Context: an optimization exercise on an open-source flow, tuned for small area and a short achievable clock period. The choices shown serve that exercise and are no tape-out recipe.
At most, simulation tests tie the RTL to the original design; equivalence was not proved.
Some runs may be left out. An edit can pass the tests and still lose a function that they never use.
For runs 2 and 4 to 11, only the layout was checked, not whether the RTL still works.

==> flow/design.v <==
module ks_vandana_fp_div(
	a1,
	b1,
	c,
	clk
);
	input wire [31:0] a1;
	input wire [31:0] b1;
	input wire clk;
	output wire [31:0] c;
	localparam integer K1 = 7;
	localparam integer K2 = 18;
	wire [26:0] ys [0:24];
	wire [26:0] yc [0:24];
	wire [23:0] qp;    
	wire [23:0] qn;    
	wire [23:0] mb_s [0:24];
	wire [26:0] w_s, w_c;
	wire        sc0 = a1[31] ^ b1[31];
	wire [7:0]  e0  = (a1[30:23] - b1[30:23]) + 8'd127;
	assign ys[0] = {3'b000, 1'b1, a1[22:0]};
	assign yc[0] = 27'd0;
	assign mb_s[0] = {1'b1, b1[22:0]};
	reg        sc1, sc2;
	reg [7:0]  e1, e2;
	reg [22:0] mb1, mb2;
	reg [26:0] ys1, yc1, ys2, yc2;
	wire [23:0] dp, dn;   
	reg [23:24-K1] qp1, qn1;
	reg [23:24-K2] qp2, qn2;
	genvar j;
	generate
		for (j = 1; j <= 24; j = j + 1) begin : step
			wire [26:0] s_in, c_in;
			wire [23:0] mb;
			if (j == K1 + 1) begin : from1
				assign s_in = ys1;
				assign c_in = yc1;
				assign mb = {1'b1, mb1};
			end else if (j == K2 + 1) begin : from2
				assign s_in = ys2;
				assign c_in = yc2;
				assign mb = {1'b1, mb2};
			end else begin : direct
				assign s_in = ys[j-1];
				assign c_in = yc[j-1];
				assign mb = mb_s[j-1];
			end
			wire [3:0] est = s_in[26:23] + c_in[26:23];
			wire pos = ~est[3];
			wire neg = est[3] & ~(&est);
			wire [26:0] m = ({27{pos}} & ~{3'b000, mb}) | ({27{neg}} & {3'b000, mb});
			wire [26:0] so = s_in ^ c_in ^ m;
			wire [26:0] co = (s_in & c_in) | (s_in & m) | (c_in & m);
			wire [26:0] wc = {co[25:0], pos};
			assign ys[j] = {so[25:0], 1'b0};
			assign yc[j] = {wc[25:0], 1'b0};
			assign mb_s[j] = mb;
			if (j == 24) begin : last
				assign w_s = so;
				assign w_c = wc;
			end
			assign dp[24-j] = pos;
			assign dn[24-j] = neg;
		end
	endgenerate
	always @(posedge clk) begin
		sc1 <= sc0;
		e1 <= e0;
		mb1 <= b1[22:0];
		ys1 <= ys[K1];
		yc1 <= yc[K1];
		sc2 <= sc1;
		e2 <= e1;
		mb2 <= mb1;
		ys2 <= ys[K2];
		yc2 <= yc[K2];
		qp1[23:24-K1] <= dp[23:24-K1];
		qn1[23:24-K1] <= dn[23:24-K1];
		qp2[23:24-K2] <= {qp1[23:24-K1], dp[23-K1:24-K2]};
		qn2[23:24-K2] <= {qn1[23:24-K1], dn[23-K1:24-K2]};
	end
	assign qp = {qp2[23:24-K2], dp[23-K2:0]};
	assign qn = {qn2[23:24-K2], dn[23-K2:0]};
	wire [26:0] w = w_s + w_c;
	wire [23:0] f = qp - qn - {23'd0, w[26]};
	wire [22:0] frac = f[23] ? f[22:0] : {f[21:0], 1'b0};
	wire [7:0]  ex = f[23] ? e2 : e2 - 8'd1;
	assign c = {sc2, ex, frac};
endmodule
==> flow/run.sh <==
#!/bin/bash
# synth_recipe.tcl (not shown) runs the flow's synth.tcl, then flattens the netlist and writes it again
# the make line also repeats each setting of config.mk as NAME=value (left out here)
make -C /OpenROAD-flow-scripts/flow DESIGN_CONFIG=/design/flow/config.mk WORK_HOME=/design/flow/orfs CLKGATE_MAP_FILE= SYNTH_SCRIPT=/design/flow/synth_recipe.tcl finish
==> flow/config.mk <==
export PLATFORM = sky130hd
export DESIGN_NAME = ks_vandana_fp_div
export DESIGN_NICKNAME = ks_vandana_fp_div
export VERILOG_FILES = /design/flow/design.v
export SDC_FILE = /design/flow/constraint.sdc
export NUM_CORES = 4
export LEC_CHECK = 0
export CAP_MARGIN = 20
export CORE_MARGIN = 2
export CORE_UTILIZATION = 40
export SLEW_MARGIN = 20
==> flow/constraint.sdc <==
create_clock -name core_clock -period 120.0 [get_ports {clk}]
set_input_delay 24.0000 -clock core_clock [delete_from_list [all_inputs] [get_ports {clk}]]
set_output_delay 24.0000 -clock core_clock [all_outputs]
set_load 0.01 [all_outputs]
run_1/final_clocks.png
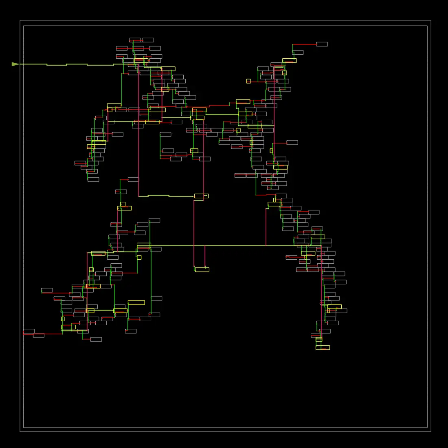
seq_cells: 210
clk latency of the worst-skew pair: 540 ps
total CTS buffers: 25
clock sink count: 210

run_1/met2.png
Drawn at 2 px/µm.
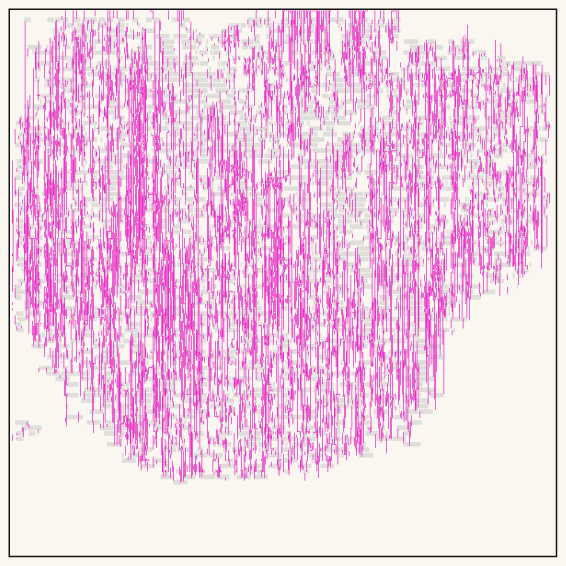
- share of all routed wire: 51%
- wire length on this layer: 38.3 mm
- longest straight run: 114 µm
- main direction: vertical
M2 GR Usage: 37.7%
overall routed net length: 74.5 mm
via count: 21.0k

run_1/zoom.png
Window x 126 to 146, y 126 to 146 µm. Cells in grey, sequential cells in the stronger grey; small squares are vias.
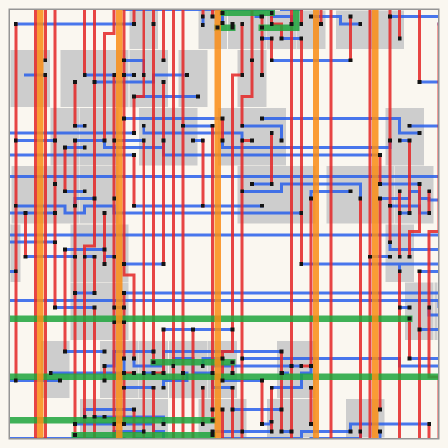
- met1: blue
- met3: green
- met4: orange
- met2: red
- cells with their middle in the window: 35
- sequential cells in the window: 0
- most frequent: nand2_1 (8), o21ai_0 (7), a21oi_1 (3)

run_1/metal_stack.png
Drawn at 2 px/µm. Only two layers are drawn.
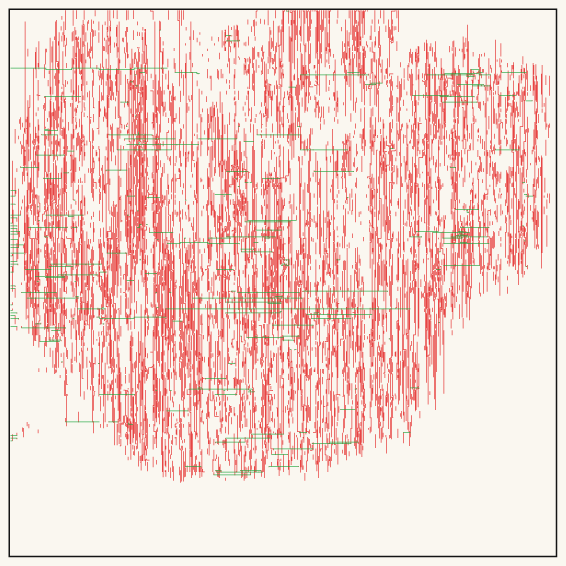
- met2: red (wire length 38.3 mm)
- met3: green (wire length 2,150 µm)

==> impl_results.md, run 1 <==
* Syn Std Cell Area at roughly 29,000 µm²
* Overflow after GRT at 0
* First-pass GRT wire length at 122 mm
* DRC at 0
* Post-CTS Hold Buffers at 0
* Synth Area in Compound Gates at approximately 14%
* Post-DP HPWL at 60.8 mm
* Warnings, synthesis at 1
* Num rows at between 90 and 100
* Critical Path Max Stage Delay at about 770 ps
* Final #Nets at 4,070
* Layout Skew at between 20 and 30 ps
* Chip width at 273 µm
* Max Cap Viol at 0
* Endpoints failing hold at 0
* Largest net degree at the start of global routing at 47
* CTS tree: done
* Synth Area per Inst at about 8.7 µm²
* Met1 usage at 26.0%
* Hold WS at between 300 and 400 ps
* Commonest cells post-synth: 589 x inv_1, 535 x fa_1, 352 x a21oi_1
* Mux share of post-synthesis cell area at less than 1%
* Port Buffers at between 90 and 100
* Starting Density at between 40 and 50%
* DRT iter0 DRCs at approximately 1k
* Post-route ant nets at 0
* Max Slew Vio Count at 0
* Boundary Pins at 97
* Vias in the first global route at 22.1k
* Post-route insts no fill at between 4k and 5k
* Htree depth at 1
* Gr usage total at 20.6%
* Post-synthesis adder-cell area fraction at between 40% and 50%
* Yosys cell types at between 70 and 80
* Worst EP required at ~96,000 ps
* Status: timing/DRC/antenna clean
* Yosys top cell area share at 37.0%
* Period utilization at 37.7%
* Core Box Area at around 71,000 µm²
* Crit path capture type: output pin
* Kind of critical path: reg2out
* Final min period at about 45,000 ps
* Critical path's top delay family: adder cells
* Cell count after placement at approximately 4.2k
* Clock buffer depth at 3
* Area delta synth->final at 8.84%
* Final setup vio count at 0
* Largest family of logic cells by synthesized area: adder cells
* CP max-delay cell: and2_1
* Synthesized flop and latch total at 210
* Clock slew at reported path FFs at ~60 ps
* Antenna violations before repair at 2
* Min-Delay Path Class: reg2reg
* GPL Wtd Cong at ~0.87
* Top cells by area, synth: fa_1 37%, dfxtp_1 15%, ha_1 8.2%, inv_1 7.6%, a21oi_1 6.1%
* Post-Synth Simple-Gate Area at 10.1%
* Cell mode on critical path: inv_1
* Post-synthesis cell type with the largest combined area: fa_1
* Fraction of layout cells with a size suffix above 1 at 4.79%
* DRT Pass-1 Iters at 5
* Area post-placement at approximately 31,000 µm²
* Top-count cell post-synth: inv_1
* Post-CTS sizing at 0
* Final Cell Area at about 31,000 µm²
* Postcts setup bufs at 0
* RSZ-0062 raised after global routing: false
* Die Area at between 70,000 and 80,000 µm²
* Die Height at 273 µm
* Avg WL per Cell at 17.5 µm
* Main flop type after synthesis: dfxtp_1
* Ys async rst share at 0%
* GR peak layer: met2
* WP data arrival at between 20,000 and 25,000 ps
* Worst setup SP type: flip-flop
* Fmax at 22.1 MHz
* Met3 Resource Use GR at about 1.3%
* Layout fillers at 6,995
* Final setup TNS at 0 ps
* Tightest Pin Transition at 1140 ps
* Rel. slew slack at between 20% and 30%
* Register area share after synthesis at approximately 15%
* Critical Path Fanout Max at 36
* XOR/XNOR share of the synthesized area at 5.02%
* Root Buffer: clkbuf_16
* Post-synth EDFFs at 0
* WP buf/inv at 23
* Vias per inst at approximately 5
* Cell count after synthesis at between 3k and 4k
[run 1: metrics by stage]
stage | util, % | setup WS, ps
3_3_place_gp | 42.9 | 75710
5_1_grt | 44.0 | 73100
3_5_place_dp | 42.9 | 75350
6_report | 44.0 | 74810
2_1_floorplan | - | 77150
4_1_cts | 44.0 | 74730
[run 1: worst paths after layout]
path,endpoint,slack [ps],cells past startpoint,startpoint
hold / removal,sc2,330,0,sc1
hold reg to reg,sc2,330,0,sc1
setup reg to reg,ys2[16],89930,111,ys1[24]
setup / recovery,c[30],74810,89,ys2[24]
[run 1: area by class of cell]
cell class,count,area (µm²),area share (%)
antenna,1,2.50,0.00795
clock buffer,32,692,2.20
clock inverter,13,141,0.449
inverter,595,2240,7.10
multi-input combinational,2309,21700,69.0
sequential,210,4210,13.4
tap,950,1190,3.78
timing repair buffer,139,1280,4.08
[run 1: placed cells by master (no fill, tap or decap), types with 6 or more instances in the layout]
| cell | n |
|---|---|
| mux2i_1 | 9 |
| fa_1 | 535 |
| a22oi_1 | 6 |
| nand2b_1 | 8 |
| mux2_2 | 15 |
| a21o_1 | 43 |
| nor3_1 | 6 |
| o21ai_0 | 228 |
| o211ai_1 | 8 |
| nand3_1 | 27 |
| a21oi_2 | 23 |
| nor2_1 | 344 |
| and2_0 | 8 |
| nand2_1 | 253 |
| xnor2_1 | 84 |
| dfxtp_1 | 209 |
| a21oi_1 | 352 |
| nand4_1 | 6 |
| a31oi_1 | 8 |
| clkdlybuf4s50_1 | 96 |
| inv_1 | 589 |
| xor2_1 | 38 |
| clkbuf_16 | 25 |
| nand3b_1 | 14 |
| xnor2_2 | 9 |
| ha_1 | 190 |
| buf_4 | 43 |
| nor2b_1 | 9 |
[run 1: flip-flops by register name, summed over array words and instances, names as in the netlist, 6 cells and up]
name  count
qp2      17
yc2      24
qn1       6
e2        8
yc1      24
ys1      26
e1        8
mb1      23
mb2      23
qp1       6
ys2      26
qn2      17
[run 1: worst register-to-register path, delay by kind of cell, from the launching register on]
family / cells / cell delay [ps]
AO/OA/AOI/OAI: 27 / 3910
XOR/XNOR: 22 / 7520
adder cells (fa/ha/maj): 24 / 9190
buffers and inverters: 25 / 5430
flip-flops: 1 / 390
AND/OR/NAND/NOR: 13 / 3550
[run 1: layer usage]
metal  part of all wire [%]  vias up
li1                       -    10300
met1                     42    10200
met2                     51      379
met3                    2.9      117
met4                    3.2        0
met5                      0        -
run_1/met1.png
Drawn at 1.5 px/µm. Supply wires on this layer in grey.
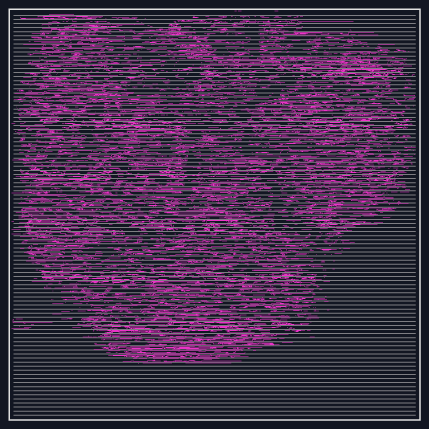

## Run 2: what changed since run 1
==> flow/design.v (replaced) <==
module ks_vandana_fp_div(
	a1,
	b1,
	c,
	clk
);
	input wire [31:0] a1;
	input wire [31:0] b1;
	input wire clk;
	output reg [31:0] c;
	reg [31:0] a;
	reg [31:0] b;
	reg sa;
	reg sb;
	reg sc;
	reg [7:0] ea;
	reg [7:0] eb;
	reg [7:0] ec;
	reg [23:0] ma;
	reg [23:0] mb;
	reg [23:0] mc;
	reg [49:0] rq;
	always @(posedge clk) begin
		a <= a1;
		b <= b1;
		c[31] <= sc;
		c[30:23] <= ec;
		c[22:0] <= mc[22:0];
	end
	always @(*) begin : sv2v_autoblock_1
		reg [0:1] _sv2v_jump;
		_sv2v_jump = 2'b00;
		sa = a[31];
		sb = b[31];
		sc = sa ^ sb;
		ea = a[30:23];
		eb = b[30:23];
		ec = (ea - eb) + 8'b01111111;
		ma = 24'b000000000000000000000000 + a[22:0];
		mb = 24'b000000000000000000000000 + b[22:0];
		mc = 24'b000000000000000000000000;
		rq = 50'b00000000000000000000000000000000000000000000000000;
		ma[23] = 1;
		mb[23] = 1;
		rq[46:23] = ma[23:0];
		begin : sv2v_autoblock_2
			reg signed [31:0] t;
			for (t = 0; t < 24; t = t + 1)
				begin
					rq = rq << 1;
					rq[49] = 0;
					rq[49:24] = rq[49:24] - mb[23:0];
					if (rq[49] == 1)
						rq[49:24] = rq[49:24] + mb[23:0];
					else
						rq[0] = 1;
				end
		end
		mc = rq[23:0];
		begin : sv2v_autoblock_3
			reg signed [31:0] l;
			begin : sv2v_autoblock_4
				reg signed [31:0] _sv2v_value_on_break;
				for (l = 0; l < 25; l = l + 1)
					if (_sv2v_jump < 2'b10) begin
						_sv2v_jump = 2'b00;
						if (~mc[23]) begin
							if (mc != 0) begin
								mc = mc << 1;
								ec = ec - 1;
								if (mc[23])
									_sv2v_jump = 2'b10;
							end
							else
								mc = mc;
						end
						_sv2v_value_on_break = l;
					end
				if (!(_sv2v_jump < 2'b10))
					l = _sv2v_value_on_break;
				if (_sv2v_jump != 2'b11)
					_sv2v_jump = 2'b00;
			end
		end
	end
endmodule
run_2/met1.png
Drawn at 1 px/µm. Supply wires on this layer in grey.
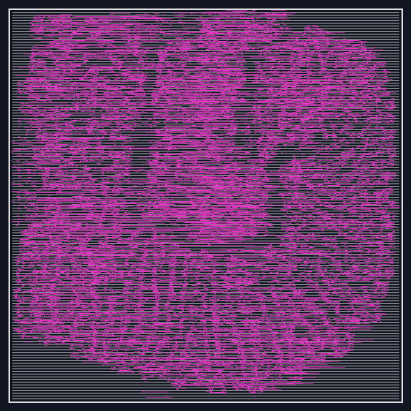
- longest straight run: 89.9 µm
- share of all routed wire: 44%
- wire length on this layer: 102 mm
- main direction: horizontal
- nets with wire on the layer: 9,652
met1 usage: 37.7%
via count: 63.2k
overall routed net length: 230 mm

==> impl_results.md, run 2 <==
* Status: timing/DRC/antenna clean
* Post-route ant nets at 0
* Die Height at 391 µm
* Rel. slew slack at 12.1%
* CP max-delay cell: a31oi_1
* CP Launch Point: b[0]
* Warnings, synthesis at 1
* Reg2reg setup slack at between 9000 and 10,000 ps
* DRT iter0 DRCs at between 4k and 5k
* Worst Hold Path Cells at 1
* Port Buffers at 96
* Cell mode on critical path: a21o_1
* Post-synth EDFFs at 0
* Reg2reg end: c[29]
* Overflow after GRT at 0
* Top cells by area, synth: ha_1 23%, xnor2_1 9.4%, a21oi_1 7.3%, o21ai_0 6.6%, nand2_1 5.1%
* Final worst slack at between 9000 and 10,000 ps
* GPL Wtd Cong at between 0.9 and 1
* Biggest regs: a x32, b x32, c x32
* Synthesized flop and latch total at 96
* Min-Delay Path Class: reg2reg
* Clk latency of the worst-skew pair at just over 400 ps
* Register area share after synthesis at 3.20%
* Chip width at just under 400 µm
* Final setup vio count at 0
* Antenna cell count at 0
* Core Box Area at ~150,000 µm²
* DRC at 0
* Most frequent cells in the layout: 1,084 x ha_1, 838 x a21oi_1, 806 x nand2_1
* Clock sink count at 96
* Post-DP HPWL at ~180 mm
* Top-count cell post-synth: ha_1
* Worst EP required at ~120,000 ps
* Largest net degree at the start of global routing at 53
* Reg2Reg Depth at ~630
* Critical path's top delay family: compound AO/OA/AOI/OAI gates
* Kind of critical path: reg2reg
* Die Area at around 150,000 µm²
* Main flop type after synthesis: dfxtp_1
* Final #Nets at around 10k
* Boundary Pins at 97
* Htree depth at 3
* Ys async rst share at 0%
* Layout Skew at about 29 ps
* Fraction of layout cells with a size suffix above 1 at between 7 and 8%
* Yosys cell types at between 100 and 150
* Endpoints failing hold at 0
* Final min period at about 110,000 ps
* Worst setup SP type: flip-flop
* WP data arrival at 110,810 ps
* Period utilization at between 90% and 100%
* Crit. path cell count at around 630
* Max Slew Vio Count at 0
* Post-synthesis cell type with the largest combined area: ha_1
* Endpoint, Worst Hold: c[31]
* Area delta synth->final at 10.2%
* Vias per inst at between 5 and 6
* CTS tree: done
* Root Buffer: clkbuf_16
* CP endpoint: c[29]
* Yosys top cell area share at 22.7%
* Clock slew at reported path FFs at approximately 100 ps
* Most common cell after layout, fill and taps aside: ha_1
* Critical Path Fanout Max at 35
* Post-Place Setup Slack at -693 ps
* WP buf/inv at 31
* Cell count after synthesis at between 8k and 9k
* Total CTS buffers at 9
* Commonest cells post-synth: 1,088 x ha_1, 878 x a21oi_1, 813 x nand2_1
run_2/metal_stack.png
Drawn at 1.5 px/µm. Only two layers are drawn.
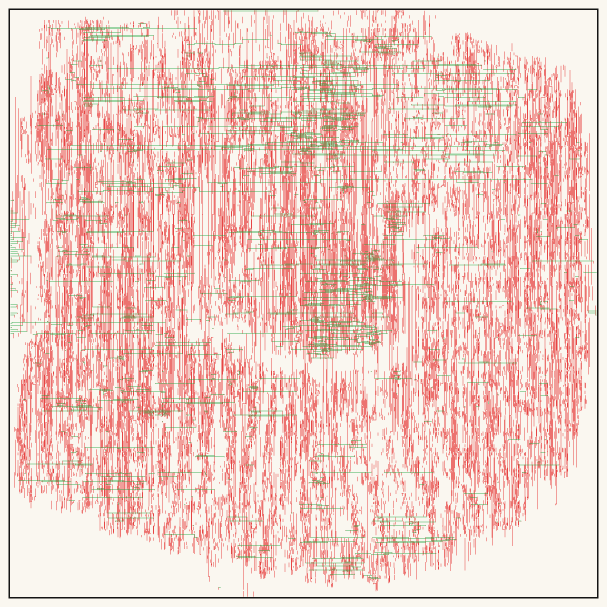
- met3: green (wire length 13,700 µm)
- met2: red (wire length 105 mm)
Avg WL per Cell: 21.3 µm
gr usage total: 28.9%

==> run 2: cell count changes in the layout (fill, tap and decap cells not counted), moves of 366 or more <==
cell,delta
a21oi_1,+486
nor2_1,+366
xnor2_1,+553
o21ai_0,+458
nand2_1,+553
ha_1,+894
fa_1,-512
==> run 2: area by class of cell <==
| class | count | area, µm² |
|---|---|---|
| multi-input combinational | 7753 | 56200 |
| tap | 2016 | 2520 |
| clock buffer | 12 | 268 |
| timing repair buffer | 358 | 3060 |
| inverter | 564 | 2120 |
| clock inverter | 3 | 22.5 |
| sequential | 96 | 1940 |
| fill | 15400 | 83300 |
==> run 2: logic make-up after synthesis <==
logic type      share of synthesized area (%)
buf+inv                                  4.84
xor+xnor                                 14.7
flops                                    3.20
fa+ha+maj                                23.5
mux                                      2.65
compound gates                           31.5
simple gates                             19.5
==> run 2: through the flow <==
stage	util, %	instance area, µm²	std cells	hold WS [ps]
final	44.3	66100	10800	433
after global routing	44.3	66100	10800	454
after CTS	43.4	64800	10800	434
after detailed placement	43.1	64500	10700	420
after global placement	43.1	64500	10700	409
after floorplan	-	60000	8610	406
==> run 2: metal layers <==
metal,track usage [%],part of all wire [%]
met2,49.6,46
met1,37.7,44
met5,0,0.022
met3,2.87,6.0
met4,9.35,3.8
==> run 2: timing repair <==
action	4_1_cts	5_1_grt
pin swaps	1	62
gates cloned	0	2
hold buffers	0	0
gates resized for setup	19	316
setup buffers	2	47
setup endpoints to repair	7	29
run_2/final_clocks.png
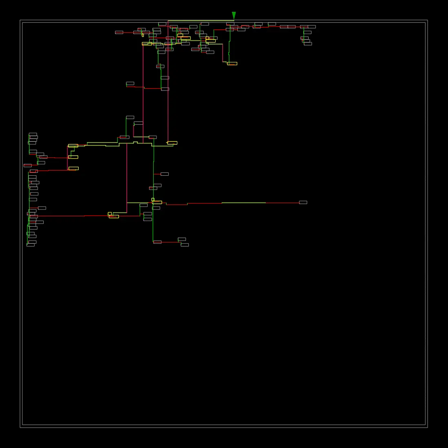

==> run 3: a larger rewrite; changed files in full <==
==> flow/design.v <==
module ks_vandana_fp_div(
	a1,
	b1,
	c,
	clk
);
	input wire [31:0] a1;
	input wire [31:0] b1;
	input wire clk;
	output wire [31:0] c;
	localparam integer K1 = 3;
	localparam integer K2 = 12;
	function [2:0] sel;    
		input [6:0] est;
		input [2:0] di;
		reg signed [6:0] e, m2, m1, m0, mm1;
		reg ge2, ge1, ge0, gem1;
		begin
			e = est;
			case (di)
				3'd0: begin m2 = 7'sd12; m1 = 7'sd4; m0 = -7'sd4; mm1 = -7'sd13; end
				3'd1: begin m2 = 7'sd14; m1 = 7'sd4; m0 = -7'sd6; mm1 = -7'sd15; end
				3'd2: begin m2 = 7'sd15; m1 = 7'sd4; m0 = -7'sd6; mm1 = -7'sd16; end
				3'd3: begin m2 = 7'sd16; m1 = 7'sd4; m0 = -7'sd6; mm1 = -7'sd18; end
				3'd4: begin m2 = 7'sd18; m1 = 7'sd6; m0 = -7'sd8; mm1 = -7'sd20; end
				3'd5: begin m2 = 7'sd20; m1 = 7'sd6; m0 = -7'sd8; mm1 = -7'sd20; end
				3'd6: begin m2 = 7'sd20; m1 = 7'sd8; m0 = -7'sd8; mm1 = -7'sd22; end
				default: begin m2 = 7'sd24; m1 = 7'sd8; m0 = -7'sd8; mm1 = -7'sd24; end
			endcase
			ge2 = e >= m2;
			ge1 = e >= m1;
			ge0 = e >= m0;
			gem1 = e >= mm1;
			sel = {ge1, ge2 | ~gem1, (ge1 & ~ge2) | (gem1 & ~ge0)};
		end
	endfunction
	wire        sc0 = a1[31] ^ b1[31];
	wire [7:0]  e0  = (a1[30:23] - b1[30:23]) + 8'd127;
	wire        q1  = a1[22] | ~b1[22];
	wire [26:0] ys [2:13];
	wire [26:0] yc [2:13];
	wire [23:0] mbv [1:13];
	wire [2:0]  dig [2:13];    
	wire [24:0] vs, vc;        
	assign mbv[1] = {1'b1, b1[22:0]};
	assign ys[2] = {2'b00, 1'b1, a1[22:0], q1};
	assign yc[2] = q1 ? ~{1'b0, 1'b1, b1[22:0], 2'b00} : 27'd0;
	reg        sc1, sc2;
	reg [7:0]  e1, e2;
	reg [22:0] mb1, mb2;
	reg [26:0] ys1, yc1, ys2, yc2;
	reg        q1_1, q1_2;
	reg [3*K1-1:0] dg1;         
	reg [3*K2-1:0] dg2;         
	genvar j;
	generate
		for (j = 2; j <= 13; j = j + 1) begin : step
			wire [26:0] s_in, c_in;
			wire [23:0] mb;
			if (j == K1 + 1) begin : from1
				assign s_in = ys1;
				assign c_in = yc1;
				assign mb = {1'b1, mb1};
			end else if (j == K2 + 1) begin : from2
				assign s_in = ys2;
				assign c_in = yc2;
				assign mb = {1'b1, mb2};
			end else begin : direct
				assign s_in = ys[j];
				assign c_in = yc[j];
				assign mb = mbv[j-1];
			end
			assign mbv[j] = mb;
			wire [6:0] est = s_in[26:20] + c_in[26:20];
			wire [2:0] q = sel(est, mb[22:20]);
			wire qpos = q[2];
			wire two = q[1];
			wire one = q[0];
			wire [24:0] t = ({25{one}} & {1'b0, mb}) | ({25{two}} & {mb, 1'b0});
			wire [24:0] m = t ^ {25{qpos}};
			wire [24:0] so = s_in[24:0] ^ c_in[24:0] ^ m;
			wire [24:0] co = (s_in[24:0] & c_in[24:0]) | (s_in[24:0] & m) | (c_in[24:0] & m);
			wire [24:0] wc = {co[23:0], qpos};
			assign dig[j] = q;
			if (j < 13) begin : nxt
				assign ys[j+1] = {so, 2'b00};
				assign yc[j+1] = {wc, 2'b00};
			end else begin : last
				assign vs = so;
				assign vc = wc;
			end
		end
	endgenerate
	wire [3*12-1:0] dall;
	generate
		for (j = 2; j <= 13; j = j + 1) begin : gath
			assign dall[3*(13-j)+2:3*(13-j)] = dig[j];
		end
	endgenerate
	always @(posedge clk) begin
		sc1 <= sc0;
		e1 <= e0;
		mb1 <= b1[22:0];
		q1_1 <= q1;
		ys1 <= ys[K1+1];
		yc1 <= yc[K1+1];
		dg1 <= dall[35:36-3*(K1-1)];
		sc2 <= sc1;
		e2 <= e1;
		mb2 <= mb1;
		q1_2 <= q1_1;
		ys2 <= ys[K2+1];
		yc2 <= yc[K2+1];
		dg2 <= {dg1, dall[35-3*(K1-1):36-3*(K2-1)]};
	end
	wire [35:0] dq = {dg2, dall[35-3*(K2-1):0]};
	wire [24:0] qp, qn;
	assign qp[24] = q1_2;
	assign qn[24] = 1'b0;
	generate
		for (j = 2; j <= 13; j = j + 1) begin : conv
			wire [2:0] d = dq[3*(13-j)+2:3*(13-j)];
			assign qp[2*(13-j)+1:2*(13-j)] = d[2] ? d[1:0] : 2'b00;
			assign qn[2*(13-j)+1:2*(13-j)] = d[2] ? 2'b00 : d[1:0];
		end
	endgenerate
	wire [24:0] v = vs + vc;
	wire [24:0] f = qp - qn - {24'd0, v[24]};
	wire [22:0] frac = f[23] ? f[22:0] : {f[21:0], 1'b0};
	wire [7:0]  ex = f[23] ? e2 : e2 - 8'd1;
	assign c = {sc2, ex, frac};
endmodule
run_3/final_clocks.png
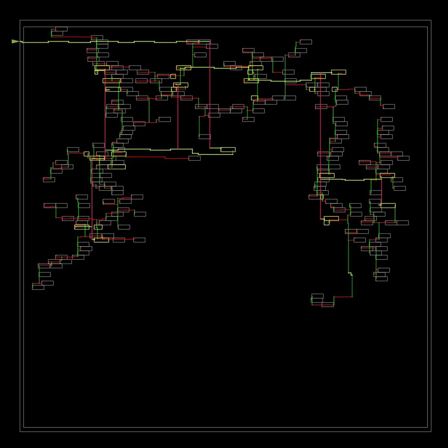
total CTS buffers: 17
Clock Buffer Count: 18
seq_cells: 197

==> impl_results.md, run 3 <==
* Post-synth EDFFs at 0
* Num rows at 93
* Period utilization at approximately 33%
* Die Height at between 200 and 300 µm
* Main flop type after synthesis: dfxtp_1
* Worst EP required at about 120,000 ps
* Max Slew Vio Count at 0
* Hold WS at approximately 330 ps
* Top-count cell post-synth: inv_1
* Reg2reg setup slack at roughly 81,000 ps
* Post-CTS Hold Buffers at 0
* Clock slew at reported path FFs at approximately 80 ps
* Cell count after synthesis at ~2.9k
* Fraction of layout cells with a size suffix above 1 at under 10%
* R2R Path Start: mb1[22]
* Final #Nets at between 3k and 4k
* Register bank with the most flops: dg2
* Min-delay src: e1[0]
* RSZ-0062 raised after global routing: false
* Post-route ant nets at 0
* Most frequent cells in the layout: 378 x inv_1, 319 x ha_1, 272 x xnor2_1
* Min-Delay Path Class: reg2reg
* Tightest Pin Transition at about 1100 ps
* Die Area at roughly 68,000 µm²
* Htree depth at 4
* Reg2Reg Depth at between 100 and 150
* Port Buffers at 96
* Yosys top cell area share at roughly a fifth
* Yosys cell types at 90
* Max Cap Viol at 0
* Antenna violations before repair at 0
* DRT iter0 DRCs at between 1k and 1.5k
* Final min period at about 40,000 ps
* Largest net degree at the start of global routing at 45
* Overflow after GRT at 0
* Post-synthesis cell type with the largest combined area: fa_1
* Final setup TNS at 0 ps
* Avg WL per Cell at between 15 and 20 µm
* Critical Path Max Stage Delay at about 970 ps
* Synthesized flop and latch total at between 150 and 200
* Critical Path Fanout Max at 44
* Vias per inst at approximately 5.5
* Area delta synth->final at 8.90%
* Core Box Area at between 60,000 and 70,000 µm²
* Fmax at ~25 MHz
* Commonest cells post-synth: 378 x inv_1, 319 x ha_1, 272 x xnor2_1
* CTS tree: done
* Vias in the first global route at about 21k
* Endpoints failing hold at 0
* Warnings, synthesis at 1
* Boundary Pins at 97
* Final setup vio count at 0
* Most common cell after layout, fill and taps aside: inv_1
* Worst setup SP type: flip-flop
* Top cells by area, synth: fa_1 19%, ha_1 15%, dfxtp_1 15%, xnor2_1 9.1%, a22oi_1 6.8%
* Max FFs per register at 33
* Starting Density at 40.6%
* Cell mode on critical path: fa_1
* Worst Hold Path Cells at 0
* Chip width at 260 µm
* Clock buffer depth at 2
* Syn Std Cell Area at between 20,000 and 30,000 µm²
* CP max-delay cell: o21ai_2
* Endpoint, Worst Hold: e2[0]
* Reg2reg end: ys2[22]
* WP data arrival at approximately 40,000 ps
* Clock sink count at around 200
* DRT Pass-1 Iters at 5
* Gr usage total at approximately a fifth
* Status: timing/DRC/antenna clean
* First-pass GRT wire length at ~110 mm
* Crit path capture type: flip-flop
* Ys async rst share at 0%
* DRC at 0
* Postcts setup bufs at 0
* Synth Area per Inst at a little over 9 µm²
* Kind of critical path: reg2reg
* Layout Skew at approximately 18 ps
* Post-DP HPWL at around 55 mm
* GPL Wtd Cong at roughly 0.9
* Biggest regs: dg2 x33, ys1 x25, ys2 x25
* Rel. slew slack at approximately 28%
* Root Buffer: clkbuf_16
* Clk latency of the worst-skew pair at approximately 470 ps
* Post-CTS sizing at 0
* Register area share after synthesis at roughly 15%
run_3/met1.png
Drawn at 1.5 px/µm. Supply wires on this layer in grey.
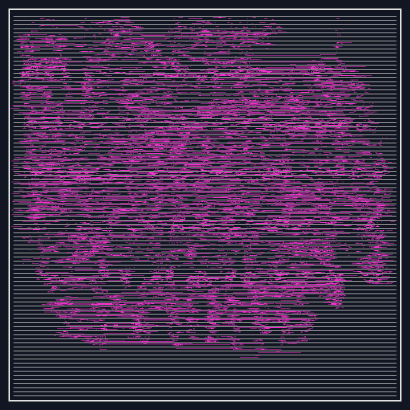
- main direction: horizontal
- share of all routed wire: 45%
- wire length on this layer: 31.1 mm
- longest straight run: 70.4 µm
met1 usage: 26.9%
via count: 20.3k
overall routed net length: 68.4 mm

==> run 3: metrics by stage <==
| stage | worst slack (ps) | instances | util [%] | cell area [µm²] |
|---|---|---|---|---|
| floorplan | 85570 | 2874 | - | 26200 |
| CTS | 80460 | 3713 | 44.1 | 28500 |
| global placement | 81440 | 3683 | 43.2 | 27900 |
| global route | 77780 | 3715 | 44.2 | 28500 |
| finish | 80580 | 3716 | 44.2 | 28500 |
| detailed placement | 80560 | 3683 | 43.2 | 27900 |
==> run 3: worst max-delay path by stage <==
stage,from,to,cells after the start,slack (ps)
floorplan,ys2[20],c[30],46,85570
global placement,mb1[22],ys2[25],130,81440
detailed placement,mb1[22],ys2[25],132,80560
CTS,mb1[22],ys2[25],131,80460
global route,mb1[21],ys2[22],135,77780
finish,mb1[22],ys2[22],135,80580
==> run 3: area by class of cell <==
cell class	count	area, µm²
antenna	1	2.50
inverter	382	1430
tap	855	1070
clock buffer	18	439
fill	6266	36000
timing repair buffer	129	1230
clock inverter	12	143
multi-input combinational	2122	20300
sequential	197	3940
==> run 3: cell families after synthesis <==
kind of cell | after synthesis | share of synthesized area, %
XOR/XNOR | 395 | 13.3
AND/OR/NAND/NOR | 415 | 8.02
flip-flops | 197 | 15.1
multiplexers | 54 | 2.17
adder cells (fa/ha/maj) | 570 | 34.3
buffers and inverters | 555 | 8.11
AO/OA/AOI/OAI | 688 | 19.0
==> run 3: metal layers <==
metal	global-route usage [%]	vias up	share of wire (%)
met2	35.9	448	49
met5	0	-	0
met4	5.03	0	1.9
met1	26.9	10000	45
met3	1.87	79	3.3
li1	-	9732	-
==> run 3: critical path: cells and delay by family, from the launching register on <==
kind                       cells  cell delay (ps)
and+or+nand+nor               22             4460
buffers and inverters         13             1740
DFF                            1              300
AOI/OAI and AO/OA             45            13400
xor gates and xnor gates      16             4000
muxes                          5             2160
adders and majority gates     34            13180
run_3/met2.png
Drawn at 2 px/µm.
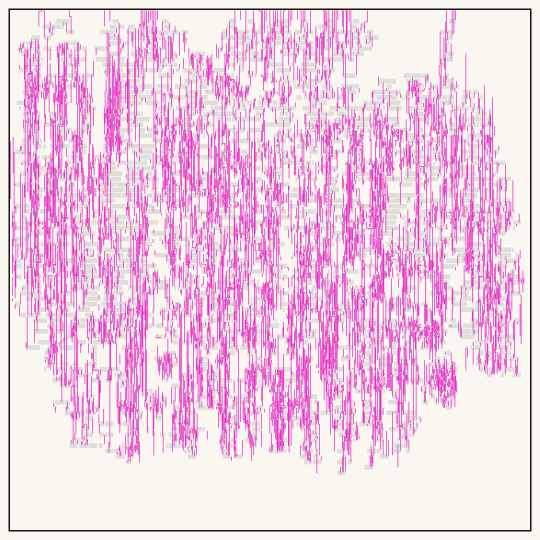

## Run 4: what changed since run 3
--- a/flow/design.v
+++ b/flow/design.v
@@ -13,22 +13,21 @@
 	function [2:0] sel;    
-		input [6:0] est;
+		input [6:0] sh;
+		input [6:0] ch;
 		input [2:0] di;
-		reg signed [6:0] e, m2, m1, m0, mm1;
-		reg ge2, ge1, ge0, gem1;
+		reg [6:0] e;
+		reg ge1, ge0, ge2, gem1;
 		begin
-			e = est;
+			e = sh + ch;
+			ge1 = ~e[6] & (e[5] | e[4] | e[3] | (e[2] & (~di[2] | e[1])));
+			ge0 = ~e[6] | (e[5] & e[4] & e[3] & (e[2] | (di[2] ? (e[1] | e[0]) : (e[1] & e[0]))));
 			case (di)
-				3'd0: begin m2 = 7'sd12; m1 = 7'sd4; m0 = -7'sd4; mm1 = -7'sd13; end
-				3'd1: begin m2 = 7'sd14; m1 = 7'sd4; m0 = -7'sd6; mm1 = -7'sd15; end
-				3'd2: begin m2 = 7'sd15; m1 = 7'sd4; m0 = -7'sd6; mm1 = -7'sd16; end
-				3'd3: begin m2 = 7'sd16; m1 = 7'sd4; m0 = -7'sd6; mm1 = -7'sd18; end
-				3'd4: begin m2 = 7'sd18; m1 = 7'sd6; m0 = -7'sd8; mm1 = -7'sd20; end
-				3'd5: begin m2 = 7'sd20; m1 = 7'sd6; m0 = -7'sd8; mm1 = -7'sd20; end
-				3'd6: begin m2 = 7'sd20; m1 = 7'sd8; m0 = -7'sd8; mm1 = -7'sd22; end
-				default: begin m2 = 7'sd24; m1 = 7'sd8; m0 = -7'sd8; mm1 = -7'sd24; end
+				3'd0: begin ge2 = ~e[6] & (e[5:0] >= 6'd12); gem1 = ~e[6] | (e[5:0] >= 6'd51); end
+				3'd1: begin ge2 = ~e[6] & (e[5:0] >= 6'd14); gem1 = ~e[6] | (e[5:0] >= 6'd49); end
+				3'd2: begin ge2 = ~e[6] & (e[5:0] >= 6'd15); gem1 = ~e[6] | (e[5:0] >= 6'd48); end
+				3'd3: begin ge2 = ~e[6] & (e[5:0] >= 6'd16); gem1 = ~e[6] | (e[5:0] >= 6'd46); end
+				3'd4: begin ge2 = ~e[6] & (e[5:0] >= 6'd18); gem1 = ~e[6] | (e[5:0] >= 6'd44); end
+				3'd5: begin ge2 = ~e[6] & (e[5:0] >= 6'd20); gem1 = ~e[6] | (e[5:0] >= 6'd44); end
+				3'd6: begin ge2 = ~e[6] & (e[5:0] >= 6'd20); gem1 = ~e[6] | (e[5:0] >= 6'd42); end
+				3'd7: begin ge2 = ~e[6] & (e[5:0] >= 6'd24); gem1 = ~e[6] | (e[5:0] >= 6'd40); end
 			endcase
-			ge2 = e >= m2;
-			ge1 = e >= m1;
-			ge0 = e >= m0;
-			gem1 = e >= mm1;
 			sel = {ge1, ge2 | ~gem1, (ge1 & ~ge2) | (gem1 & ~ge0)};
@@ -73,11 +72,13 @@
 			assign mbv[j] = mb;
-			wire [6:0] est = s_in[26:20] + c_in[26:20];
-			wire [2:0] q = sel(est, mb[22:20]);
-			wire qpos = q[2];
-			wire two = q[1];
-			wire one = q[0];
-			wire [24:0] t = ({25{one}} & {1'b0, mb}) | ({25{two}} & {mb, 1'b0});
-			wire [24:0] m = t ^ {25{qpos}};
-			wire [24:0] so = s_in[24:0] ^ c_in[24:0] ^ m;
-			wire [24:0] co = (s_in[24:0] & c_in[24:0]) | (s_in[24:0] & m) | (c_in[24:0] & m);
+			wire qpos, two, one;
+			assign {qpos, two, one} = sel(s_in[26:20], c_in[26:20], mb[22:20]);
+			wire [2:0] q = {qpos, two, one};
+			wire [24:0] so, co;
+			wire [24:0] mbl = {1'b0, mb};
+			wire [24:0] mbh = {mb, 1'b0};
+			genvar i;
+			for (i = 0; i < 25; i = i + 1) begin : bt
+				wire m = ((one & mbl[i]) | (two & mbh[i])) ^ qpos;
+				r4_fa u_fa (.a(s_in[i]), .b(c_in[i]), .ci(m), .s(so[i]), .co(co[i]));
+			end
 			wire [24:0] wc = {co[23:0], qpos};
@@ -132 +133,10 @@
 endmodule
+module r4_fa(a, b, ci, s, co);
+	input wire a;
+	input wire b;
+	input wire ci;
+	output wire s;
+	output wire co;
+	assign s = a ^ b ^ ci;
+	assign co = (a & b) | (a & ci) | (b & ci);
+endmodule
--- a/flow/config.mk
+++ b/flow/config.mk
@@ -11 +11,2 @@
 export SLEW_MARGIN = 20
+export SYNTH_HIERARCHICAL = 1
run_4/met2.png
Drawn at 2 px/µm.
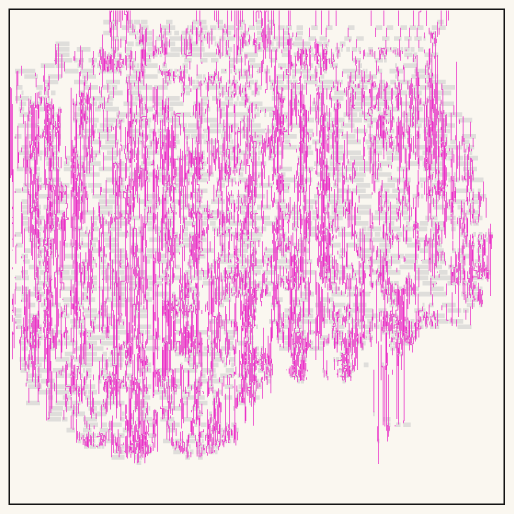
- nets with wire on the layer: 2,465
- share of all routed wire: 48%
- main direction: vertical
- wire length on this layer: 29.7 mm

run_4/met1.png
Drawn at 1.5 px/µm. Supply wires on this layer in grey.
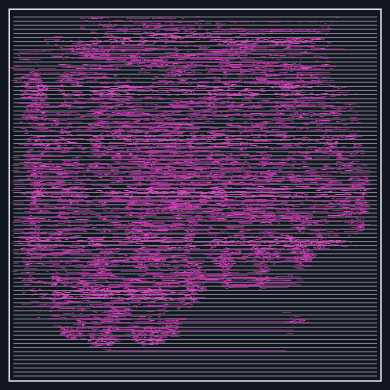
- nets with wire on the layer: 2,672
- wire length on this layer: 27.8 mm
via count: 18.0k
met1 usage: 27.4%
overall routed net length: 61.5 mm

==> impl_results.md, run 4 <==
* CP max-delay cell: clkdlybuf4s50_1
* Total CTS buffers at 24
* Endpoints failing hold at 0
* Period utilization at 28.3%
* Vias per inst at between 5 and 6
* Main flop type after synthesis: dfxtp_1
* Critical Path Max Stage Delay at about 550 ps
* Reg2Reg Depth at approximately 110
* Final setup TNS at 0 ps
* Worst EP required at about 96,000 ps
* Clock slew at reported path FFs at approximately 60 ps
* Kind of critical path: reg2out
* GPL Wtd Cong at about 0.85
* Chip width at approximately 250 µm
* Postcts setup bufs at 0
* Fraction of layout cells with a size suffix above 1 at ~7.4%
* Cell count after synthesis at between 2k and 2.5k
* Tightest Pin Transition at between 1000 and 1500 ps
* Max FFs per register at 32
* Core Box Area at between 50,000 and 60,000 µm²
* Post-DP HPWL at 48.2 mm
* Post-synthesis cell type with the largest combined area: fa_1
* Yosys cell types at 93
* Max Cap Viol at 0
* DRC at 0
* Post-synth EDFFs at 0
* Starting Density at between 40% and 50%
* DRT Pass-1 Iters at 5
* Final Cell Area at about 26,000 µm²
* WP data arrival at 9960 ps
* Vias in the first global route at ~18k
* RSZ-0062 raised after global routing: false
* Most frequent cells in the layout: 331 x xnor2_1, 314 x fa_1, 209 x a22oi_1
* DRT iter0 DRCs at around 1.4k
* Antenna violations before repair at 0
* Final #Nets at between 2k and 3k
* Critical Path Fanout Max at 34
* Worst setup SP type: flip-flop
* Top-count cell post-synth: xnor2_1
* Crit path capture type: output pin
* Status: timing/DRC/antenna clean
* Layout Skew at 20.7 ps
* Commonest cells post-synth: 331 x xnor2_1, 314 x fa_1, 209 x a22oi_1
* Final setup vio count at 0
* Largest net degree at the start of global routing at between 50 and 60
* Area post-placement at ~25,000 µm²
* Most common cell after layout, fill and taps aside: xnor2_1
* Antenna cell count at 0
* Layout fillers at between 5k and 6k
* Final min period at 33,960 ps
* Die Area at about 61,000 µm²
* CTS tree: done
* Max Slew Vio Count at 0
* Root Buffer: clkbuf_16
* Top cells by area, synth: fa_1 27%, dfxtp_1 17%, xnor2_1 12%, ha_1 6.9%, a22oi_1 6.7%
* Post-CTS sizing at 0
* Syn Std Cell Area at ~24,000 µm²
* Port Buffers at 96
* Synth Area per Inst at around 10 µm²
* Fmax at about 30 MHz
* Rel. slew slack at ~25%
* Yosys top cell area share at a little over a quarter
* Register area share after synthesis at between 15 and 20%
* Clock buffer depth at 3
* Avg WL per Cell at just under 20 µm
* Clk latency of the worst-skew pair at ~550 ps
* Area delta synth->final at 10.2%
* Clock sink count at roughly 200
* Die Height at approximately 250 µm
* Post-CTS Hold Buffers at 0
* Synthesized flop and latch total at around 200
* Post-route ant nets at 0
* Num rows at between 80 and 90
* Gr usage total at around a fifth
* Htree depth at 1
* Boundary Pins at 97
* First-pass GRT wire length at 99.4 mm
* Register bank with the most flops: dg2
* Warnings, synthesis at 7
* Overflow after GRT at 0
* Worst Hold Path Cells at 0
* Min-Delay Path Class: reg2reg
* Ys async rst share at 0%
-- run 4: worst max-delay path, delay by kind of cell (launching register included) --
family                     cells  cell delay, ps
and+or+nand+nor                8            1510
DFF                            1             430
AOI/OAI and AO/OA             16            4130
adders and majority gates      4            1360
buffers and inverters          4            1620
xor gates and xnor gates       2             370
-- run 4: kinds of logic (layout without fill, tap and decap cells) --
logic type	after synthesis	after routing	synth area share (%)
adder cells (fa/ha/maj)	454	454	34.0
XOR/XNOR	362	362	13.5
buffers and inverters	255	238	4.60
AO/OA/AOI/OAI	715	715	22.2
flip-flops	201	201	17.1
multiplexers	21	21	1.04
other	2	45	0.0318
AND/OR/NAND/NOR	357	357	7.52
-- run 4: path summary, 6_finish.rpt --
path | endpoint | slack (ps) | startpoint
min reg2reg | e2[4] | 330 | e1[4]
min | e2[4] | 330 | e1[4]
max | c[30] | 86040 | yc2[21]
max reg2reg | ys2[7] | 86640 | ys1[20]
-- run 4: metrics by stage --
step	hold slack [ps]	std cells	util, %	setup WS (ps)
2_1_floorplan	310	2410	-	88620
3_3_place_gp	312	3115	43.3	86670
3_5_place_dp	312	3115	43.3	86630
4_1_cts	326	3158	44.8	86000
5_1_grt	333	3158	44.8	84120
6_report	325	3158	44.8	86040
-- run 4: modules after synthesis (local to each module, per instance) --
| module | copies in the design | cells | area, µm² | flops+latches |
|---|---|---|---|---|
| ks_vandana_fp_div | 1 | 2067 | 17600 | 201 |
| r4_fa | 300 | 1 | 20.0 | 0 |
-- run 4: final cells by class --
| class | count | area (µm²) | share of cell area (%) |
|---|---|---|---|
| clock buffer | 28 | 657 | 2.53 |
| clock inverter | 15 | 206 | 0.795 |
| inverter | 71 | 267 | 1.03 |
| multi-input combinational | 1954 | 18700 | 72.0 |
| sequential | 201 | 4030 | 15.5 |
| tap | 765 | 957 | 3.68 |
| timing repair buffer | 124 | 1170 | 4.51 |
-- run 4: layer usage --
layer	GRT usage [%]	vias up	wire, µm
li1	-	8417	-
met1	27.4	9032	27800
met2	34.1	514	29700
met3	2.03	83	2750
met4	4.52	0	1230
met5	0	-	0
run_4/zoom.png
Window x 113 to 133, y 113 to 133 µm. Cells in grey, sequential cells in the stronger grey; small squares are vias.
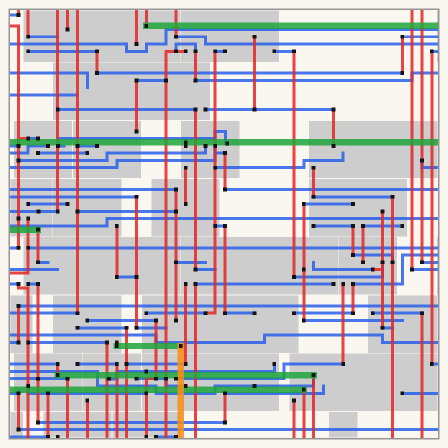

## Run 5: what changed since run 4
--- a/flow/design.v
+++ b/flow/design.v
@@ -11,3 +11,2 @@
 	localparam integer K1 = 3;
-	localparam integer K2 = 12;
 	function [2:0] sel;    
@@ -48,7 +47,8 @@
 	reg [7:0]  e1, e2;
-	reg [22:0] mb1, mb2;
-	reg [26:0] ys1, yc1, ys2, yc2;
+	reg [22:0] mb1;
+	reg [26:0] ys1, yc1;
+	reg [24:0] vs2, vc2;
 	reg        q1_1, q1_2;
-	reg [3*K1-1:0] dg1;         
-	reg [3*K2-1:0] dg2;         
+	reg [3*K1-1:3] dg1;         
+	reg [35:0] dg2;             
 	genvar j;
@@ -62,6 +62,2 @@
 				assign mb = {1'b1, mb1};
-			end else if (j == K2 + 1) begin : from2
-				assign s_in = ys2;
-				assign c_in = yc2;
-				assign mb = {1'b1, mb2};
 			end else begin : direct
@@ -110,9 +106,8 @@
 		e2 <= e1;
-		mb2 <= mb1;
 		q1_2 <= q1_1;
-		ys2 <= ys[K2+1];
-		yc2 <= yc[K2+1];
-		dg2 <= {dg1, dall[35-3*(K1-1):36-3*(K2-1)]};
+		vs2 <= vs;
+		vc2 <= vc;
+		dg2 <= {dg1, dall[35-3*(K1-1):0]};
 	end
-	wire [35:0] dq = {dg2, dall[35-3*(K2-1):0]};
+	wire [35:0] dq = dg2;
 	wire [24:0] qp, qn;
@@ -127,3 +122,3 @@
 	endgenerate
-	wire [24:0] v = vs + vc;
+	wire [24:0] v = vs2 + vc2;
 	wire [24:0] f = qp - qn - {24'd0, v[24]};
--- a/flow/config.mk
+++ b/flow/config.mk
@@ -7,2 +7,3 @@
 export LEC_CHECK = 0
+export ABC_AREA = 1
 export CAP_MARGIN = 20
run_5/zoom.png
Window x 119 to 139, y 119 to 139 µm. Cells in grey, sequential cells in the stronger grey; small squares are vias.
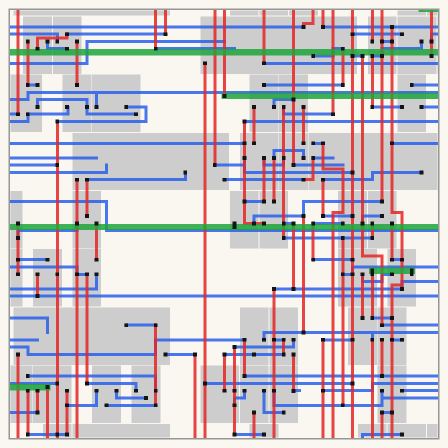
- met3: green
- met2: red
- met1: blue
- most frequent: nand2_1 (26), nand3_1 (6), fa_1 (4)
- sequential cells in the window: 0
- cells with their middle in the window: 37

run_5/met1.png
Drawn at 1.5 px/µm. Supply wires on this layer in grey.
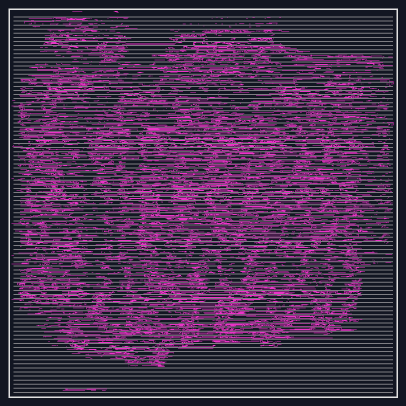
- nets with wire on the layer: 4,015
- longest straight run: 71.3 µm

==> impl_results.md, run 5 <==
* Post-CTS Hold Buffers at 0
* CP max-delay cell: clkinv_1
* Max Cap Viol at 0
* Post-route insts no fill at 4,643
* Synth Area in Compound Gates at ~6.7%
* Chip width at roughly 260 µm
* WP buf/inv at 24
* Boundary Pins at slightly below 100
* Final setup TNS at 0 ps
* Endpoints failing hold at 0
* Area post-placement at approximately 27,000 µm²
* Overall routed net length at ~75 mm
* First-pass GRT wire length at ~120 mm
* Vias in the first global route at 23.2k
* Post-route ant nets at 0
* Fmax at between 20 and 30 MHz
* Ys async rst share at 0%
* Top-count cell post-synth: nand2_1
* Final setup vio count at 0
* Cell count after placement at roughly 4.6k
* CTS tree: done
* GPL Wtd Cong at between 0.8 and 0.9
* Status: timing/DRC/antenna clean
* Tightest Pin Transition at 1160 ps
* Critical path's top delay family: adder cells
* Main flop type after synthesis: dfxtp_1
* Mux share of post-synthesis cell area at 0%
* Layout Skew at just over 20 ps
* Reg2Reg Depth at 140
* Gr usage total at approximately 23%
* Period utilization at around 29%
* Biggest regs: dg2 x36, vs2 x25, ys1 x25
* Largest family of logic cells by synthesized area: simple AND/OR/NAND/NOR gates
* Post-synthesis adder-cell area fraction at 30.6%
* Final min period at around 35,000 ps
* Vias per inst at between 5 and 6
* RSZ-0062 raised after global routing: false
* Overflow after GRT at 0
* Cell mode on critical path: nand2_1
* Synthesized flop and latch total at 181
* Fraction of layout cells with a size suffix above 1 at roughly 4.2%
* Final #Nets at 4,291
* Antenna violations before repair at 0
* Most common cell after layout, fill and taps aside: nand2_1
* Root Buffer: clkbuf_16
* Clock slew at reported path FFs at roughly 80 ps
* Cell count after synthesis at roughly 3.8k
* Critical Path Fanout Max at 27
* Clock buffer depth at 2
* Port Buffers at 96
* Post-Synth Simple-Gate Area at a little under two fifths
* Layout fillers at 6,586
* Warnings, synthesis at 7
* Post-Place Setup Slack at 85,280 ps
* Via count at 24.2k
* Min-Delay Path Class: reg2reg
* Clock sink count at 181
* Final Cell Area at 27,800 µm²
* Post-synth EDFFs at 0
* Kind of critical path: reg2reg
* Commonest cells post-synth: 1,677 x nand2_1, 405 x nand3_1, 313 x fa_1
* XOR/XNOR share of the synthesized area at approximately 4.4%
* Antenna cell count at 0
* Post-DP HPWL at about 60 mm
* DRT iter0 DRCs at 1,895
* Total CTS buffers at 17
* Num rows at 92
* Worst EP required at between 100,000 and 150,000 ps
* Max FFs per register at 36
* Top cells by area, synth: nand2_1 24%, fa_1 24%, dfxtp_1 14%, nand3_1 7.9%, ha_1 6.3%
* Rel. slew slack at 22.4%
* Clk latency of the worst-skew pair at between 400 and 500 ps
* DRT Pass-1 Iters at 6
* Area delta synth->final at 8.20%
* Synth Area per Inst at slightly below 7 µm²
* Post-CTS sizing at 0
* Final worst slack at ~85,000 ps
* Most frequent cells in the layout: 1,677 x nand2_1, 405 x nand3_1, 313 x fa_1
* Crit. path cell count at 140
* Postcts setup bufs at 0
* Yosys top cell area share at approximately a quarter
* Die Height at between 200 and 300 µm
* Largest net degree at the start of global routing at 32
* Avg WL per Cell at 16.1 µm
* Core Box Area at around 63,000 µm²
* Worst Hold Path Cells at 0
* Critical Path Max Stage Delay at just over 800 ps
* Syn Std Cell Area at around 26,000 µm²
* DRC at 0
* Yosys cell types at between 60 and 70
* Post-synthesis cell type with the largest combined area: nand2_1
* Register area share after synthesis at 14.1%
* Register bank with the most flops: dg2
* WP data arrival at around 35,000 ps
* Worst setup SP type: flip-flop
* Htree depth at 4
* Crit path capture type: flip-flop
run 5: cell types whose count changed in the layout (fill, tap and decap cells not counted), sizes merged, moves of 20 or more:
| cell | previous run | this run |
|---|---|---|
| nand2 | 83 | 1692 |
| nand3 | 29 | 409 |
| xnor2 | 333 | 25 |
| a22oi | 244 | 2 |
| inv | 75 | 238 |
| xor2 | 29 | 94 |
| nor2 | 95 | 146 |
| a221oi | 50 | 1 |
| a21oi | 139 | 105 |
| nand2b | 30 | 0 |
| o21ai | 84 | 110 |
| a21o | 28 | 3 |
| dfxtp | 201 | 181 |
run 5: worst paths after layout:
path,slack [ps],from,to
min,330,e1[0],e2[0]
max,85270,ys1[20],vs2[19]
min reg2reg,330,e1[0],e2[0]
max reg2reg,85270,ys1[20],vs2[19]
run 5: stage by stage:
stage | util, % | hold slack [ps]
after floorplan | - | 310
after global placement | 42.9 | 310
after detailed placement | 43.0 | 312
after CTS | 44.0 | 331
after global routing | 44.0 | 335
final | 44.0 | 331
run 5: cell families (layout without fill, tap and decap cells):
kind of cell / Yosys count / in the layout
AO/OA/AOI/OAI: 288 / 288
XOR/XNOR: 119 / 119
adder cells (fa/ha/maj): 442 / 442
buffers and inverters: 420 / 387
flip-flops: 181 / 181
other: 2 / 45
AND/OR/NAND/NOR: 2335 / 2335
run 5: final cells by class:
| class | instances | area, µm² | area share, % |
|---|---|---|---|
| inverters | 237 | 890 | 3.20 |
| repair buffers | 118 | 1130 | 4.04 |
| clock inverters | 15 | 225 | 0.809 |
| well taps | 846 | 1060 | 3.80 |
| flip-flops and latches | 181 | 3620 | 13.0 |
| clock buffers | 17 | 425 | 1.53 |
| multi-input cells | 3229 | 20500 | 73.6 |
run 5: per-module statistics from Yosys, one instance, submodules excluded:
module | area [µm²] | cells | times used | flops+latches
r4_fa | 20.0 | 1 | 300 | 0
ks_vandana_fp_div | 19700 | 3487 | 1 | 181
run 5: per-layer routing:
layer  routed length, µm  vias to the layer above  GRT usage, %  part of all wire (%)
li1                    -                    12000             -                     -
met4                1030                        0          5.15                   1.4
met5                   0                        -             0                     0
met1               34700                    11400          31.5                    46
met2               35500                      691          38.2                    47
met3                3720                       72          2.37                   5.0
run_5/metal_stack.png
Drawn at 2 px/µm. Only two layers are drawn.
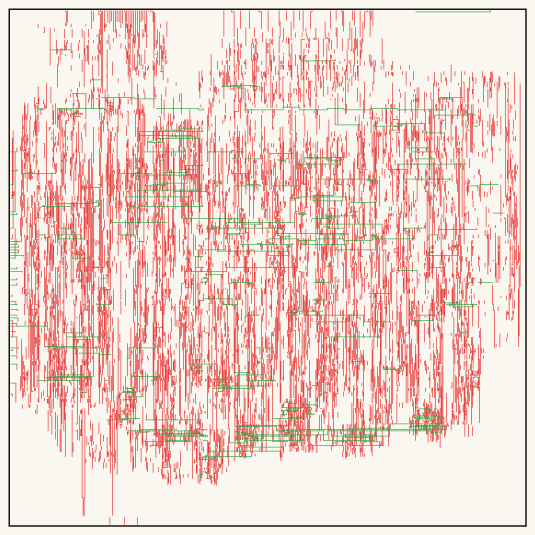

## Run 6: what changed since run 5
--- a/flow/design.v
+++ b/flow/design.v
@@ -75,5 +75,12 @@
 			genvar i;
-			for (i = 0; i < 25; i = i + 1) begin : bt
+			for (i = (j == 2) ? 0 : 2; i < 25; i = i + 1) begin : bt
 				wire m = ((one & mbl[i]) | (two & mbh[i])) ^ qpos;
 				r4_fa u_fa (.a(s_in[i]), .b(c_in[i]), .ci(m), .s(so[i]), .co(co[i]));
+			end
+			if (j > 2) begin : blo
+				for (i = 0; i < 2; i = i + 1) begin : bl
+					wire m = ((one & mbl[i]) | (two & mbh[i])) ^ qpos;
+					assign so[i] = m;
+					assign co[i] = 1'b0;
+				end
 			end
--- a/flow/config.mk
+++ b/flow/config.mk
@@ -7,3 +7,2 @@
 export LEC_CHECK = 0
-export ABC_AREA = 1
 export CAP_MARGIN = 20
run_6/metal_stack.png
Drawn at 2 px/µm. Only two layers are drawn.
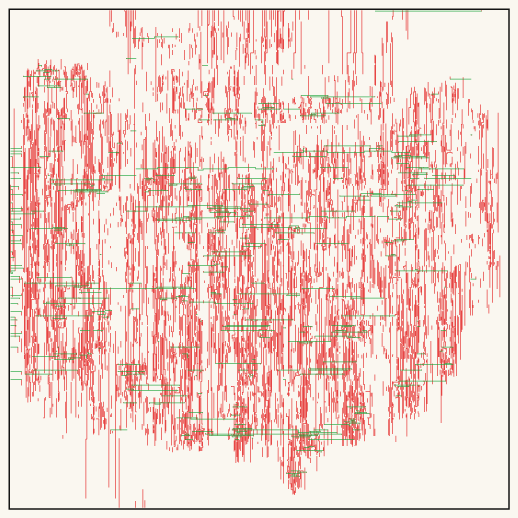
- met3: green (wire length 3,550 µm)
- met2: red (wire length 32.5 mm)

run_6/met2.png
Drawn at 2 px/µm.
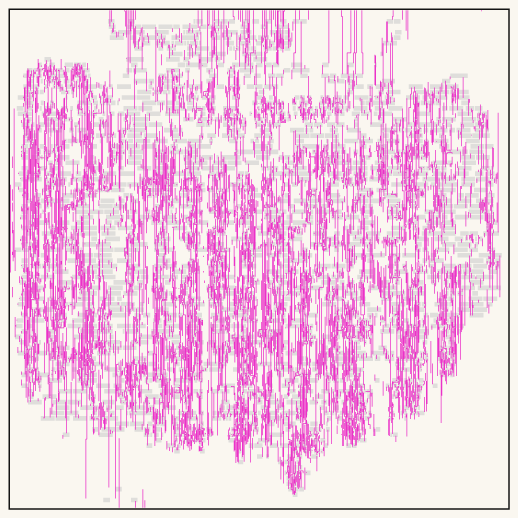
- main direction: vertical
- share of all routed wire: 48%
- wire length on this layer: 32.5 mm

==> impl_results.md, run 6 <==
* Final setup vio count at 0
* Post-route ant nets at 0
* Starting Density at between 40% and 50%
* Antenna cell count at 0
* Die Height at between 200 and 250 µm
* DRC at 0
* Area post-placement at 25,300 µm²
* Post-DP HPWL at around 52 mm
* Yosys cell types at a little over 100
* Antenna violations before repair at 1
* Ys async rst share at 0%
* Warnings, synthesis at 7
* First-pass GRT wire length at 109 mm
* Final #Nets at between 2k and 3k
* CP max-delay cell: dfxtp_2
* Crit path capture type: flip-flop
* Final setup TNS at 0 ps
* Boundary Pins at a little under 100
* Cell count after placement at 3,230
* Final Cell Area at between 20,000 and 30,000 µm²
* Overflow after GRT at 0
* Biggest regs: dg2 x36, vs2 x25, ys1 x25
* Status: timing/DRC/antenna clean
* Chip width at around 250 µm
* Synth Area per Inst at 9.38 µm²
* Post-CTS Hold Buffers at 0
* Clock slew at reported path FFs at 70 ps
* GPL Wtd Cong at 0.869
* Gr usage total at about a fifth
* Worst EP required at between 100,000 and 150,000 ps
* Critical Path Max Stage Delay at ~930 ps
* DRT iter0 DRCs at approximately 1.6k
* R2R Path Start: mb1[20]
* Fraction of layout cells with a size suffix above 1 at under 10%
* CTS tree: done
* Port Buffers at between 90 and 100
* Postcts setup bufs at 0
* Cell count after synthesis at roughly 2.6k
* Cell mode on critical path: fa_1
* RSZ-0062 raised after global routing: false
* Area occupied by multi-input gates at between 15,000 and 20,000 µm²
* Top cells by area, synth: fa_1 24%, dfxtp_1 15%, xnor2_1 7.4%, ha_1 6.6%, a22oi_1 4.4%
* Post-route insts no fill at 3,262
* Largest net degree at the start of global routing at 51
* Period utilization at between 30% and 40%
* Main flop type after synthesis: dfxtp_1
* Register area at 3570 µm²
* Fmax at roughly 26 MHz
* Min-delay src: e1[1]
* Synthesized flop and latch total at ~180
* Post-CTS sizing at 0
* Num rows at 89
* Max FFs per register at 36
* DRT Pass-1 Iters at 6
* Vias per inst at between 6 and 7
* Max Slew Vio Count at 0
* Kind of critical path: reg2reg
* Layout fillers at 5,715
* Min-Delay Path Class: reg2reg
* WP data arrival at 38,840 ps
* Post-synth EDFFs at 0
* Clock buffer depth at 2
* Area delta synth->final at 8.15%
* Yosys top cell area share at about 24%
* Register area share after synthesis at around 15%
* Most frequent cells in the layout: 291 x fa_1, 204 x xnor2_1, 197 x a21oi_1
* Max Cap Viol at 0
* Root Buffer: clkbuf_16
* Core Box Area at about 59,000 µm²
* Vias in the first global route at about 20k
* Avg WL per Cell at 20.8 µm
* Post-synthesis cell type with the largest combined area: fa_1
* Top-count cell post-synth: fa_1
* Via count at between 20k and 25k
* Final min period at slightly below 40,000 ps
* Tightest Pin Transition at 1080 ps
* Htree depth at 4
* Clk latency of the worst-skew pair at 480 ps
* Commonest cells post-synth: 291 x fa_1, 204 x xnor2_1, 200 x a21oi_1
* Die Area at a little over 60,000 µm²
* Rel. slew slack at about 28%
* Worst setup SP type: flip-flop
* Critical Path Fanout Max at 47
* Register bank with the most flops: dg2
* Total CTS buffers at 17
* Syn Std Cell Area at between 20,000 and 25,000 µm²
* Endpoints failing hold at 0
* Layout Skew at about 17 ps
* Clock sink count at about 180
* Overall routed net length at roughly 68 mm
* Most common cell after layout, fill and taps aside: fa_1
* CP Launch Point: mb1[20]
* Fin util at between 40% and 50%
run 6: cells by family (layout without fill, tap and decap cells):
logic type / after synthesis / count (layout) / share of synthesized area, %
xor+xnor: 241 / 241 / 8.85
fa+ha+maj: 424 / 424 / 31.1
buf+inv: 338 / 247 / 5.77
simple gates: 386 / 386 / 8.23
other cells: 2 / 21 / 0.0313
compound gates: 945 / 945 / 29.1
mux: 48 / 48 / 2.20
flops: 177 / 177 / 14.7
run 6: per-layer routing:
layer	vias to the layer above	routed length, µm	global-route usage [%]
li1	9286	-	-
met5	-	0	0
met3	79	3550	2.06
met2	710	32500	35.8
met4	0	1310	5.75
met1	10100	30400	29.4
run 6: path summary, 6_finish.rpt:
kind | endpoint | slack [ps] | depth (start not counted)
max | vs2[4] | 81510 | 118
min | e2[1] | 320 | 0
max reg2reg | vs2[4] | 81510 | 118
min reg2reg | e2[1] | 320 | 0
run 6: worst max-delay path, delay by kind of cell (launching register included):
kind            cells  cell delay (ps)
compound gates     54            15130
fa+ha+maj          28            11020
simple gates       16             4260
xor+xnor           14             4110
buf+inv             4             1860
flops               1              930
mux                 2              910
run 6: metrics by stage:
stage,hold slack [ps],worst slack [ps]
6_report,324,81510
5_1_grt,338,78760
4_1_cts,325,81650
3_5_place_dp,312,81700
3_3_place_gp,311,82520
2_1_floorplan,310,88990
run 6: modules after synthesis (local to each module, per instance):
module / flip-flops and latches / area (µm²)
r4_fa: 0 / 20.0
ks_vandana_fp_div: 177 / 18500
run 6: layout make-up:
class / count / share of cell area (%)
sequential: 177 / 13.7
tap: 773 / 3.72
clock inverter: 15 / 0.708
multi-input combinational: 2065 / 74.2
inverter: 80 / 1.16
clock buffer: 17 / 1.64
timing repair buffer: 135 / 4.87
run_6/zoom.png
Window x 115 to 135, y 115 to 135 µm. Cells in grey, sequential cells in the stronger grey; small squares are vias.
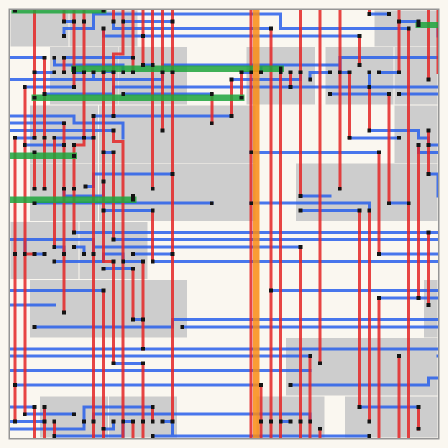

## Run 7: what changed since run 6
--- a/flow/design.v
+++ b/flow/design.v
@@ -72,2 +72,6 @@
 			wire [24:0] so, co;
+			wire one_b, two_b, qpos_b;
+			r4_buf u_b1 (.a(one), .y(one_b));
+			r4_buf u_b2 (.a(two), .y(two_b));
+			r4_buf u_b3 (.a(qpos), .y(qpos_b));
 			wire [24:0] mbl = {1'b0, mb};
@@ -76,3 +80,4 @@
 			for (i = (j == 2) ? 0 : 2; i < 25; i = i + 1) begin : bt
-				wire m = ((one & mbl[i]) | (two & mbh[i])) ^ qpos;
+				wire m = (i >= 16) ? (((one & mbl[i]) | (two & mbh[i])) ^ qpos)
+					: (((one_b & mbl[i]) | (two_b & mbh[i])) ^ qpos_b);
 				r4_fa u_fa (.a(s_in[i]), .b(c_in[i]), .ci(m), .s(so[i]), .co(co[i]));
@@ -81,3 +86,4 @@
 				for (i = 0; i < 2; i = i + 1) begin : bl
-					wire m = ((one & mbl[i]) | (two & mbh[i])) ^ qpos;
+					wire m = (i >= 16) ? (((one & mbl[i]) | (two & mbh[i])) ^ qpos)
+					: (((one_b & mbl[i]) | (two_b & mbh[i])) ^ qpos_b);
 					assign so[i] = m;
@@ -144 +150,6 @@
 endmodule
+module r4_buf(a, y);
+	input wire a;
+	output wire y;
+	assign y = a;
+endmodule
run_7/zoom.png
Window x 112 to 132, y 112 to 132 µm. Cells in grey, sequential cells in the stronger grey; small squares are vias.
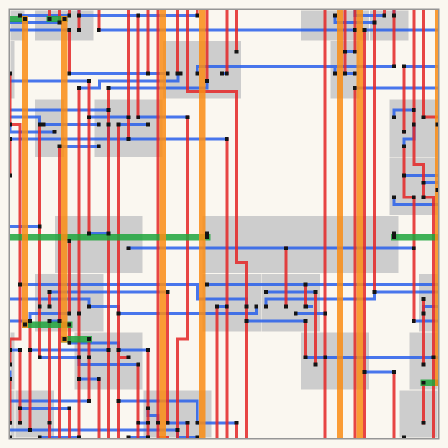
- met4: orange
- met2: red
- met3: green
- met1: blue
- cells with their middle in the window: 18
- most frequent: a221oi_1 (4), a22oi_1 (3)
- sequential cells in the window: 0

run_7/met1.png
Drawn at 1.5 px/µm. Supply wires on this layer in grey.
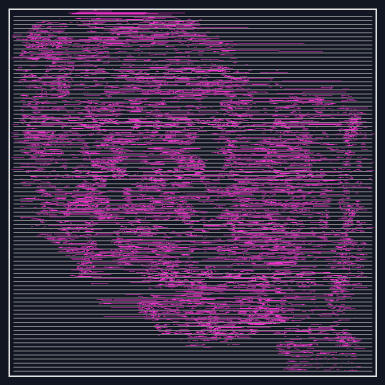
- wire length on this layer: 26.8 mm
- main direction: horizontal

==> impl_results.md, run 7 <==
* Post-CTS sizing at 0
* Die Height at between 200 and 250 µm
* Tightest Pin Transition at about 1100 ps
* Vias per inst at approximately 5.9
* Max Cap Viol at 0
* Fmax at approximately 26 MHz
* Most common cell after layout, fill and taps aside: xnor2_1
* Antenna cell count at 0
* DRT iter0 DRCs at between 1k and 1.5k
* Final worst slack at slightly above 80,000 ps
* Crit path capture type: flip-flop
* Overall routed net length at ~64 mm
* DRT Pass-1 Iters at 8
* Rel. slew slack at a little over a quarter
* Antenna violations before repair at 0
* Post-CTS Hold Buffers at 0
* Clock buffer depth at 2
* Area delta synth->final at 7.95%
* Post-synth EDFFs at 0
* Overflow after GRT at 0
* Critical Path Fanout Max at 43
* Commonest cells post-synth: 326 x xnor2_1, 291 x fa_1, 218 x a22oi_1
* Largest net degree at the start of global routing at between 50 and 60
* First-pass GRT wire length at around 100 mm
* Max Slew Vio Count at 0
* Clock sink count at 177
* Avg WL per Cell at 20.7 µm
* Synthesized flop and latch total at around 180
* Layout Skew at 11.1 ps
* Post-synthesis cell type with the largest combined area: fa_1
* Post-DP HPWL at 50.7 mm
* Final setup TNS at 0 ps
* WP data arrival at 38,580 ps
* Cell count after synthesis at around 2.4k
* Die Area at 59,300 µm²
* Core Box Area at 56,600 µm²
* Top-count cell post-synth: xnor2_1
* Port Buffers at 96
* Register bank with the most flops: dg2
* Gr usage total at 21.8%
* Ys async rst share at 0%
* Synth Area per Inst at 9.51 µm²
* Post-route ant nets at 0
* Critical Path Max Stage Delay at slightly below 900 ps
* Biggest regs: dg2 x36, vs2 x25, ys1 x25
* Status: timing/DRC/antenna clean
* Register area share after synthesis at 15.4%
* Total CTS buffers at 17
* CP max-delay cell: a32o_1
* Area post-placement at roughly 24,000 µm²
* Top cells by area, synth: fa_1 25%, dfxtp_1 15%, xnor2_1 12%, a22oi_1 7.1%, ha_1 6.9%
* Fraction of layout cells with a size suffix above 1 at approximately 5.4%
* Yosys top cell area share at between 20% and 30%
* Boundary Pins at 97
* DRC at 0
* Endpoints failing hold at 0
* Warnings, synthesis at 7
* Final #Nets at 2,831
* Chip width at around 240 µm
* Worst EP required at approximately 120,000 ps
* Num rows at 87
* Post-Place Setup Slack at between 80,000 and 90,000 ps
* Max FFs per register at 36
* Via count at about 18k
* Reg2reg setup slack at roughly 82,000 ps
* CTS tree: done
* Root Buffer: clkbuf_16
* RSZ-0062 raised after global routing: false
* Postcts setup bufs at 0
* Clk latency of the worst-skew pair at ~480 ps
* Final setup vio count at 0
* Min-Delay Path Class: reg2reg
* Final min period at about 38,000 ps
* Yosys cell types at between 90 and 100
* Period utilization at 31.9%
* Vias in the first global route at between 15k and 20k
* Starting Density at 40.6%
-- run 7: cell types whose count changed in the layout (fill, tap and decap cells not counted), moves of 27 or more --
| cell | change |
|---|---|
| a221o_1 | -33 |
| o31ai_1 | -27 |
| xnor2_1 | +121 |
| a22oi_1 | +77 |
| nor2_1 | +36 |
| a21oi_1 | -53 |
| a221oi_1 | -71 |
| mux2_2 | -27 |
| a32oi_1 | -35 |
-- run 7: per-layer routing --
layer | global-route usage [%] | up-vias | routed length (µm)
met5 | 0 | - | 0
met1 | 27.2 | 9221 | 26800
met4 | 8.34 | 0 | 1920
met3 | 3.00 | 116 | 3050
met2 | 38.2 | 628 | 32600
li1 | - | 8402 | -
-- run 7: kinds of logic after synthesis --
logic type               Yosys count  synth area share [%]
AO/OA/AOI/OAI                    730                  23.1
XOR/XNOR                         365                  14.1
adder cells (fa/ha/maj)          423                  32.5
buffers and inverters            300                  5.71
flip-flops                       177                  15.4
multiplexers                      23                  1.05
other                              2                0.0327
AND/OR/NAND/NOR                  395                  8.10
-- run 7: worst paths after layout --
path / startpoint / to / cells after the start
worst max-delay path: mb1[22] / vs2[8] / 122
worst min-delay path: e1[1] / e2[1] / 0
worst max register to register: mb1[22] / vs2[8] / 122
worst min register to register: e1[1] / e2[1] / 0
-- run 7: critical path: cells and delay by family (launching register included) --
family                     cells  cell delay, ps
DFF                            1             310
and+or+nand+nor               16            4160
adders and majority gates     27           10640
buffers and inverters          7            2390
xor gates and xnor gates      14            4230
AOI/OAI and AO/OA             58           16230
-- run 7: stage by stage --
stage | utilization [%] | instances | hold slack, ps
after floorplan | - | 2434 | 310
after global placement | 42.7 | 3084 | 312
after detailed placement | 42.7 | 3084 | 312
after CTS | 43.7 | 3115 | 325
after global routing | 43.8 | 3116 | 334
final | 43.8 | 3116 | 321
-- run 7: cell type report --
type | count | area (µm²)
Sequential cell | 177 | 3550
Tap cell | 756 | 946
Fill cell | 5485 | 31800
Timing Repair Buffer | 126 | 1190
Clock inverter | 12 | 149
Clock buffer | 19 | 433
Multi-Input combinational cell | 1957 | 18300
Inverter | 69 | 262
run_7/final_clocks.png
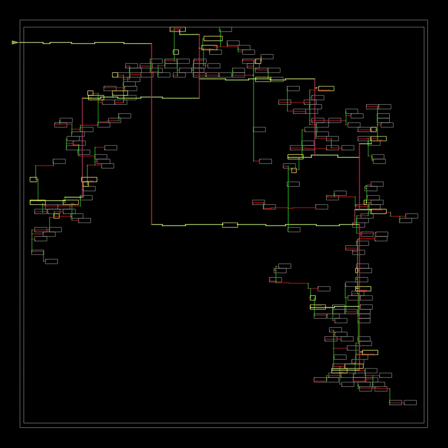

## Run 8: what changed since run 7
--- a/flow/design.v
+++ b/flow/design.v
@@ -12,9 +12,6 @@
 	function [2:0] sel;    
-		input [6:0] sh;
-		input [6:0] ch;
+		input [6:0] e;
 		input [2:0] di;
-		reg [6:0] e;
 		reg ge1, ge0, ge2, gem1;
 		begin
-			e = sh + ch;
 			ge1 = ~e[6] & (e[5] | e[4] | e[3] | (e[2] & (~di[2] | e[1])));
@@ -69,9 +66,7 @@
 			wire qpos, two, one;
-			assign {qpos, two, one} = sel(s_in[26:20], c_in[26:20], mb[22:20]);
+			wire [6:0] est;
+			r4_est u_est (.a(s_in[26:20]), .b(c_in[26:20]), .e(est));
+			assign {qpos, two, one} = sel(est, mb[22:20]);
 			wire [2:0] q = {qpos, two, one};
 			wire [24:0] so, co;
-			wire one_b, two_b, qpos_b;
-			r4_buf u_b1 (.a(one), .y(one_b));
-			r4_buf u_b2 (.a(two), .y(two_b));
-			r4_buf u_b3 (.a(qpos), .y(qpos_b));
 			wire [24:0] mbl = {1'b0, mb};
@@ -79,14 +74,7 @@
 			genvar i;
-			for (i = (j == 2) ? 0 : 2; i < 25; i = i + 1) begin : bt
-				wire m = (i >= 16) ? (((one & mbl[i]) | (two & mbh[i])) ^ qpos)
-					: (((one_b & mbl[i]) | (two_b & mbh[i])) ^ qpos_b);
+			for (i = 0; i < 25; i = i + 1) begin : bt
+				wire nt, m;
+				r4_aoi22 u_t (.a(one), .b(mbl[i]), .c(two), .d(mbh[i]), .y(nt));
+				r4_xnor2 u_m (.a(nt), .b(qpos), .y(m));
 				r4_fa u_fa (.a(s_in[i]), .b(c_in[i]), .ci(m), .s(so[i]), .co(co[i]));
-			end
-			if (j > 2) begin : blo
-				for (i = 0; i < 2; i = i + 1) begin : bl
-					wire m = (i >= 16) ? (((one & mbl[i]) | (two & mbh[i])) ^ qpos)
-					: (((one_b & mbl[i]) | (two_b & mbh[i])) ^ qpos_b);
-					assign so[i] = m;
-					assign co[i] = 1'b0;
-				end
 			end
@@ -150,6 +138,72 @@
 endmodule
-module r4_buf(a, y);
-	input wire a;
-	output wire y;
-	assign y = a;
-endmodule
+module r4_est(a, b, e);
+	input wire [6:0] a;
+	input wire [6:0] b;
+	output wire [6:0] e;
+	wire [6:0] g, p;
+	genvar k;
+	generate
+		for (k = 0; k < 7; k = k + 1) begin : pg
+			r4_ha u_ha (.a(a[k]), .b(b[k]), .s(p[k]), .co(g[k]));
+		end
+	endgenerate
+	wire c1 = g[0];
+	wire c2, c3, c4, c5, c6, g32, p32, g54, p54;
+	r4_ao21 u_c2 (.a(p[1]), .b(g[0]), .c(g[1]), .y(c2));
+	r4_ao21 u_g32 (.a(p[3]), .b(g[2]), .c(g[3]), .y(g32));
+	r4_and2 u_p32 (.a(p[3]), .b(p[2]), .y(p32));
+	r4_ao21 u_g54 (.a(p[5]), .b(g[4]), .c(g[5]), .y(g54));
+	r4_and2 u_p54 (.a(p[5]), .b(p[4]), .y(p54));
+	r4_ao21 u_c3 (.a(p[2]), .b(c2), .c(g[2]), .y(c3));
+	r4_ao21 u_c4 (.a(p32), .b(c2), .c(g32), .y(c4));
+	r4_ao21 u_c5 (.a(p[4]), .b(c4), .c(g[4]), .y(c5));
+	r4_ao21 u_c6 (.a(p54), .b(c4), .c(g54), .y(c6));
+	assign e[0] = p[0];
+	r4_xor2 u_e1 (.a(p[1]), .b(c1), .y(e[1]));
+	r4_xor2 u_e2 (.a(p[2]), .b(c2), .y(e[2]));
+	r4_xor2 u_e3 (.a(p[3]), .b(c3), .y(e[3]));
+	r4_xor2 u_e4 (.a(p[4]), .b(c4), .y(e[4]));
+	r4_xor2 u_e5 (.a(p[5]), .b(c5), .y(e[5]));
+	r4_xor2 u_e6 (.a(p[6]), .b(c6), .y(e[6]));
+endmodule
+module r4_ha(a, b, s, co);
+	input wire a;
+	input wire b;
+	output wire s;
+	output wire co;
+	assign s = a ^ b;
+	assign co = a & b;
+endmodule
+module r4_ao21(a, b, c, y);
+	input wire a;
+	input wire b;
+	input wire c;
+	output wire y;
+	assign y = (a & b) | c;
+endmodule
+module r4_and2(a, b, y);
+	input wire a;
+	input wire b;
+	output wire y;
+	assign y = a & b;
+endmodule
+module r4_xor2(a, b, y);
+	input wire a;
+	input wire b;
+	output wire y;
+	assign y = a ^ b;
+endmodule
+module r4_aoi22(a, b, c, d, y);
+	input wire a;
+	input wire b;
+	input wire c;
+	input wire d;
+	output wire y;
+	assign y = ~((a & b) | (c & d));
+endmodule
+module r4_xnor2(a, b, y);
+	input wire a;
+	input wire b;
+	output wire y;
+	assign y = ~(a ^ b);
+endmodule
run_8/final_clocks.png
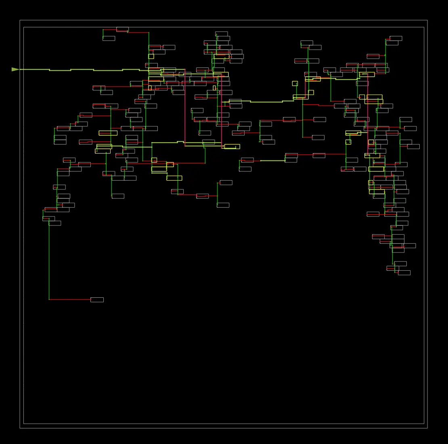
Layout Skew: 13.4 ps

==> impl_results.md, run 8 <==
* Reg2reg setup slack at 83,150 ps
* Reg2reg end: vs2[21]
* Syn Std Cell Area at 23,500 µm²
* DRT Pass-1 Iters at 5
* Most common cell after layout, fill and taps aside: xnor2_1
* Max FFs per register at 36
* Mux share of post-synthesis cell area at less than 1%
* Kind of critical path: reg2reg
* Rel. slew slack at between 20% and 30%
* Most frequent cells in the layout: 327 x xnor2_1, 301 x fa_1, 300 x a22oi_2
* Clock buffer depth at 2
* Critical Path Max Stage Delay at approximately 930 ps
* Min-Delay Path Class: reg2reg
* Post-synthesis cell type with the largest combined area: fa_1
* Max Cap Viol at 0
* Area occupied by multi-input gates at 20,000 µm²
* Crit path capture type: flip-flop
* Commonest cells post-synth: 327 x xnor2_1, 301 x fa_1, 300 x a22oi_2
* Area post-placement at ~26,000 µm²
* DRC at 0
* Yosys cell types at between 60 and 70
* Synth Area in Compound Gates at a little over a quarter
* Synth Area per Inst at roughly 11 µm²
* RSZ-0062 raised after global routing: false
* Clk latency of the worst-skew pair at 440 ps
* CP Launch Point: mb1[21]
* Postcts setup bufs at 0
* Port Buffers at 96
* DRT iter0 DRCs at approximately 1.1k
* Fin util at a little under half
* Antenna cell count at 0
* Final min period at 36,850 ps
* Endpoints failing hold at 0
* Antenna violations before repair at 0
* Status: timing/DRC/antenna clean
* Reg2Reg Depth at 111
* Post-CTS sizing at 0
* Num rows at 88
* Post-DP HPWL at just under 50 mm
* Warnings, synthesis at 7
* GPL Wtd Cong at just under 0.9
* Synthesized flop and latch total at 181
* Yosys top cell area share at around 26%
* Period utilization at 30.7%
* Biggest regs: dg2 x36, vs2 x25, ys1 x25
* Vias in the first global route at roughly 18k
* WP data arrival at 37,170 ps
* Post-route ant nets at 0
* Final setup TNS at 0 ps
* Post-Synth Simple-Gate Area at between 6 and 7%
* Starting Density at approximately 40%
* CP endpoint: vs2[21]
* Critical Path Fanout Max at 42
* Cell count after synthesis at 2,157
* XOR/XNOR share of the synthesized area at approximately 15%
* Final #Nets at 2,851
* Clock sink count at between 150 and 200
* Largest family of logic cells by synthesized area: adder cells
* CP max-delay cell: a21oi_4
run_8/met1.png
Drawn at 1.5 px/µm. Supply wires on this layer in grey.
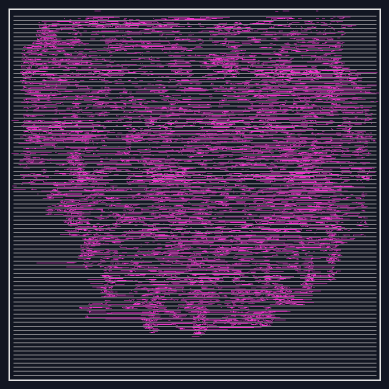
- share of all routed wire: 45%
- nets with wire on the layer: 2,614
overall routed net length: 61.6 mm
met1 usage: 26.6%
via count: 17.3k

==> run 8: kinds of logic after synthesis <==
group,count (synthesis)
XOR/XNOR,412
adder cells (fa/ha/maj),445
multiplexers,19
AO/OA/AOI/OAI,683
other,2
buffers and inverters,120
flip-flops,181
AND/OR/NAND/NOR,295
==> run 8: critical path: cells and delay by family (launching register included) <==
family	cells	cell delay [ps]
and+or+nand+nor	10	2730
DFF	1	320
buffers and inverters	11	4420
adders and majority gates	19	8110
xor gates and xnor gates	19	6360
AOI/OAI and AO/OA	52	14670
==> run 8: modules after synthesis, one instance, submodules excluded <==
module             cell area (µm²)  copies in the design  cells  flip-flops and latches
ks_vandana_fp_div             8550                     1    981                     181
r4_fa                         20.0                   300      1                       0
r4_aoi22                      12.5                   300      1                       0
r4_ha                         12.5                    84      1                       0
r4_xnor2                      8.76                   300      1                       0
r4_xor2                       8.76                    72      1                       0
r4_ao21                       7.51                    84      1                       0
r4_est                        7.51                    12      1                       0
r4_and2                       6.26                    24      1                       0
==> run 8: per-stage QoR <==
step           hold slack [ps]  worst slack (ps)
6_report                   324             83150
5_1_grt                    331             80730
4_1_cts                    327             82120
3_5_place_dp               312             82200
3_3_place_gp               310             83020
2_1_floorplan              310             67650
==> run 8: how the worst min path moves through the flow <==
stage / to / cells after the start / slack [ps]
2_1_floorplan: dg2[30] / 0 / 310
4_1_cts: e2[1] / 0 / 330
5_1_grt: dg2[33] / 0 / 330
6_report: e2[3] / 0 / 320
3_5_place_dp: e2[1] / 0 / 310
3_3_place_gp: e2[1] / 0 / 310
==> run 8: layout make-up <==
type,count,share of cell area [%]
Tap cell,765,3.57
Inverter,47,0.658
Timing Repair Buffer,145,5.48
Sequential cell,181,13.5
Multi-Input combinational cell,1951,74.6
Clock inverter,12,0.542
Clock buffer,18,1.60
==> run 8: routing by layer <==
layer  vias up  part of all wire (%)  track usage (%)
li1       8050                     -                -
met1      8770                    45             26.6
met2       385                    50             36.1
met3        77                   3.0             1.95
met4         0                   2.1             5.21
met5         -                     0                0
run_8/metal_stack.png
Drawn at 2 px/µm. Only two layers are drawn.
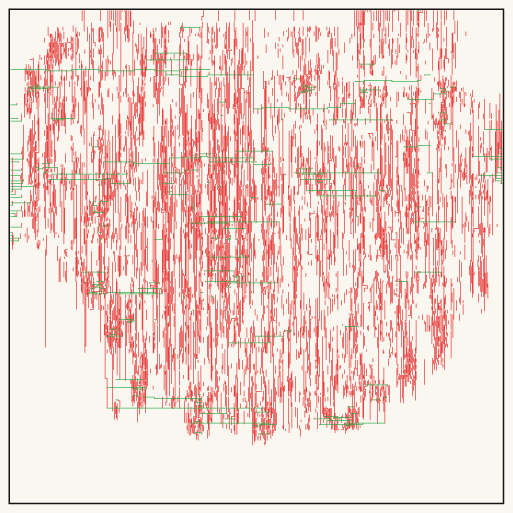

## Run 9: what changed since run 8
--- a/flow/design.v
+++ b/flow/design.v
@@ -11,22 +11,2 @@
 	localparam integer K1 = 3;
-	function [2:0] sel;    
-		input [6:0] e;
-		input [2:0] di;
-		reg ge1, ge0, ge2, gem1;
-		begin
-			ge1 = ~e[6] & (e[5] | e[4] | e[3] | (e[2] & (~di[2] | e[1])));
-			ge0 = ~e[6] | (e[5] & e[4] & e[3] & (e[2] | (di[2] ? (e[1] | e[0]) : (e[1] & e[0]))));
-			case (di)
-				3'd0: begin ge2 = ~e[6] & (e[5:0] >= 6'd12); gem1 = ~e[6] | (e[5:0] >= 6'd51); end
-				3'd1: begin ge2 = ~e[6] & (e[5:0] >= 6'd14); gem1 = ~e[6] | (e[5:0] >= 6'd49); end
-				3'd2: begin ge2 = ~e[6] & (e[5:0] >= 6'd15); gem1 = ~e[6] | (e[5:0] >= 6'd48); end
-				3'd3: begin ge2 = ~e[6] & (e[5:0] >= 6'd16); gem1 = ~e[6] | (e[5:0] >= 6'd46); end
-				3'd4: begin ge2 = ~e[6] & (e[5:0] >= 6'd18); gem1 = ~e[6] | (e[5:0] >= 6'd44); end
-				3'd5: begin ge2 = ~e[6] & (e[5:0] >= 6'd20); gem1 = ~e[6] | (e[5:0] >= 6'd44); end
-				3'd6: begin ge2 = ~e[6] & (e[5:0] >= 6'd20); gem1 = ~e[6] | (e[5:0] >= 6'd42); end
-				3'd7: begin ge2 = ~e[6] & (e[5:0] >= 6'd24); gem1 = ~e[6] | (e[5:0] >= 6'd40); end
-			endcase
-			sel = {ge1, ge2 | ~gem1, (ge1 & ~ge2) | (gem1 & ~ge0)};
-		end
-	endfunction
 	wire        sc0 = a1[31] ^ b1[31];
@@ -66,5 +46,4 @@
 			wire qpos, two, one;
-			wire [6:0] est;
-			r4_est u_est (.a(s_in[26:20]), .b(c_in[26:20]), .e(est));
-			assign {qpos, two, one} = sel(est, mb[22:20]);
+			r4_sel u_sel (.sh(s_in[26:20]), .ch(c_in[26:20]), .di(mb[22:20]),
+				.qpos(qpos), .two(two), .one(one));
 			wire [2:0] q = {qpos, two, one};
@@ -74,7 +53,12 @@
 			genvar i;
-			for (i = 0; i < 25; i = i + 1) begin : bt
-				wire nt, m;
-				r4_aoi22 u_t (.a(one), .b(mbl[i]), .c(two), .d(mbh[i]), .y(nt));
-				r4_xnor2 u_m (.a(nt), .b(qpos), .y(m));
+			for (i = (j == 2) ? 0 : 2; i < 25; i = i + 1) begin : bt
+				wire m = ((one & mbl[i]) | (two & mbh[i])) ^ qpos;
 				r4_fa u_fa (.a(s_in[i]), .b(c_in[i]), .ci(m), .s(so[i]), .co(co[i]));
+			end
+			if (j > 2) begin : blo
+				for (i = 0; i < 2; i = i + 1) begin : bl
+					wire m = ((one & mbl[i]) | (two & mbh[i])) ^ qpos;
+					assign so[i] = m;
+					assign co[i] = 1'b0;
+				end
 			end
@@ -129,2 +113,25 @@
 endmodule
+module r4_sel(sh, ch, di, qpos, two, one);
+input wire [6:0] sh; input wire [6:0] ch; input wire [2:0] di; output wire qpos, two, one;
+wire [6:0] e;
+r4_est u_est (.a(sh), .b(ch), .e(e));
+wire ge1 = ~e[6] & (e[5] | e[4] | e[3] | (e[2] & (~di[2] | e[1])));
+wire ge0 = ~e[6] | (e[5] & e[4] & e[3] & (e[2] | (di[2] ? (e[1] | e[0]) : (e[1] & e[0]))));
+reg ge2, gem1;
+always @(*) begin
+  case (di)
+    3'd0: begin ge2 = ~e[6] & (e[5:0] >= 6'd12); gem1 = ~e[6] | (e[5:0] >= 6'd51); end
+    3'd1: begin ge2 = ~e[6] & (e[5:0] >= 6'd14); gem1 = ~e[6] | (e[5:0] >= 6'd49); end
+    3'd2: begin ge2 = ~e[6] & (e[5:0] >= 6'd15); gem1 = ~e[6] | (e[5:0] >= 6'd48); end
+    3'd3: begin ge2 = ~e[6] & (e[5:0] >= 6'd16); gem1 = ~e[6] | (e[5:0] >= 6'd46); end
+    3'd4: begin ge2 = ~e[6] & (e[5:0] >= 6'd18); gem1 = ~e[6] | (e[5:0] >= 6'd44); end
+    3'd5: begin ge2 = ~e[6] & (e[5:0] >= 6'd20); gem1 = ~e[6] | (e[5:0] >= 6'd44); end
+    3'd6: begin ge2 = ~e[6] & (e[5:0] >= 6'd20); gem1 = ~e[6] | (e[5:0] >= 6'd42); end
+    3'd7: begin ge2 = ~e[6] & (e[5:0] >= 6'd24); gem1 = ~e[6] | (e[5:0] >= 6'd40); end
+  endcase
+end
+assign qpos = ge1;
+assign two = ge2 | ~gem1;
+assign one = (ge1 & ~ge2) | (gem1 & ~ge0);
+endmodule
 module r4_fa(a, b, ci, s, co);
@@ -195,15 +202 @@
 endmodule
-module r4_aoi22(a, b, c, d, y);
-	input wire a;
-	input wire b;
-	input wire c;
-	input wire d;
-	output wire y;
-	assign y = ~((a & b) | (c & d));
-endmodule
-module r4_xnor2(a, b, y);
-	input wire a;
-	input wire b;
-	output wire y;
-	assign y = ~(a ^ b);
-endmodule
run_9/metal_stack.png
Drawn at 2 px/µm. Only two layers are drawn.
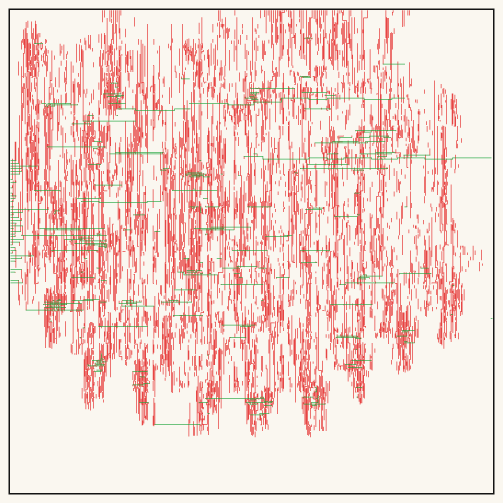
- met2: red (wire length 27.2 mm)
- met3: green (wire length 2,140 µm)
overall routed net length: 55.2 mm
gr usage total: 18.6%

run_9/final_clocks.png
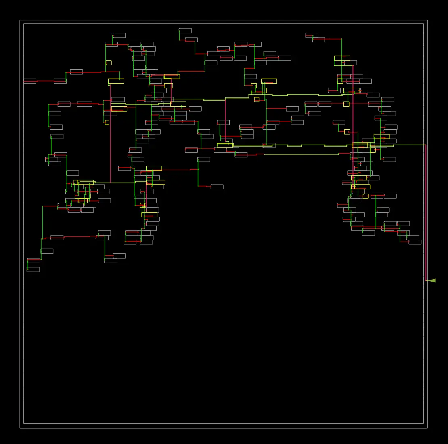
clk latency of the worst-skew pair: 450 ps
Clock Buffer Count: 19
seq_cells: 177

==> impl_results.md, run 9 <==
* Status: timing/DRC/antenna clean
* Post-route insts no fill at approximately 3k
* Clock sink count at 177
* Worst EP required at between 100,000 and 150,000 ps
* CP max-delay cell: o31a_1
* Met1 usage at between 20 and 25%
* Post-CTS Hold Buffers at 0
* Area delta synth->final at 8.92%
* Die Height at between 200 and 250 µm
* WP data arrival at around 37,000 ps
* RSZ-0062 raised after global routing: false
* Post-CTS sizing at 0
* Postcts setup bufs at 0
* Register area at 3550 µm²
* Core Box Area at between 50,000 and 60,000 µm²
* Avg WL per Cell at between 15 and 20 µm
* Most common cell after layout, fill and taps aside: xnor2_1
* Register area share after synthesis at between 10% and 20%
* WP buf/inv at 1
* Crit path capture type: flip-flop
* Most frequent cells in the layout: 308 x xnor2_1, 279 x fa_1, 264 x a22oi_1
* Period utilization at between 30% and 40%
* Area occupied by multi-input gates at 18,100 µm²
* Boundary Pins at between 90 and 100
* Cell mode on critical path: a21o_1
* Root Buffer: clkbuf_16
* M2 GR Usage at between 30 and 40%
* GPL Wtd Cong at 0.850
* GR peak layer: met2
* Fmax at ~27 MHz
* Post-synthesis cell type with the largest combined area: fa_1
* CTS tree: done
* Kind of critical path: reg2reg
* Htree depth at 4
* DRC at 0
* Tightest Pin Transition at between 1000 and 1500 ps
* Cell count after synthesis at ~2.3k
* Vias in the first global route at between 15k and 20k
* Reg2Reg Depth at between 100 and 150
* Warnings, synthesis at 8
* Max FFs per register at 36
* Worst Hold Path Cells at 0
* Port Buffers at 96
* First-pass GRT wire length at just over 90 mm
* DRT iter0 DRCs at 1,232
* Layout Skew at approximately 18 ps
* Endpoints failing hold at 0
* Total CTS buffers at 17
* Worst setup SP type: flip-flop
* Antenna violations before repair at 0
* Final #Nets at 2,729
* Top cells by area, synth: fa_1 25%, dfxtp_1 16%, xnor2_1 12%, a22oi_1 8.8%, ha_1 7.8%
* Main flop type after synthesis: dfxtp_1
* Synthesized flop and latch total at 177
* Final setup vio count at 0
* Top-count cell post-synth: xnor2_1
* Synth Area per Inst at ~9.9 µm²
* Via count at between 15k and 20k
* Critical path's top delay family: compound AO/OA/AOI/OAI gates
* DRT Pass-1 Iters at 5
* Die Area at roughly 60,000 µm²
## run 9: changes by cell type after synthesis, sizes merged, moves of 13 or more
cell	before	now
a211oi	22	5
clkbuf	56	176
a22oi	301	264
o21ai	59	45
nand2	63	93
a21oi	123	79
fa	301	279
maj3	2	24
nor3	49	36
nor4b	0	13
xnor2	327	308
and4	0	14
buf	17	30
## run 9: logic make-up (layout without fill, tap and decap cells)
| family | count (synthesis) | after routing | synth area share [%] |
|---|---|---|---|
| buf+inv | 264 | 217 | 4.94 |
| flops | 177 | 177 | 15.7 |
| simple gates | 334 | 334 | 8.02 |
| compound gates | 649 | 649 | 21.6 |
| other cells | 2 | 25 | 0.0333 |
| fa+ha+maj | 443 | 443 | 33.6 |
| xor+xnor | 404 | 404 | 15.7 |
| mux | 9 | 9 | 0.432 |
## run 9: layout make-up
class / instances / share of cell area [%]
sequential: 177 / 14.4
inverter: 58 / 0.885
tap: 756 / 3.85
clock inverter: 13 / 0.509
timing repair buffer: 127 / 4.85
multi-input combinational: 1864 / 73.6
clock buffer: 19 / 1.84
## run 9: worst reg2reg max path, delay by kind of cell (launching register included)
family / cells / cell delay (ps)
AOI/OAI and AO/OA: 54 / 15860
xor gates and xnor gates: 20 / 7050
adders and majority gates: 20 / 8410
buffers and inverters: 1 / 340
DFF: 1 / 340
and+or+nand+nor: 24 / 4690
## run 9: stage by stage
step	area, µm²	hold slack, ps	utilization, %	worst slack, ps
floorplan	22700	310	-	85850
global placement	24000	311	42.8	85230
detailed placement	24000	312	42.8	83990
CTS	24600	329	43.9	83910
global route	24600	330	43.9	80900
finish	24600	328	43.9	83210
## run 9: final timing paths
| kind | start | end | slack [ps] |
|---|---|---|---|
| hold reg to reg | dg1[8] | dg2[35] | 330 |
| hold / removal | dg1[8] | dg2[35] | 330 |
| setup reg to reg | yc1[21] | vs2[8] | 83210 |
| setup / recovery | yc1[21] | vs2[8] | 83210 |
## run 9: per-layer routing
layer  vias up  part of all wire (%)
met1      8618                    45
met5         -                     0
met3        72                   3.9
met4         0                   1.6
li1       7947                     -
met2       462                    49
run_9/met2.png
Drawn at 2 px/µm.
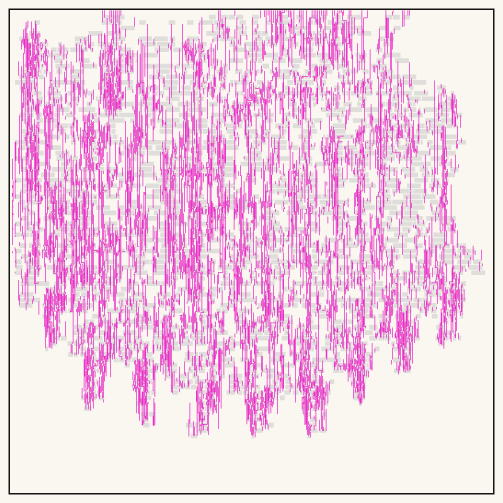

## Run 10: what changed since run 9
==> flow/flow/run.sh (new file) <==
#!/bin/bash
# The standard layout (standard.sh), with the input and output ports
# buffered by the two-drive buffer cell instead of the flow's default one.
# The full output of the flow goes to flow.log in this folder.
export BUFFER_PORTS_ARGS="-buffer_cell sky130_fd_sc_hd__buf_2"
bash standard.sh > flow.log 2>&1
==> flow/standard.sh (new file) <==
#!/bin/bash
# synth_recipe.tcl (not shown) runs the flow's synth.tcl, then flattens the netlist and writes it again
# the make line also repeats each setting of config.mk as NAME=value (left out here)
make -C /OpenROAD-flow-scripts/flow DESIGN_CONFIG=/design/flow/config.mk WORK_HOME=/design/flow/orfs CLKGATE_MAP_FILE= SYNTH_SCRIPT=/design/flow/synth_recipe.tcl "${@:-finish}"
--- a/flow/config.mk
+++ b/flow/config.mk
@@ -10,3 +10,4 @@
 export CORE_UTILIZATION = 40
-export SLEW_MARGIN = 20
+export CTS_BUF_LIST = sky130_fd_sc_hd__clkbuf_8
+export SLEW_MARGIN = 80
 export SYNTH_HIERARCHICAL = 1
removed: flow/run.sh
run_10/met2.png
Drawn at 2 px/µm.
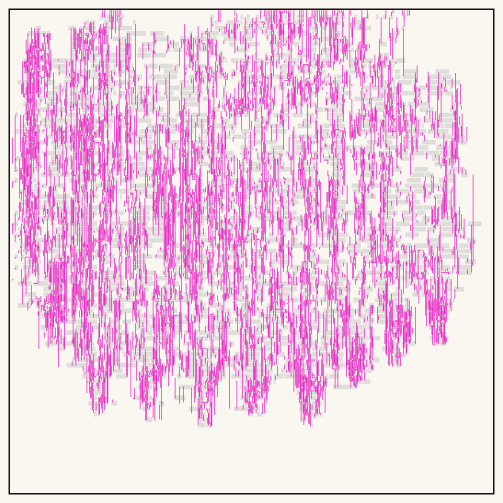
- wire length on this layer: 28.1 mm
- nets with wire on the layer: 2,391
- share of all routed wire: 50%

run_10/final_clocks.png
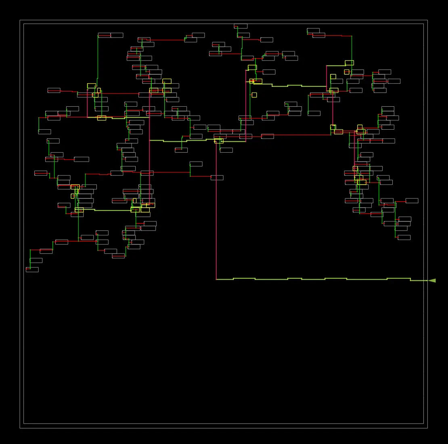
clk latency of the worst-skew pair: 490 ps
clock sink count: 177
Layout Skew: 17.5 ps

==> impl_results.md, run 10 <==
* Critical Path Max Stage Delay at ~550 ps
* Critical Path Fanout Max at 25
* Port Buffers at between 90 and 100
* Crit path capture type: flip-flop
* Yosys top cell area share at between 20% and 30%
* Gr usage total at around a fifth
* Clock slew at reported path FFs at 90 ps
* Biggest regs: dg2 x36, vs2 x25, ys1 x25
* First-pass GRT wire length at around 93 mm
* Reg2reg end: vs2[9]
* Min-Delay Path Class: reg2reg
* Total CTS buffers at 17
* Boundary Pins at 97
* Fraction of layout cells with a size suffix above 1 at 18.4%
* Final setup TNS at 0 ps
* Final min period at 35,260 ps
* CP max-delay cell: fa_1
* Kind of critical path: reg2reg
* Min-delay src: e1[1]
* CP Launch Point: ys1[21]
* Cell mode on critical path: a21o_1
* DRC at 0
* Core Box Area at 56,100 µm²
* Area delta synth->final at 16.1%
* Syn Std Cell Area at around 23,000 µm²
* Top cells by area, synth: fa_1 25%, dfxtp_1 16%, xnor2_1 12%, a22oi_1 8.8%, ha_1 7.8%
* Synthesized flop and latch total at between 150 and 200
* Max Slew Vio Count at 0
* Max Cap Viol at 0
* Chip width at between 200 and 250 µm
* Starting Density at 40.3%
* Ys async rst share at 0%
* Top-count cell post-synth: xnor2_1
* Htree depth at 4
* Final setup vio count at 0
* Reg2reg setup slack at roughly 85,000 ps
* Post-CTS sizing at 0
* Yosys cell types at between 70 and 80
* Root Buffer: clkbuf_8
* Vias per inst at approximately 5.7
* Overall routed net length at ~56 mm
* Final #Nets at roughly 2.8k
* Cell count after synthesis at 2,282
* GPL Wtd Cong at around 0.84
* Fmax at ~28 MHz
* Antenna violations before repair at 1
* Avg WL per Cell at roughly 18 µm
* DRT iter0 DRCs at roughly 1.1k
* Most common cell after layout, fill and taps aside: xnor2_1
* Post-CTS Hold Buffers at 0
* Worst setup SP type: flip-flop
* Post-Place Setup Slack at 84,770 ps
* Commonest cells post-synth: 308 x xnor2_1, 279 x fa_1, 264 x a22oi_1
* Vias in the first global route at 18.0k
* Layout fillers at just over 5k
* Endpoint, Worst Hold: e2[1]
* CTS tree: done
* Post-synth EDFFs at 0
* Overflow after GRT at 0
* Most frequent cells in the layout: 305 x xnor2_1, 279 x fa_1, 264 x a22oi_1
* Via count at ~17k
* Worst Hold Path Cells at 0
* RSZ-0062 raised after global routing: false
* Synth Area per Inst at a little under 10 µm²
* Final worst slack at around 85,000 ps
* Reg2Reg Depth at 131
* R2R Path Start: ys1[21]
* Endpoints failing hold at 0
* Die Area at 58,300 µm²
* Status: timing/DRC/antenna clean
* Register bank with the most flops: dg2
* Period utilization at between 20 and 30%
* Postcts setup bufs at 0
* Largest net degree at the start of global routing at 32
* Post-DP HPWL at 45.0 mm
* Post-synthesis cell type with the largest combined area: fa_1
* Main flop type after synthesis: dfxtp_1
* Register area share after synthesis at between 10% and 20%
* Max FFs per register at 36
* Die Height at 242 µm
-- run 10: cell counts after synthesis --
No cell type changed its count.
-- run 10: through the flow --
stage          cell area [µm²]  util [%]  hold slack (ps)  instances
2_1_floorplan            22700         -              310       2305
3_3_place_gp             23500      41.9              311       2980
3_5_place_dp             25400      45.4              312       3020
4_1_cts                  25800      46.0              334       3051
5_1_grt                  26200      46.7              340       3065
6_report                 26200      46.7              333       3065
-- run 10: kinds of logic after synthesis --
family | count (synthesis) | share of synthesized area, %
buffers and inverters | 264 | 4.94
other | 2 | 0.0333
xor gates and xnor gates | 404 | 15.7
muxes | 9 | 0.432
AOI/OAI and AO/OA | 649 | 21.6
adders and majority gates | 443 | 33.6
DFF | 177 | 15.7
and+or+nand+nor | 334 | 8.02
-- run 10: cell type report --
| type | instances | area [µm²] | area share, % |
|---|---|---|---|
| Sequential cell | 177 | 3630 | 13.8 |
| Multi-Input combinational cell | 1864 | 19700 | 75.3 |
| Clock buffer | 19 | 262 | 0.998 |
| Antenna cell | 1 | 2.50 | 0.00955 |
| Timing Repair Buffer | 178 | 1330 | 5.06 |
| Clock inverter | 12 | 81.3 | 0.310 |
| Inverter | 58 | 219 | 0.836 |
| Tap cell | 756 | 946 | 3.61 |
-- run 10: layer usage --
layer / vias to the layer above / share of wire (%) / track usage [%]
met1: 8885 / 45 / 25.6
li1: 8009 / - / -
met5: - / 0 / 0
met2: 437 / 50 / 33.1
met3: 58 / 4.0 / 2.23
met4: 0 / 1.1 / 4.07
-- run 10: worst max-delay path: cells and delay by family (launching register included) --
kind,cells,cell delay [ps]
buffers and inverters,11,2670
flip-flops,1,350
XOR/XNOR,20,4100
AO/OA/AOI/OAI,60,14020
AND/OR/NAND/NOR,20,5140
adder cells (fa/ha/maj),20,8730
-- run 10: worst max-delay path by stage --
stage	end	slack, ps	cells after the start
after floorplan	vs2[10]	85850	130
final	vs2[9]	84740	131
after CTS	vs2[8]	84660	131
after detailed placement	vs2[8]	84770	131
after global routing	vs2[8]	82930	131
after global placement	vs2[23]	85190	121
run_10/metal_stack.png
Drawn at 2 px/µm. Only two layers are drawn.
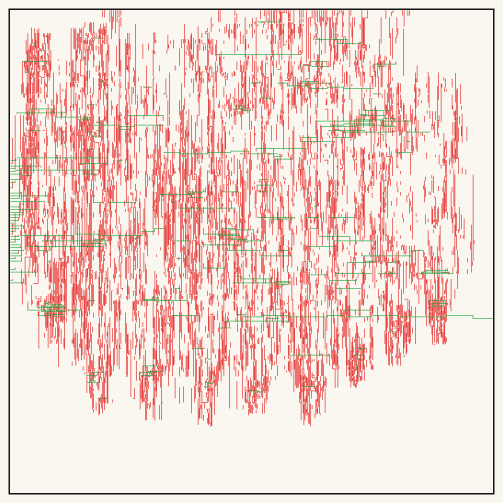

## Run 11: what changed since run 10
--- a/flow/config.mk
+++ b/flow/config.mk
@@ -11,3 +11,3 @@
 export CTS_BUF_LIST = sky130_fd_sc_hd__clkbuf_8
-export SLEW_MARGIN = 80
+export SLEW_MARGIN = 70
 export SYNTH_HIERARCHICAL = 1
run_11/metal_stack.png
Drawn at 2 px/µm. Only two layers are drawn.
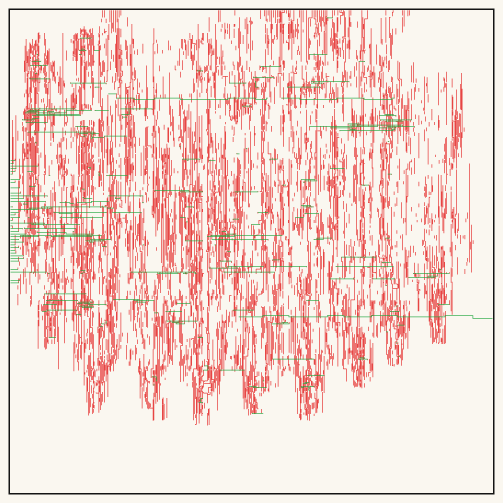
- met3: green (wire length 2,170 µm)
- met2: red (wire length 26.7 mm)

run_11/final_clocks.png
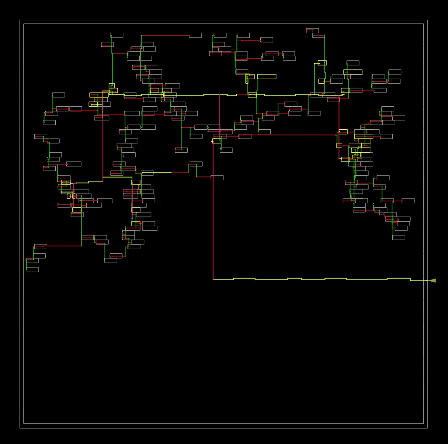
Clock Buffer Count: 18
Layout Skew: 18.3 ps

==> impl_results.md, run 11 <==
* Post-Place Setup Slack at between 80,000 and 90,000 ps
* Max Slew Vio Count at 0
* Post-CTS sizing at 0
* Syn Std Cell Area at 22,600 µm²
* R2R Path Start: ys1[21]
* Area post-placement at about 24,000 µm²
* Min-delay src: dg1[7]
* Postcts setup bufs at 0
* Overall routed net length at between 50 and 60 mm
* Max Cap Viol at 0
* Reg2reg setup slack at between 80,000 and 90,000 ps
* Yosys cell types at 74
* Final worst slack at 86,230 ps
* Kind of critical path: reg2reg
* Max FFs per register at 36
* CP Launch Point: ys1[21]
* Post-route ant nets at 0
* Post-CTS Hold Buffers at 0
* Endpoints failing hold at 0
* Port Buffers at 96
* Area delta synth->final at 9.80%
* Register area share after synthesis at between 10% and 20%
* Fmax at slightly below 30 MHz
* Die Area at roughly 58,000 µm²
* Fraction of layout cells with a size suffix above 1 at between 10% and 20%
* Warnings, synthesis at 8
* First-pass GRT wire length at 90.3 mm
* Register area at around 3600 µm²
* Final min period at around 34,000 ps
* CP max-delay cell: fa_1
* Final #Nets at 2,747
* Area occupied by multi-input gates at between 15,000 and 20,000 µm²
* Via count at roughly 17k
* Antenna violations before repair at 1
* Clk latency of the worst-skew pair at around 490 ps
* DRC at 0
* Ys async rst share at 0%
* Status: timing/DRC/antenna clean
* Starting Density at ~40%
* Worst setup SP type: flip-flop
* Core Box Area at ~56,000 µm²
* Post-synthesis cell type with the largest combined area: fa_1
* DRT Pass-1 Iters at 5
* Avg WL per Cell at between 15 and 20 µm
* Worst EP required at between 100,000 and 150,000 ps
* Yosys top cell area share at about a quarter
* Largest net degree at the start of global routing at 47
* Post-synth EDFFs at 0
* Post-DP HPWL at 43.5 mm
* Final setup vio count at 0
* DRT iter0 DRCs at ~1.1k
* Clock buffer depth at 2
* GPL Wtd Cong at approximately 0.84
* Most frequent cells in the layout: 308 x xnor2_1, 279 x fa_1, 264 x a22oi_1
* Vias per inst at 5.63
* Gr usage total at about 18%
* Crit path capture type: flip-flop
* Most common cell after layout, fill and taps aside: xnor2_1
* Clock sink count at approximately 180
* Critical Path Max Stage Delay at 540 ps
* Boundary Pins at between 90 and 100
* RSZ-0062 raised after global routing: false
* Die Height at approximately 240 µm
* Synth Area per Inst at just under 10 µm²
* Layout fillers at between 5k and 6k
* Overflow after GRT at 0
* Cell mode on critical path: a21o_1
* Root Buffer: clkbuf_8
* Register bank with the most flops: dg2
* Total CTS buffers at 17
* Clock slew at reported path FFs at about 80 ps
* Num rows at 87
* Chip width at approximately 240 µm
* Post-route insts no fill at between 3k and 4k
* Synthesized flop and latch total at approximately 180
* Cell count after synthesis at around 2.3k
* Period utilization at 28.1%
* Critical Path Fanout Max at 25
* Min-Delay Path Class: reg2reg
* Final Cell Area at about 25,000 µm²
* CTS tree: done
* Cell count after placement at between 2k and 3k
* Commonest cells post-synth: 308 x xnor2_1, 279 x fa_1, 264 x a22oi_1
* Top-count cell post-synth: xnor2_1
* Main flop type after synthesis: dfxtp_1
* Final setup TNS at 0 ps
* Vias in the first global route at roughly 18k
* Biggest regs: dg2 x36, vs2 x25, ys1 x25
* Top cells by area, synth: fa_1 25%, dfxtp_1 16%, xnor2_1 12%, a22oi_1 8.8%, ha_1 7.8%
* Htree depth at 4
* WP data arrival at between 30,000 and 40,000 ps
## run 11: cell counts after synthesis
No cell type changed its count.
## run 11: routing by layer
| metal | wire length, µm | up-vias | global-route usage (%) |
|---|---|---|---|
| met5 | 0 | - | 0 |
| met4 | 839 | 0 | 4.40 |
| met3 | 2170 | 66 | 2.14 |
| met2 | 26700 | 440 | 32.0 |
| met1 | 24900 | 8652 | 24.5 |
| li1 | - | 7920 | - |
## run 11: path summary, 6_finish.rpt
check | endpoint | depth (start not counted)
max reg2reg | vs2[7] | 130
max | vs2[7] | 130
min reg2reg | dg2[34] | 0
min | dg2[34] | 0
## run 11: final cells by class
type | instances | share of cell area (%)
clock buffer | 18 | 1.00
timing repair buffer | 145 | 3.93
multi-input combinational | 1864 | 74.9
clock inverter | 13 | 0.793
sequential | 177 | 14.6
antenna | 1 | 0.0101
inverter | 58 | 0.878
tap | 756 | 3.82
## run 11: stage by stage
step	util [%]	hold slack, ps
after floorplan	-	310
after global placement	41.9	311
after detailed placement	43.3	312
after CTS	44.0	334
after global routing	44.2	338
final	44.2	332
## run 11: cell families after synthesis
kind of cell / after synthesis / share of synthesized area [%]
muxes: 9 / 0.432
adders and majority gates: 443 / 33.6
xor gates and xnor gates: 404 / 15.7
other: 2 / 0.0333
and+or+nand+nor: 334 / 8.02
DFF: 177 / 15.7
AOI/OAI and AO/OA: 649 / 21.6
buffers and inverters: 264 / 4.94
## run 11: worst max-delay path, delay by kind of cell (launching register included)
family,cells,cell delay (ps)
flip-flops,1,350
XOR/XNOR,20,4270
AO/OA/AOI/OAI,60,12110
AND/OR/NAND/NOR,20,5230
adder cells (fa/ha/maj),20,8500
buffers and inverters,10,3120
## run 11: per-module statistics from Yosys (local to each module, per instance)
module             flip-flops and latches  cells
r4_sel                                  0     34
r4_est                                  0      1
r4_xor2                                 0      1
r4_ha                                   0      1
r4_ao21                                 0      1
r4_fa                                   0      1
r4_and2                                 0      1
ks_vandana_fp_div                     177   1320
run_11/met2.png
Drawn at 2 px/µm.
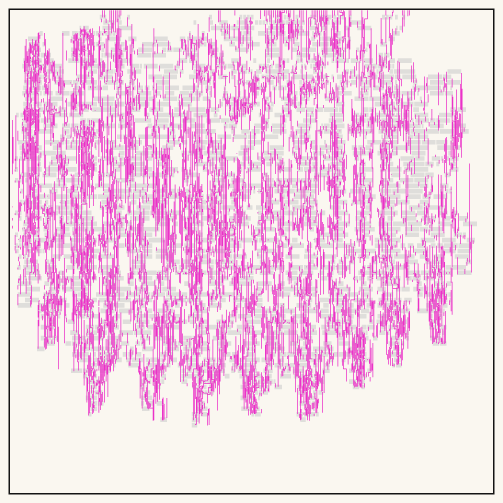

## Run 12: what changed since run 11
--- a/flow/design.v
+++ b/flow/design.v
@@ -115,4 +115,3 @@
 input wire [6:0] sh; input wire [6:0] ch; input wire [2:0] di; output wire qpos, two, one;
-wire [6:0] e;
-r4_est u_est (.a(sh), .b(ch), .e(e));
+wire [6:0] e = sh + ch;
 wire ge1 = ~e[6] & (e[5] | e[4] | e[3] | (e[2] & (~di[2] | e[1])));
@@ -145,58 +144 @@
 endmodule
-module r4_est(a, b, e);
-	input wire [6:0] a;
-	input wire [6:0] b;
-	output wire [6:0] e;
-	wire [6:0] g, p;
-	genvar k;
-	generate
-		for (k = 0; k < 7; k = k + 1) begin : pg
-			r4_ha u_ha (.a(a[k]), .b(b[k]), .s(p[k]), .co(g[k]));
-		end
-	endgenerate
-	wire c1 = g[0];
-	wire c2, c3, c4, c5, c6, g32, p32, g54, p54;
-	r4_ao21 u_c2 (.a(p[1]), .b(g[0]), .c(g[1]), .y(c2));
-	r4_ao21 u_g32 (.a(p[3]), .b(g[2]), .c(g[3]), .y(g32));
-	r4_and2 u_p32 (.a(p[3]), .b(p[2]), .y(p32));
-	r4_ao21 u_g54 (.a(p[5]), .b(g[4]), .c(g[5]), .y(g54));
-	r4_and2 u_p54 (.a(p[5]), .b(p[4]), .y(p54));
-	r4_ao21 u_c3 (.a(p[2]), .b(c2), .c(g[2]), .y(c3));
-	r4_ao21 u_c4 (.a(p32), .b(c2), .c(g32), .y(c4));
-	r4_ao21 u_c5 (.a(p[4]), .b(c4), .c(g[4]), .y(c5));
-	r4_ao21 u_c6 (.a(p54), .b(c4), .c(g54), .y(c6));
-	assign e[0] = p[0];
-	r4_xor2 u_e1 (.a(p[1]), .b(c1), .y(e[1]));
-	r4_xor2 u_e2 (.a(p[2]), .b(c2), .y(e[2]));
-	r4_xor2 u_e3 (.a(p[3]), .b(c3), .y(e[3]));
-	r4_xor2 u_e4 (.a(p[4]), .b(c4), .y(e[4]));
-	r4_xor2 u_e5 (.a(p[5]), .b(c5), .y(e[5]));
-	r4_xor2 u_e6 (.a(p[6]), .b(c6), .y(e[6]));
-endmodule
-module r4_ha(a, b, s, co);
-	input wire a;
-	input wire b;
-	output wire s;
-	output wire co;
-	assign s = a ^ b;
-	assign co = a & b;
-endmodule
-module r4_ao21(a, b, c, y);
-	input wire a;
-	input wire b;
-	input wire c;
-	output wire y;
-	assign y = (a & b) | c;
-endmodule
-module r4_and2(a, b, y);
-	input wire a;
-	input wire b;
-	output wire y;
-	assign y = a & b;
-endmodule
-module r4_xor2(a, b, y);
-	input wire a;
-	input wire b;
-	output wire y;
-	assign y = a ^ b;
-endmodule
==> flow/run.sh (new file) <==
#!/bin/bash
# synth_recipe.tcl (not shown) runs the flow's synth.tcl, then flattens the netlist and writes it again
# the make line also repeats each setting of config.mk as NAME=value (left out here)
make -C /OpenROAD-flow-scripts/flow DESIGN_CONFIG=/design/flow/config.mk WORK_HOME=/design/flow/orfs CLKGATE_MAP_FILE= SYNTH_SCRIPT=/design/flow/synth_recipe.tcl finish
--- a/flow/config.mk
+++ b/flow/config.mk
@@ -7,7 +7,6 @@
 export LEC_CHECK = 0
-export CAP_MARGIN = 20
+export CAP_MARGIN = 0
 export CORE_MARGIN = 2
 export CORE_UTILIZATION = 40
-export CTS_BUF_LIST = sky130_fd_sc_hd__clkbuf_8
-export SLEW_MARGIN = 70
+export SLEW_MARGIN = 0
 export SYNTH_HIERARCHICAL = 1
removed: flow/flow/run.sh
removed: flow/standard.sh
run_12/met2.png
Drawn at 2 px/µm.
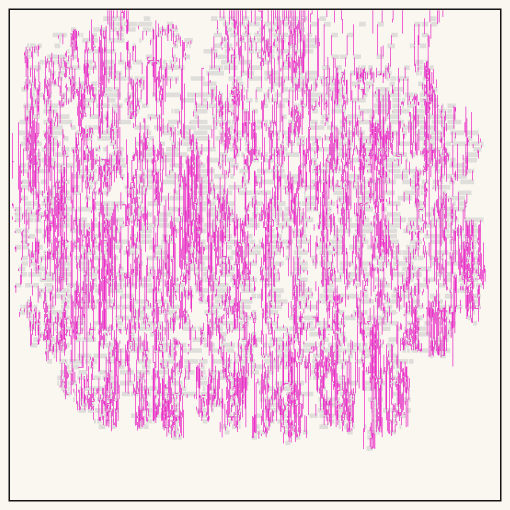
- wire length on this layer: 29.8 mm
- nets with wire on the layer: 2,418
- main direction: vertical
- share of all routed wire: 50%
overall routed net length: 59.3 mm
M2 GR Usage: 35.1%
via count: 18.0k

run_12/metal_stack.png
Drawn at 2 px/µm. Only two layers are drawn.
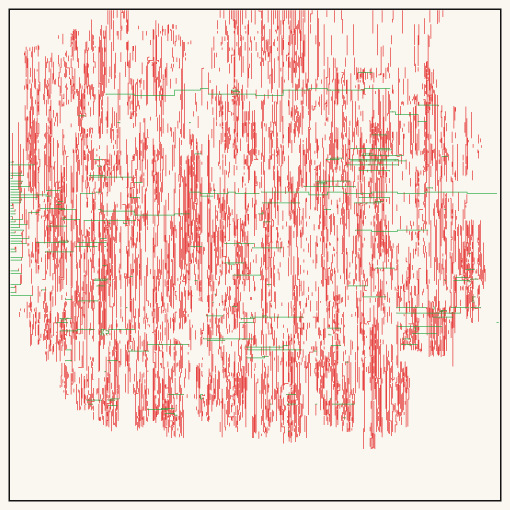
- met3: green (wire length 1,750 µm)
- met2: red (wire length 29.8 mm)
gr usage total: 19.8%
Avg WL per Cell: 19.0 µm

==> impl_results.md, run 12 <==
* Overflow after GRT at 0
* DRC at 0
* Layout Skew at roughly 12 ps
* Area post-placement at ~25,000 µm²
* Status: timing/DRC/antenna clean
* Synthesized flop and latch total at 177
* Chip width at about 250 µm
* Worst Hold Path Cells at 0
* Top-count cell post-synth: xnor2_1
* Clock slew at reported path FFs at around 80 ps
* Period utilization at approximately 28%
* Ys async rst share at 0%
* Synth Area per Inst at a little under 10 µm²
* Clock sink count at 177
* Postcts setup bufs at 0
* Cell count after synthesis at approximately 2.3k
* Final Cell Area at 25,600 µm²
* Largest net degree at the start of global routing at slightly above 90
* Core Box Area at 57,600 µm²
* Post-synthesis cell type with the largest combined area: fa_1
* Fraction of layout cells with a size suffix above 1 at 8.51%
* Top cells by area, synth: fa_1 25%, dfxtp_1 15%, xnor2_1 12%, a22oi_1 8.5%, ha_1 6.9%
* Area delta synth->final at 10.3%
* Worst setup SP type: flip-flop
* Most frequent cells in the layout: 327 x xnor2_1, 291 x fa_1, 264 x a22oi_1
* DRT iter0 DRCs at 1,309
* Post-DP HPWL at between 40 and 50 mm
* Htree depth at 4
* Final setup vio count at 0
* Hold WS at around 330 ps
* Tightest Pin Transition at 1060 ps
* Min-delay src: dg1[8]
* Final min period at around 33,000 ps
* Max FFs per register at 36
* Main flop type after synthesis: dfxtp_1
* Worst EP required at 120,340 ps
* Register bank with the most flops: dg2
* Kind of critical path: reg2reg
* RSZ-0062 raised after global routing: false
* Vias in the first global route at around 19k
* Starting Density at 40.4%
* Cell mode on critical path: fa_1
* Syn Std Cell Area at between 20,000 and 25,000 µm²
* Reg2reg setup slack at between 80,000 and 90,000 ps
* R2R Path Start: ys1[20]
* Vias per inst at between 5 and 6
* Num rows at 88
* Antenna cell count at 0
* Most common cell after layout, fill and taps aside: xnor2_1
* Reg2Reg Depth at 100
* Max Cap Viol at 0
* Endpoint, Worst Hold: dg2[35]
* Boundary Pins at 97
* Port Buffers at 96
* Post-CTS sizing at 0
* Commonest cells post-synth: 327 x xnor2_1, 291 x fa_1, 264 x a22oi_1
* Total CTS buffers at 17
* Final setup TNS at 0 ps
* Clock buffer depth at 2
* Clk latency of the worst-skew pair at between 400 and 500 ps
* CTS tree: done
* Critical Path Max Stage Delay at around 670 ps
* Warnings, synthesis at 8
* Min-Delay Path Class: reg2reg
* Endpoints failing hold at 0
* Post-CTS Hold Buffers at 0
* First-pass GRT wire length at about 98 mm
* Register area share after synthesis at between 10% and 20%
* Critical Path Fanout Max at 25
* Crit path capture type: flip-flop
* Yosys top cell area share at 25.1%
* GPL Wtd Cong at roughly 0.84
* Post-route ant nets at 0
* Biggest regs: dg2 x36, vs2 x25, ys1 x25
* WP data arrival at 33,540 ps
* Root Buffer: clkbuf_16
* Rel. slew slack at about 29%
* Yosys cell types at 80
* Reg2reg end: vs2[16]
* Max Slew Vio Count at 0
* Die Area at 60,000 µm²
* Die Height at roughly 250 µm
* CP Launch Point: ys1[20]
* Fmax at roughly 30 MHz
* Antenna violations before repair at 0
* DRT Pass-1 Iters at 7
* CP max-delay cell: fa_1
* Post-synth EDFFs at 0
* Final #Nets at 2,822
[run 12: critical path: cells and delay by family, from the launching register on]
kind / cells / cell delay (ps)
buf+inv: 10 / 3130
xor+xnor: 10 / 2370
compound gates: 50 / 13060
fa+ha+maj: 30 / 14110
flops: 1 / 340
[run 12: cell families (layout without fill, tap and decap cells)]
group | Yosys count | after routing | synth area share [%]
xor+xnor | 371 | 371 | 14.0
mux | 45 | 45 | 2.07
simple gates | 366 | 366 | 8.78
compound gates | 713 | 713 | 23.5
other cells | 2 | 25 | 0.0323
flops | 177 | 177 | 15.2
fa+ha+maj | 431 | 431 | 32.5
buf+inv | 237 | 223 | 3.94
[run 12: stage by stage]
stage,std cells,utilization [%],worst slack [ps]
2_1_floorplan,2365,-,86260
3_3_place_gp,3084,43.5,87640
3_5_place_dp,3084,43.5,87030
4_1_cts,3116,44.5,86970
5_1_grt,3116,44.5,85010
6_report,3116,44.5,86790
[run 12: per-module statistics from Yosys, one instance, submodules excluded]
module,cell area [µm²],cells inside,times used
ks_vandana_fp_div,11600,1296,1
r4_sel,504,64,12
r4_fa,20.0,1,278
[run 12: metal layers]
metal	global-route usage, %	wire length (µm)	vias to the layer above
met3	2.24	1750	52
met4	3.98	852	0
met2	35.1	29800	359
li1	-	-	8443
met1	26.0	26900	9172
met5	0	0	-
[run 12: worst max-delay path by stage]
stage,endpoint,slack [ps],cells after the start
2_1_floorplan,vs2[10],86260,107
3_3_place_gp,ys1[18],87640,25
3_5_place_dp,vs2[16],87030,100
4_1_cts,vs2[16],86970,100
5_1_grt,vs2[16],85010,98
6_report,vs2[16],86790,100
[run 12: cell type report]
type | count | area, µm²
well taps | 765 | 957
clock inverters | 15 | 184
clock buffers | 17 | 425
flip-flops and latches | 177 | 3550
repair buffers | 125 | 1180
inverters | 66 | 250
multi-input cells | 1951 | 19100
fillers | 5495 | 31900

## port drivers added, routing unchanged
Ports are ideal in the flow. The routed layouts listed here were re-timed in OpenROAD. Step 1 (the two cells are an assumption about what drives the block):
set clk [get_ports {clk}]
set_driving_cell -lib_cell sky130_fd_sc_hd__clkbuf_16 $clk
set_driving_cell -lib_cell sky130_fd_sc_hd__buf_2 [delete_from_list [all_inputs] $clk]
Step 2 moves the port delays by t, midway between the first and last clock arrival at a register: inputs arrive t later, outputs are due t later. That takes back most of the time a late clock gives input paths. Slacks: ideal / step 1 / step 2; pairs: ideal / step 1.
| run | t (ns) | setup WS [ns] | worst register clock-pin slew, ns | worst slew at a driven data input, ns | cell pins on the clock port's net |
|---|---|---|---|---|---|
| run 1 | 0.581 | 74.809 / 74.753 / 75.334 | 0.06 / 0.06 | 0.14 | 1 |
| run 2 | 0.447 | 9.524 / 9.524 / 9.524 | 0.10 / 0.10 | 0.12 | 1 |
| run 3 | 0.516 | 80.584 / 80.584 / 80.584 | 0.08 / 0.08 | 0.06 | 1 |
| run 4 | 0.595 | 86.037 / 85.983 / 86.524 | 0.08 / 0.08 | 0.05 | 1 |
| run 5 | 0.536 | 85.266 / 85.266 / 85.266 | 0.09 / 0.09 | 0.05 | 1 |
| run 6 | 0.528 | 81.508 / 81.508 / 81.508 | 0.09 / 0.09 | 0.06 | 1 |
| run 7 | 0.534 | 81.779 / 81.779 / 81.779 | 0.07 / 0.07 | 0.10 | 1 |
| run 8 | 0.489 | 83.148 / 83.148 / 83.148 | 0.08 / 0.08 | 0.04 | 1 |
| run 9 | 0.498 | 83.211 / 83.211 / 83.211 | 0.08 / 0.08 | 0.06 | 1 |
| run 10 | 0.543 | 84.738 / 84.738 / 84.738 | 0.10 / 0.10 | 0.04 | 1 |
| run 11 | 0.539 | 86.231 / 86.231 / 86.231 | 0.10 / 0.10 | 0.04 | 1 |
| run 12 | 0.508 | 86.790 / 86.790 / 86.790 | 0.08 / 0.08 | 0.05 | 1 |
After both steps setup and hold are still met in every run listed.
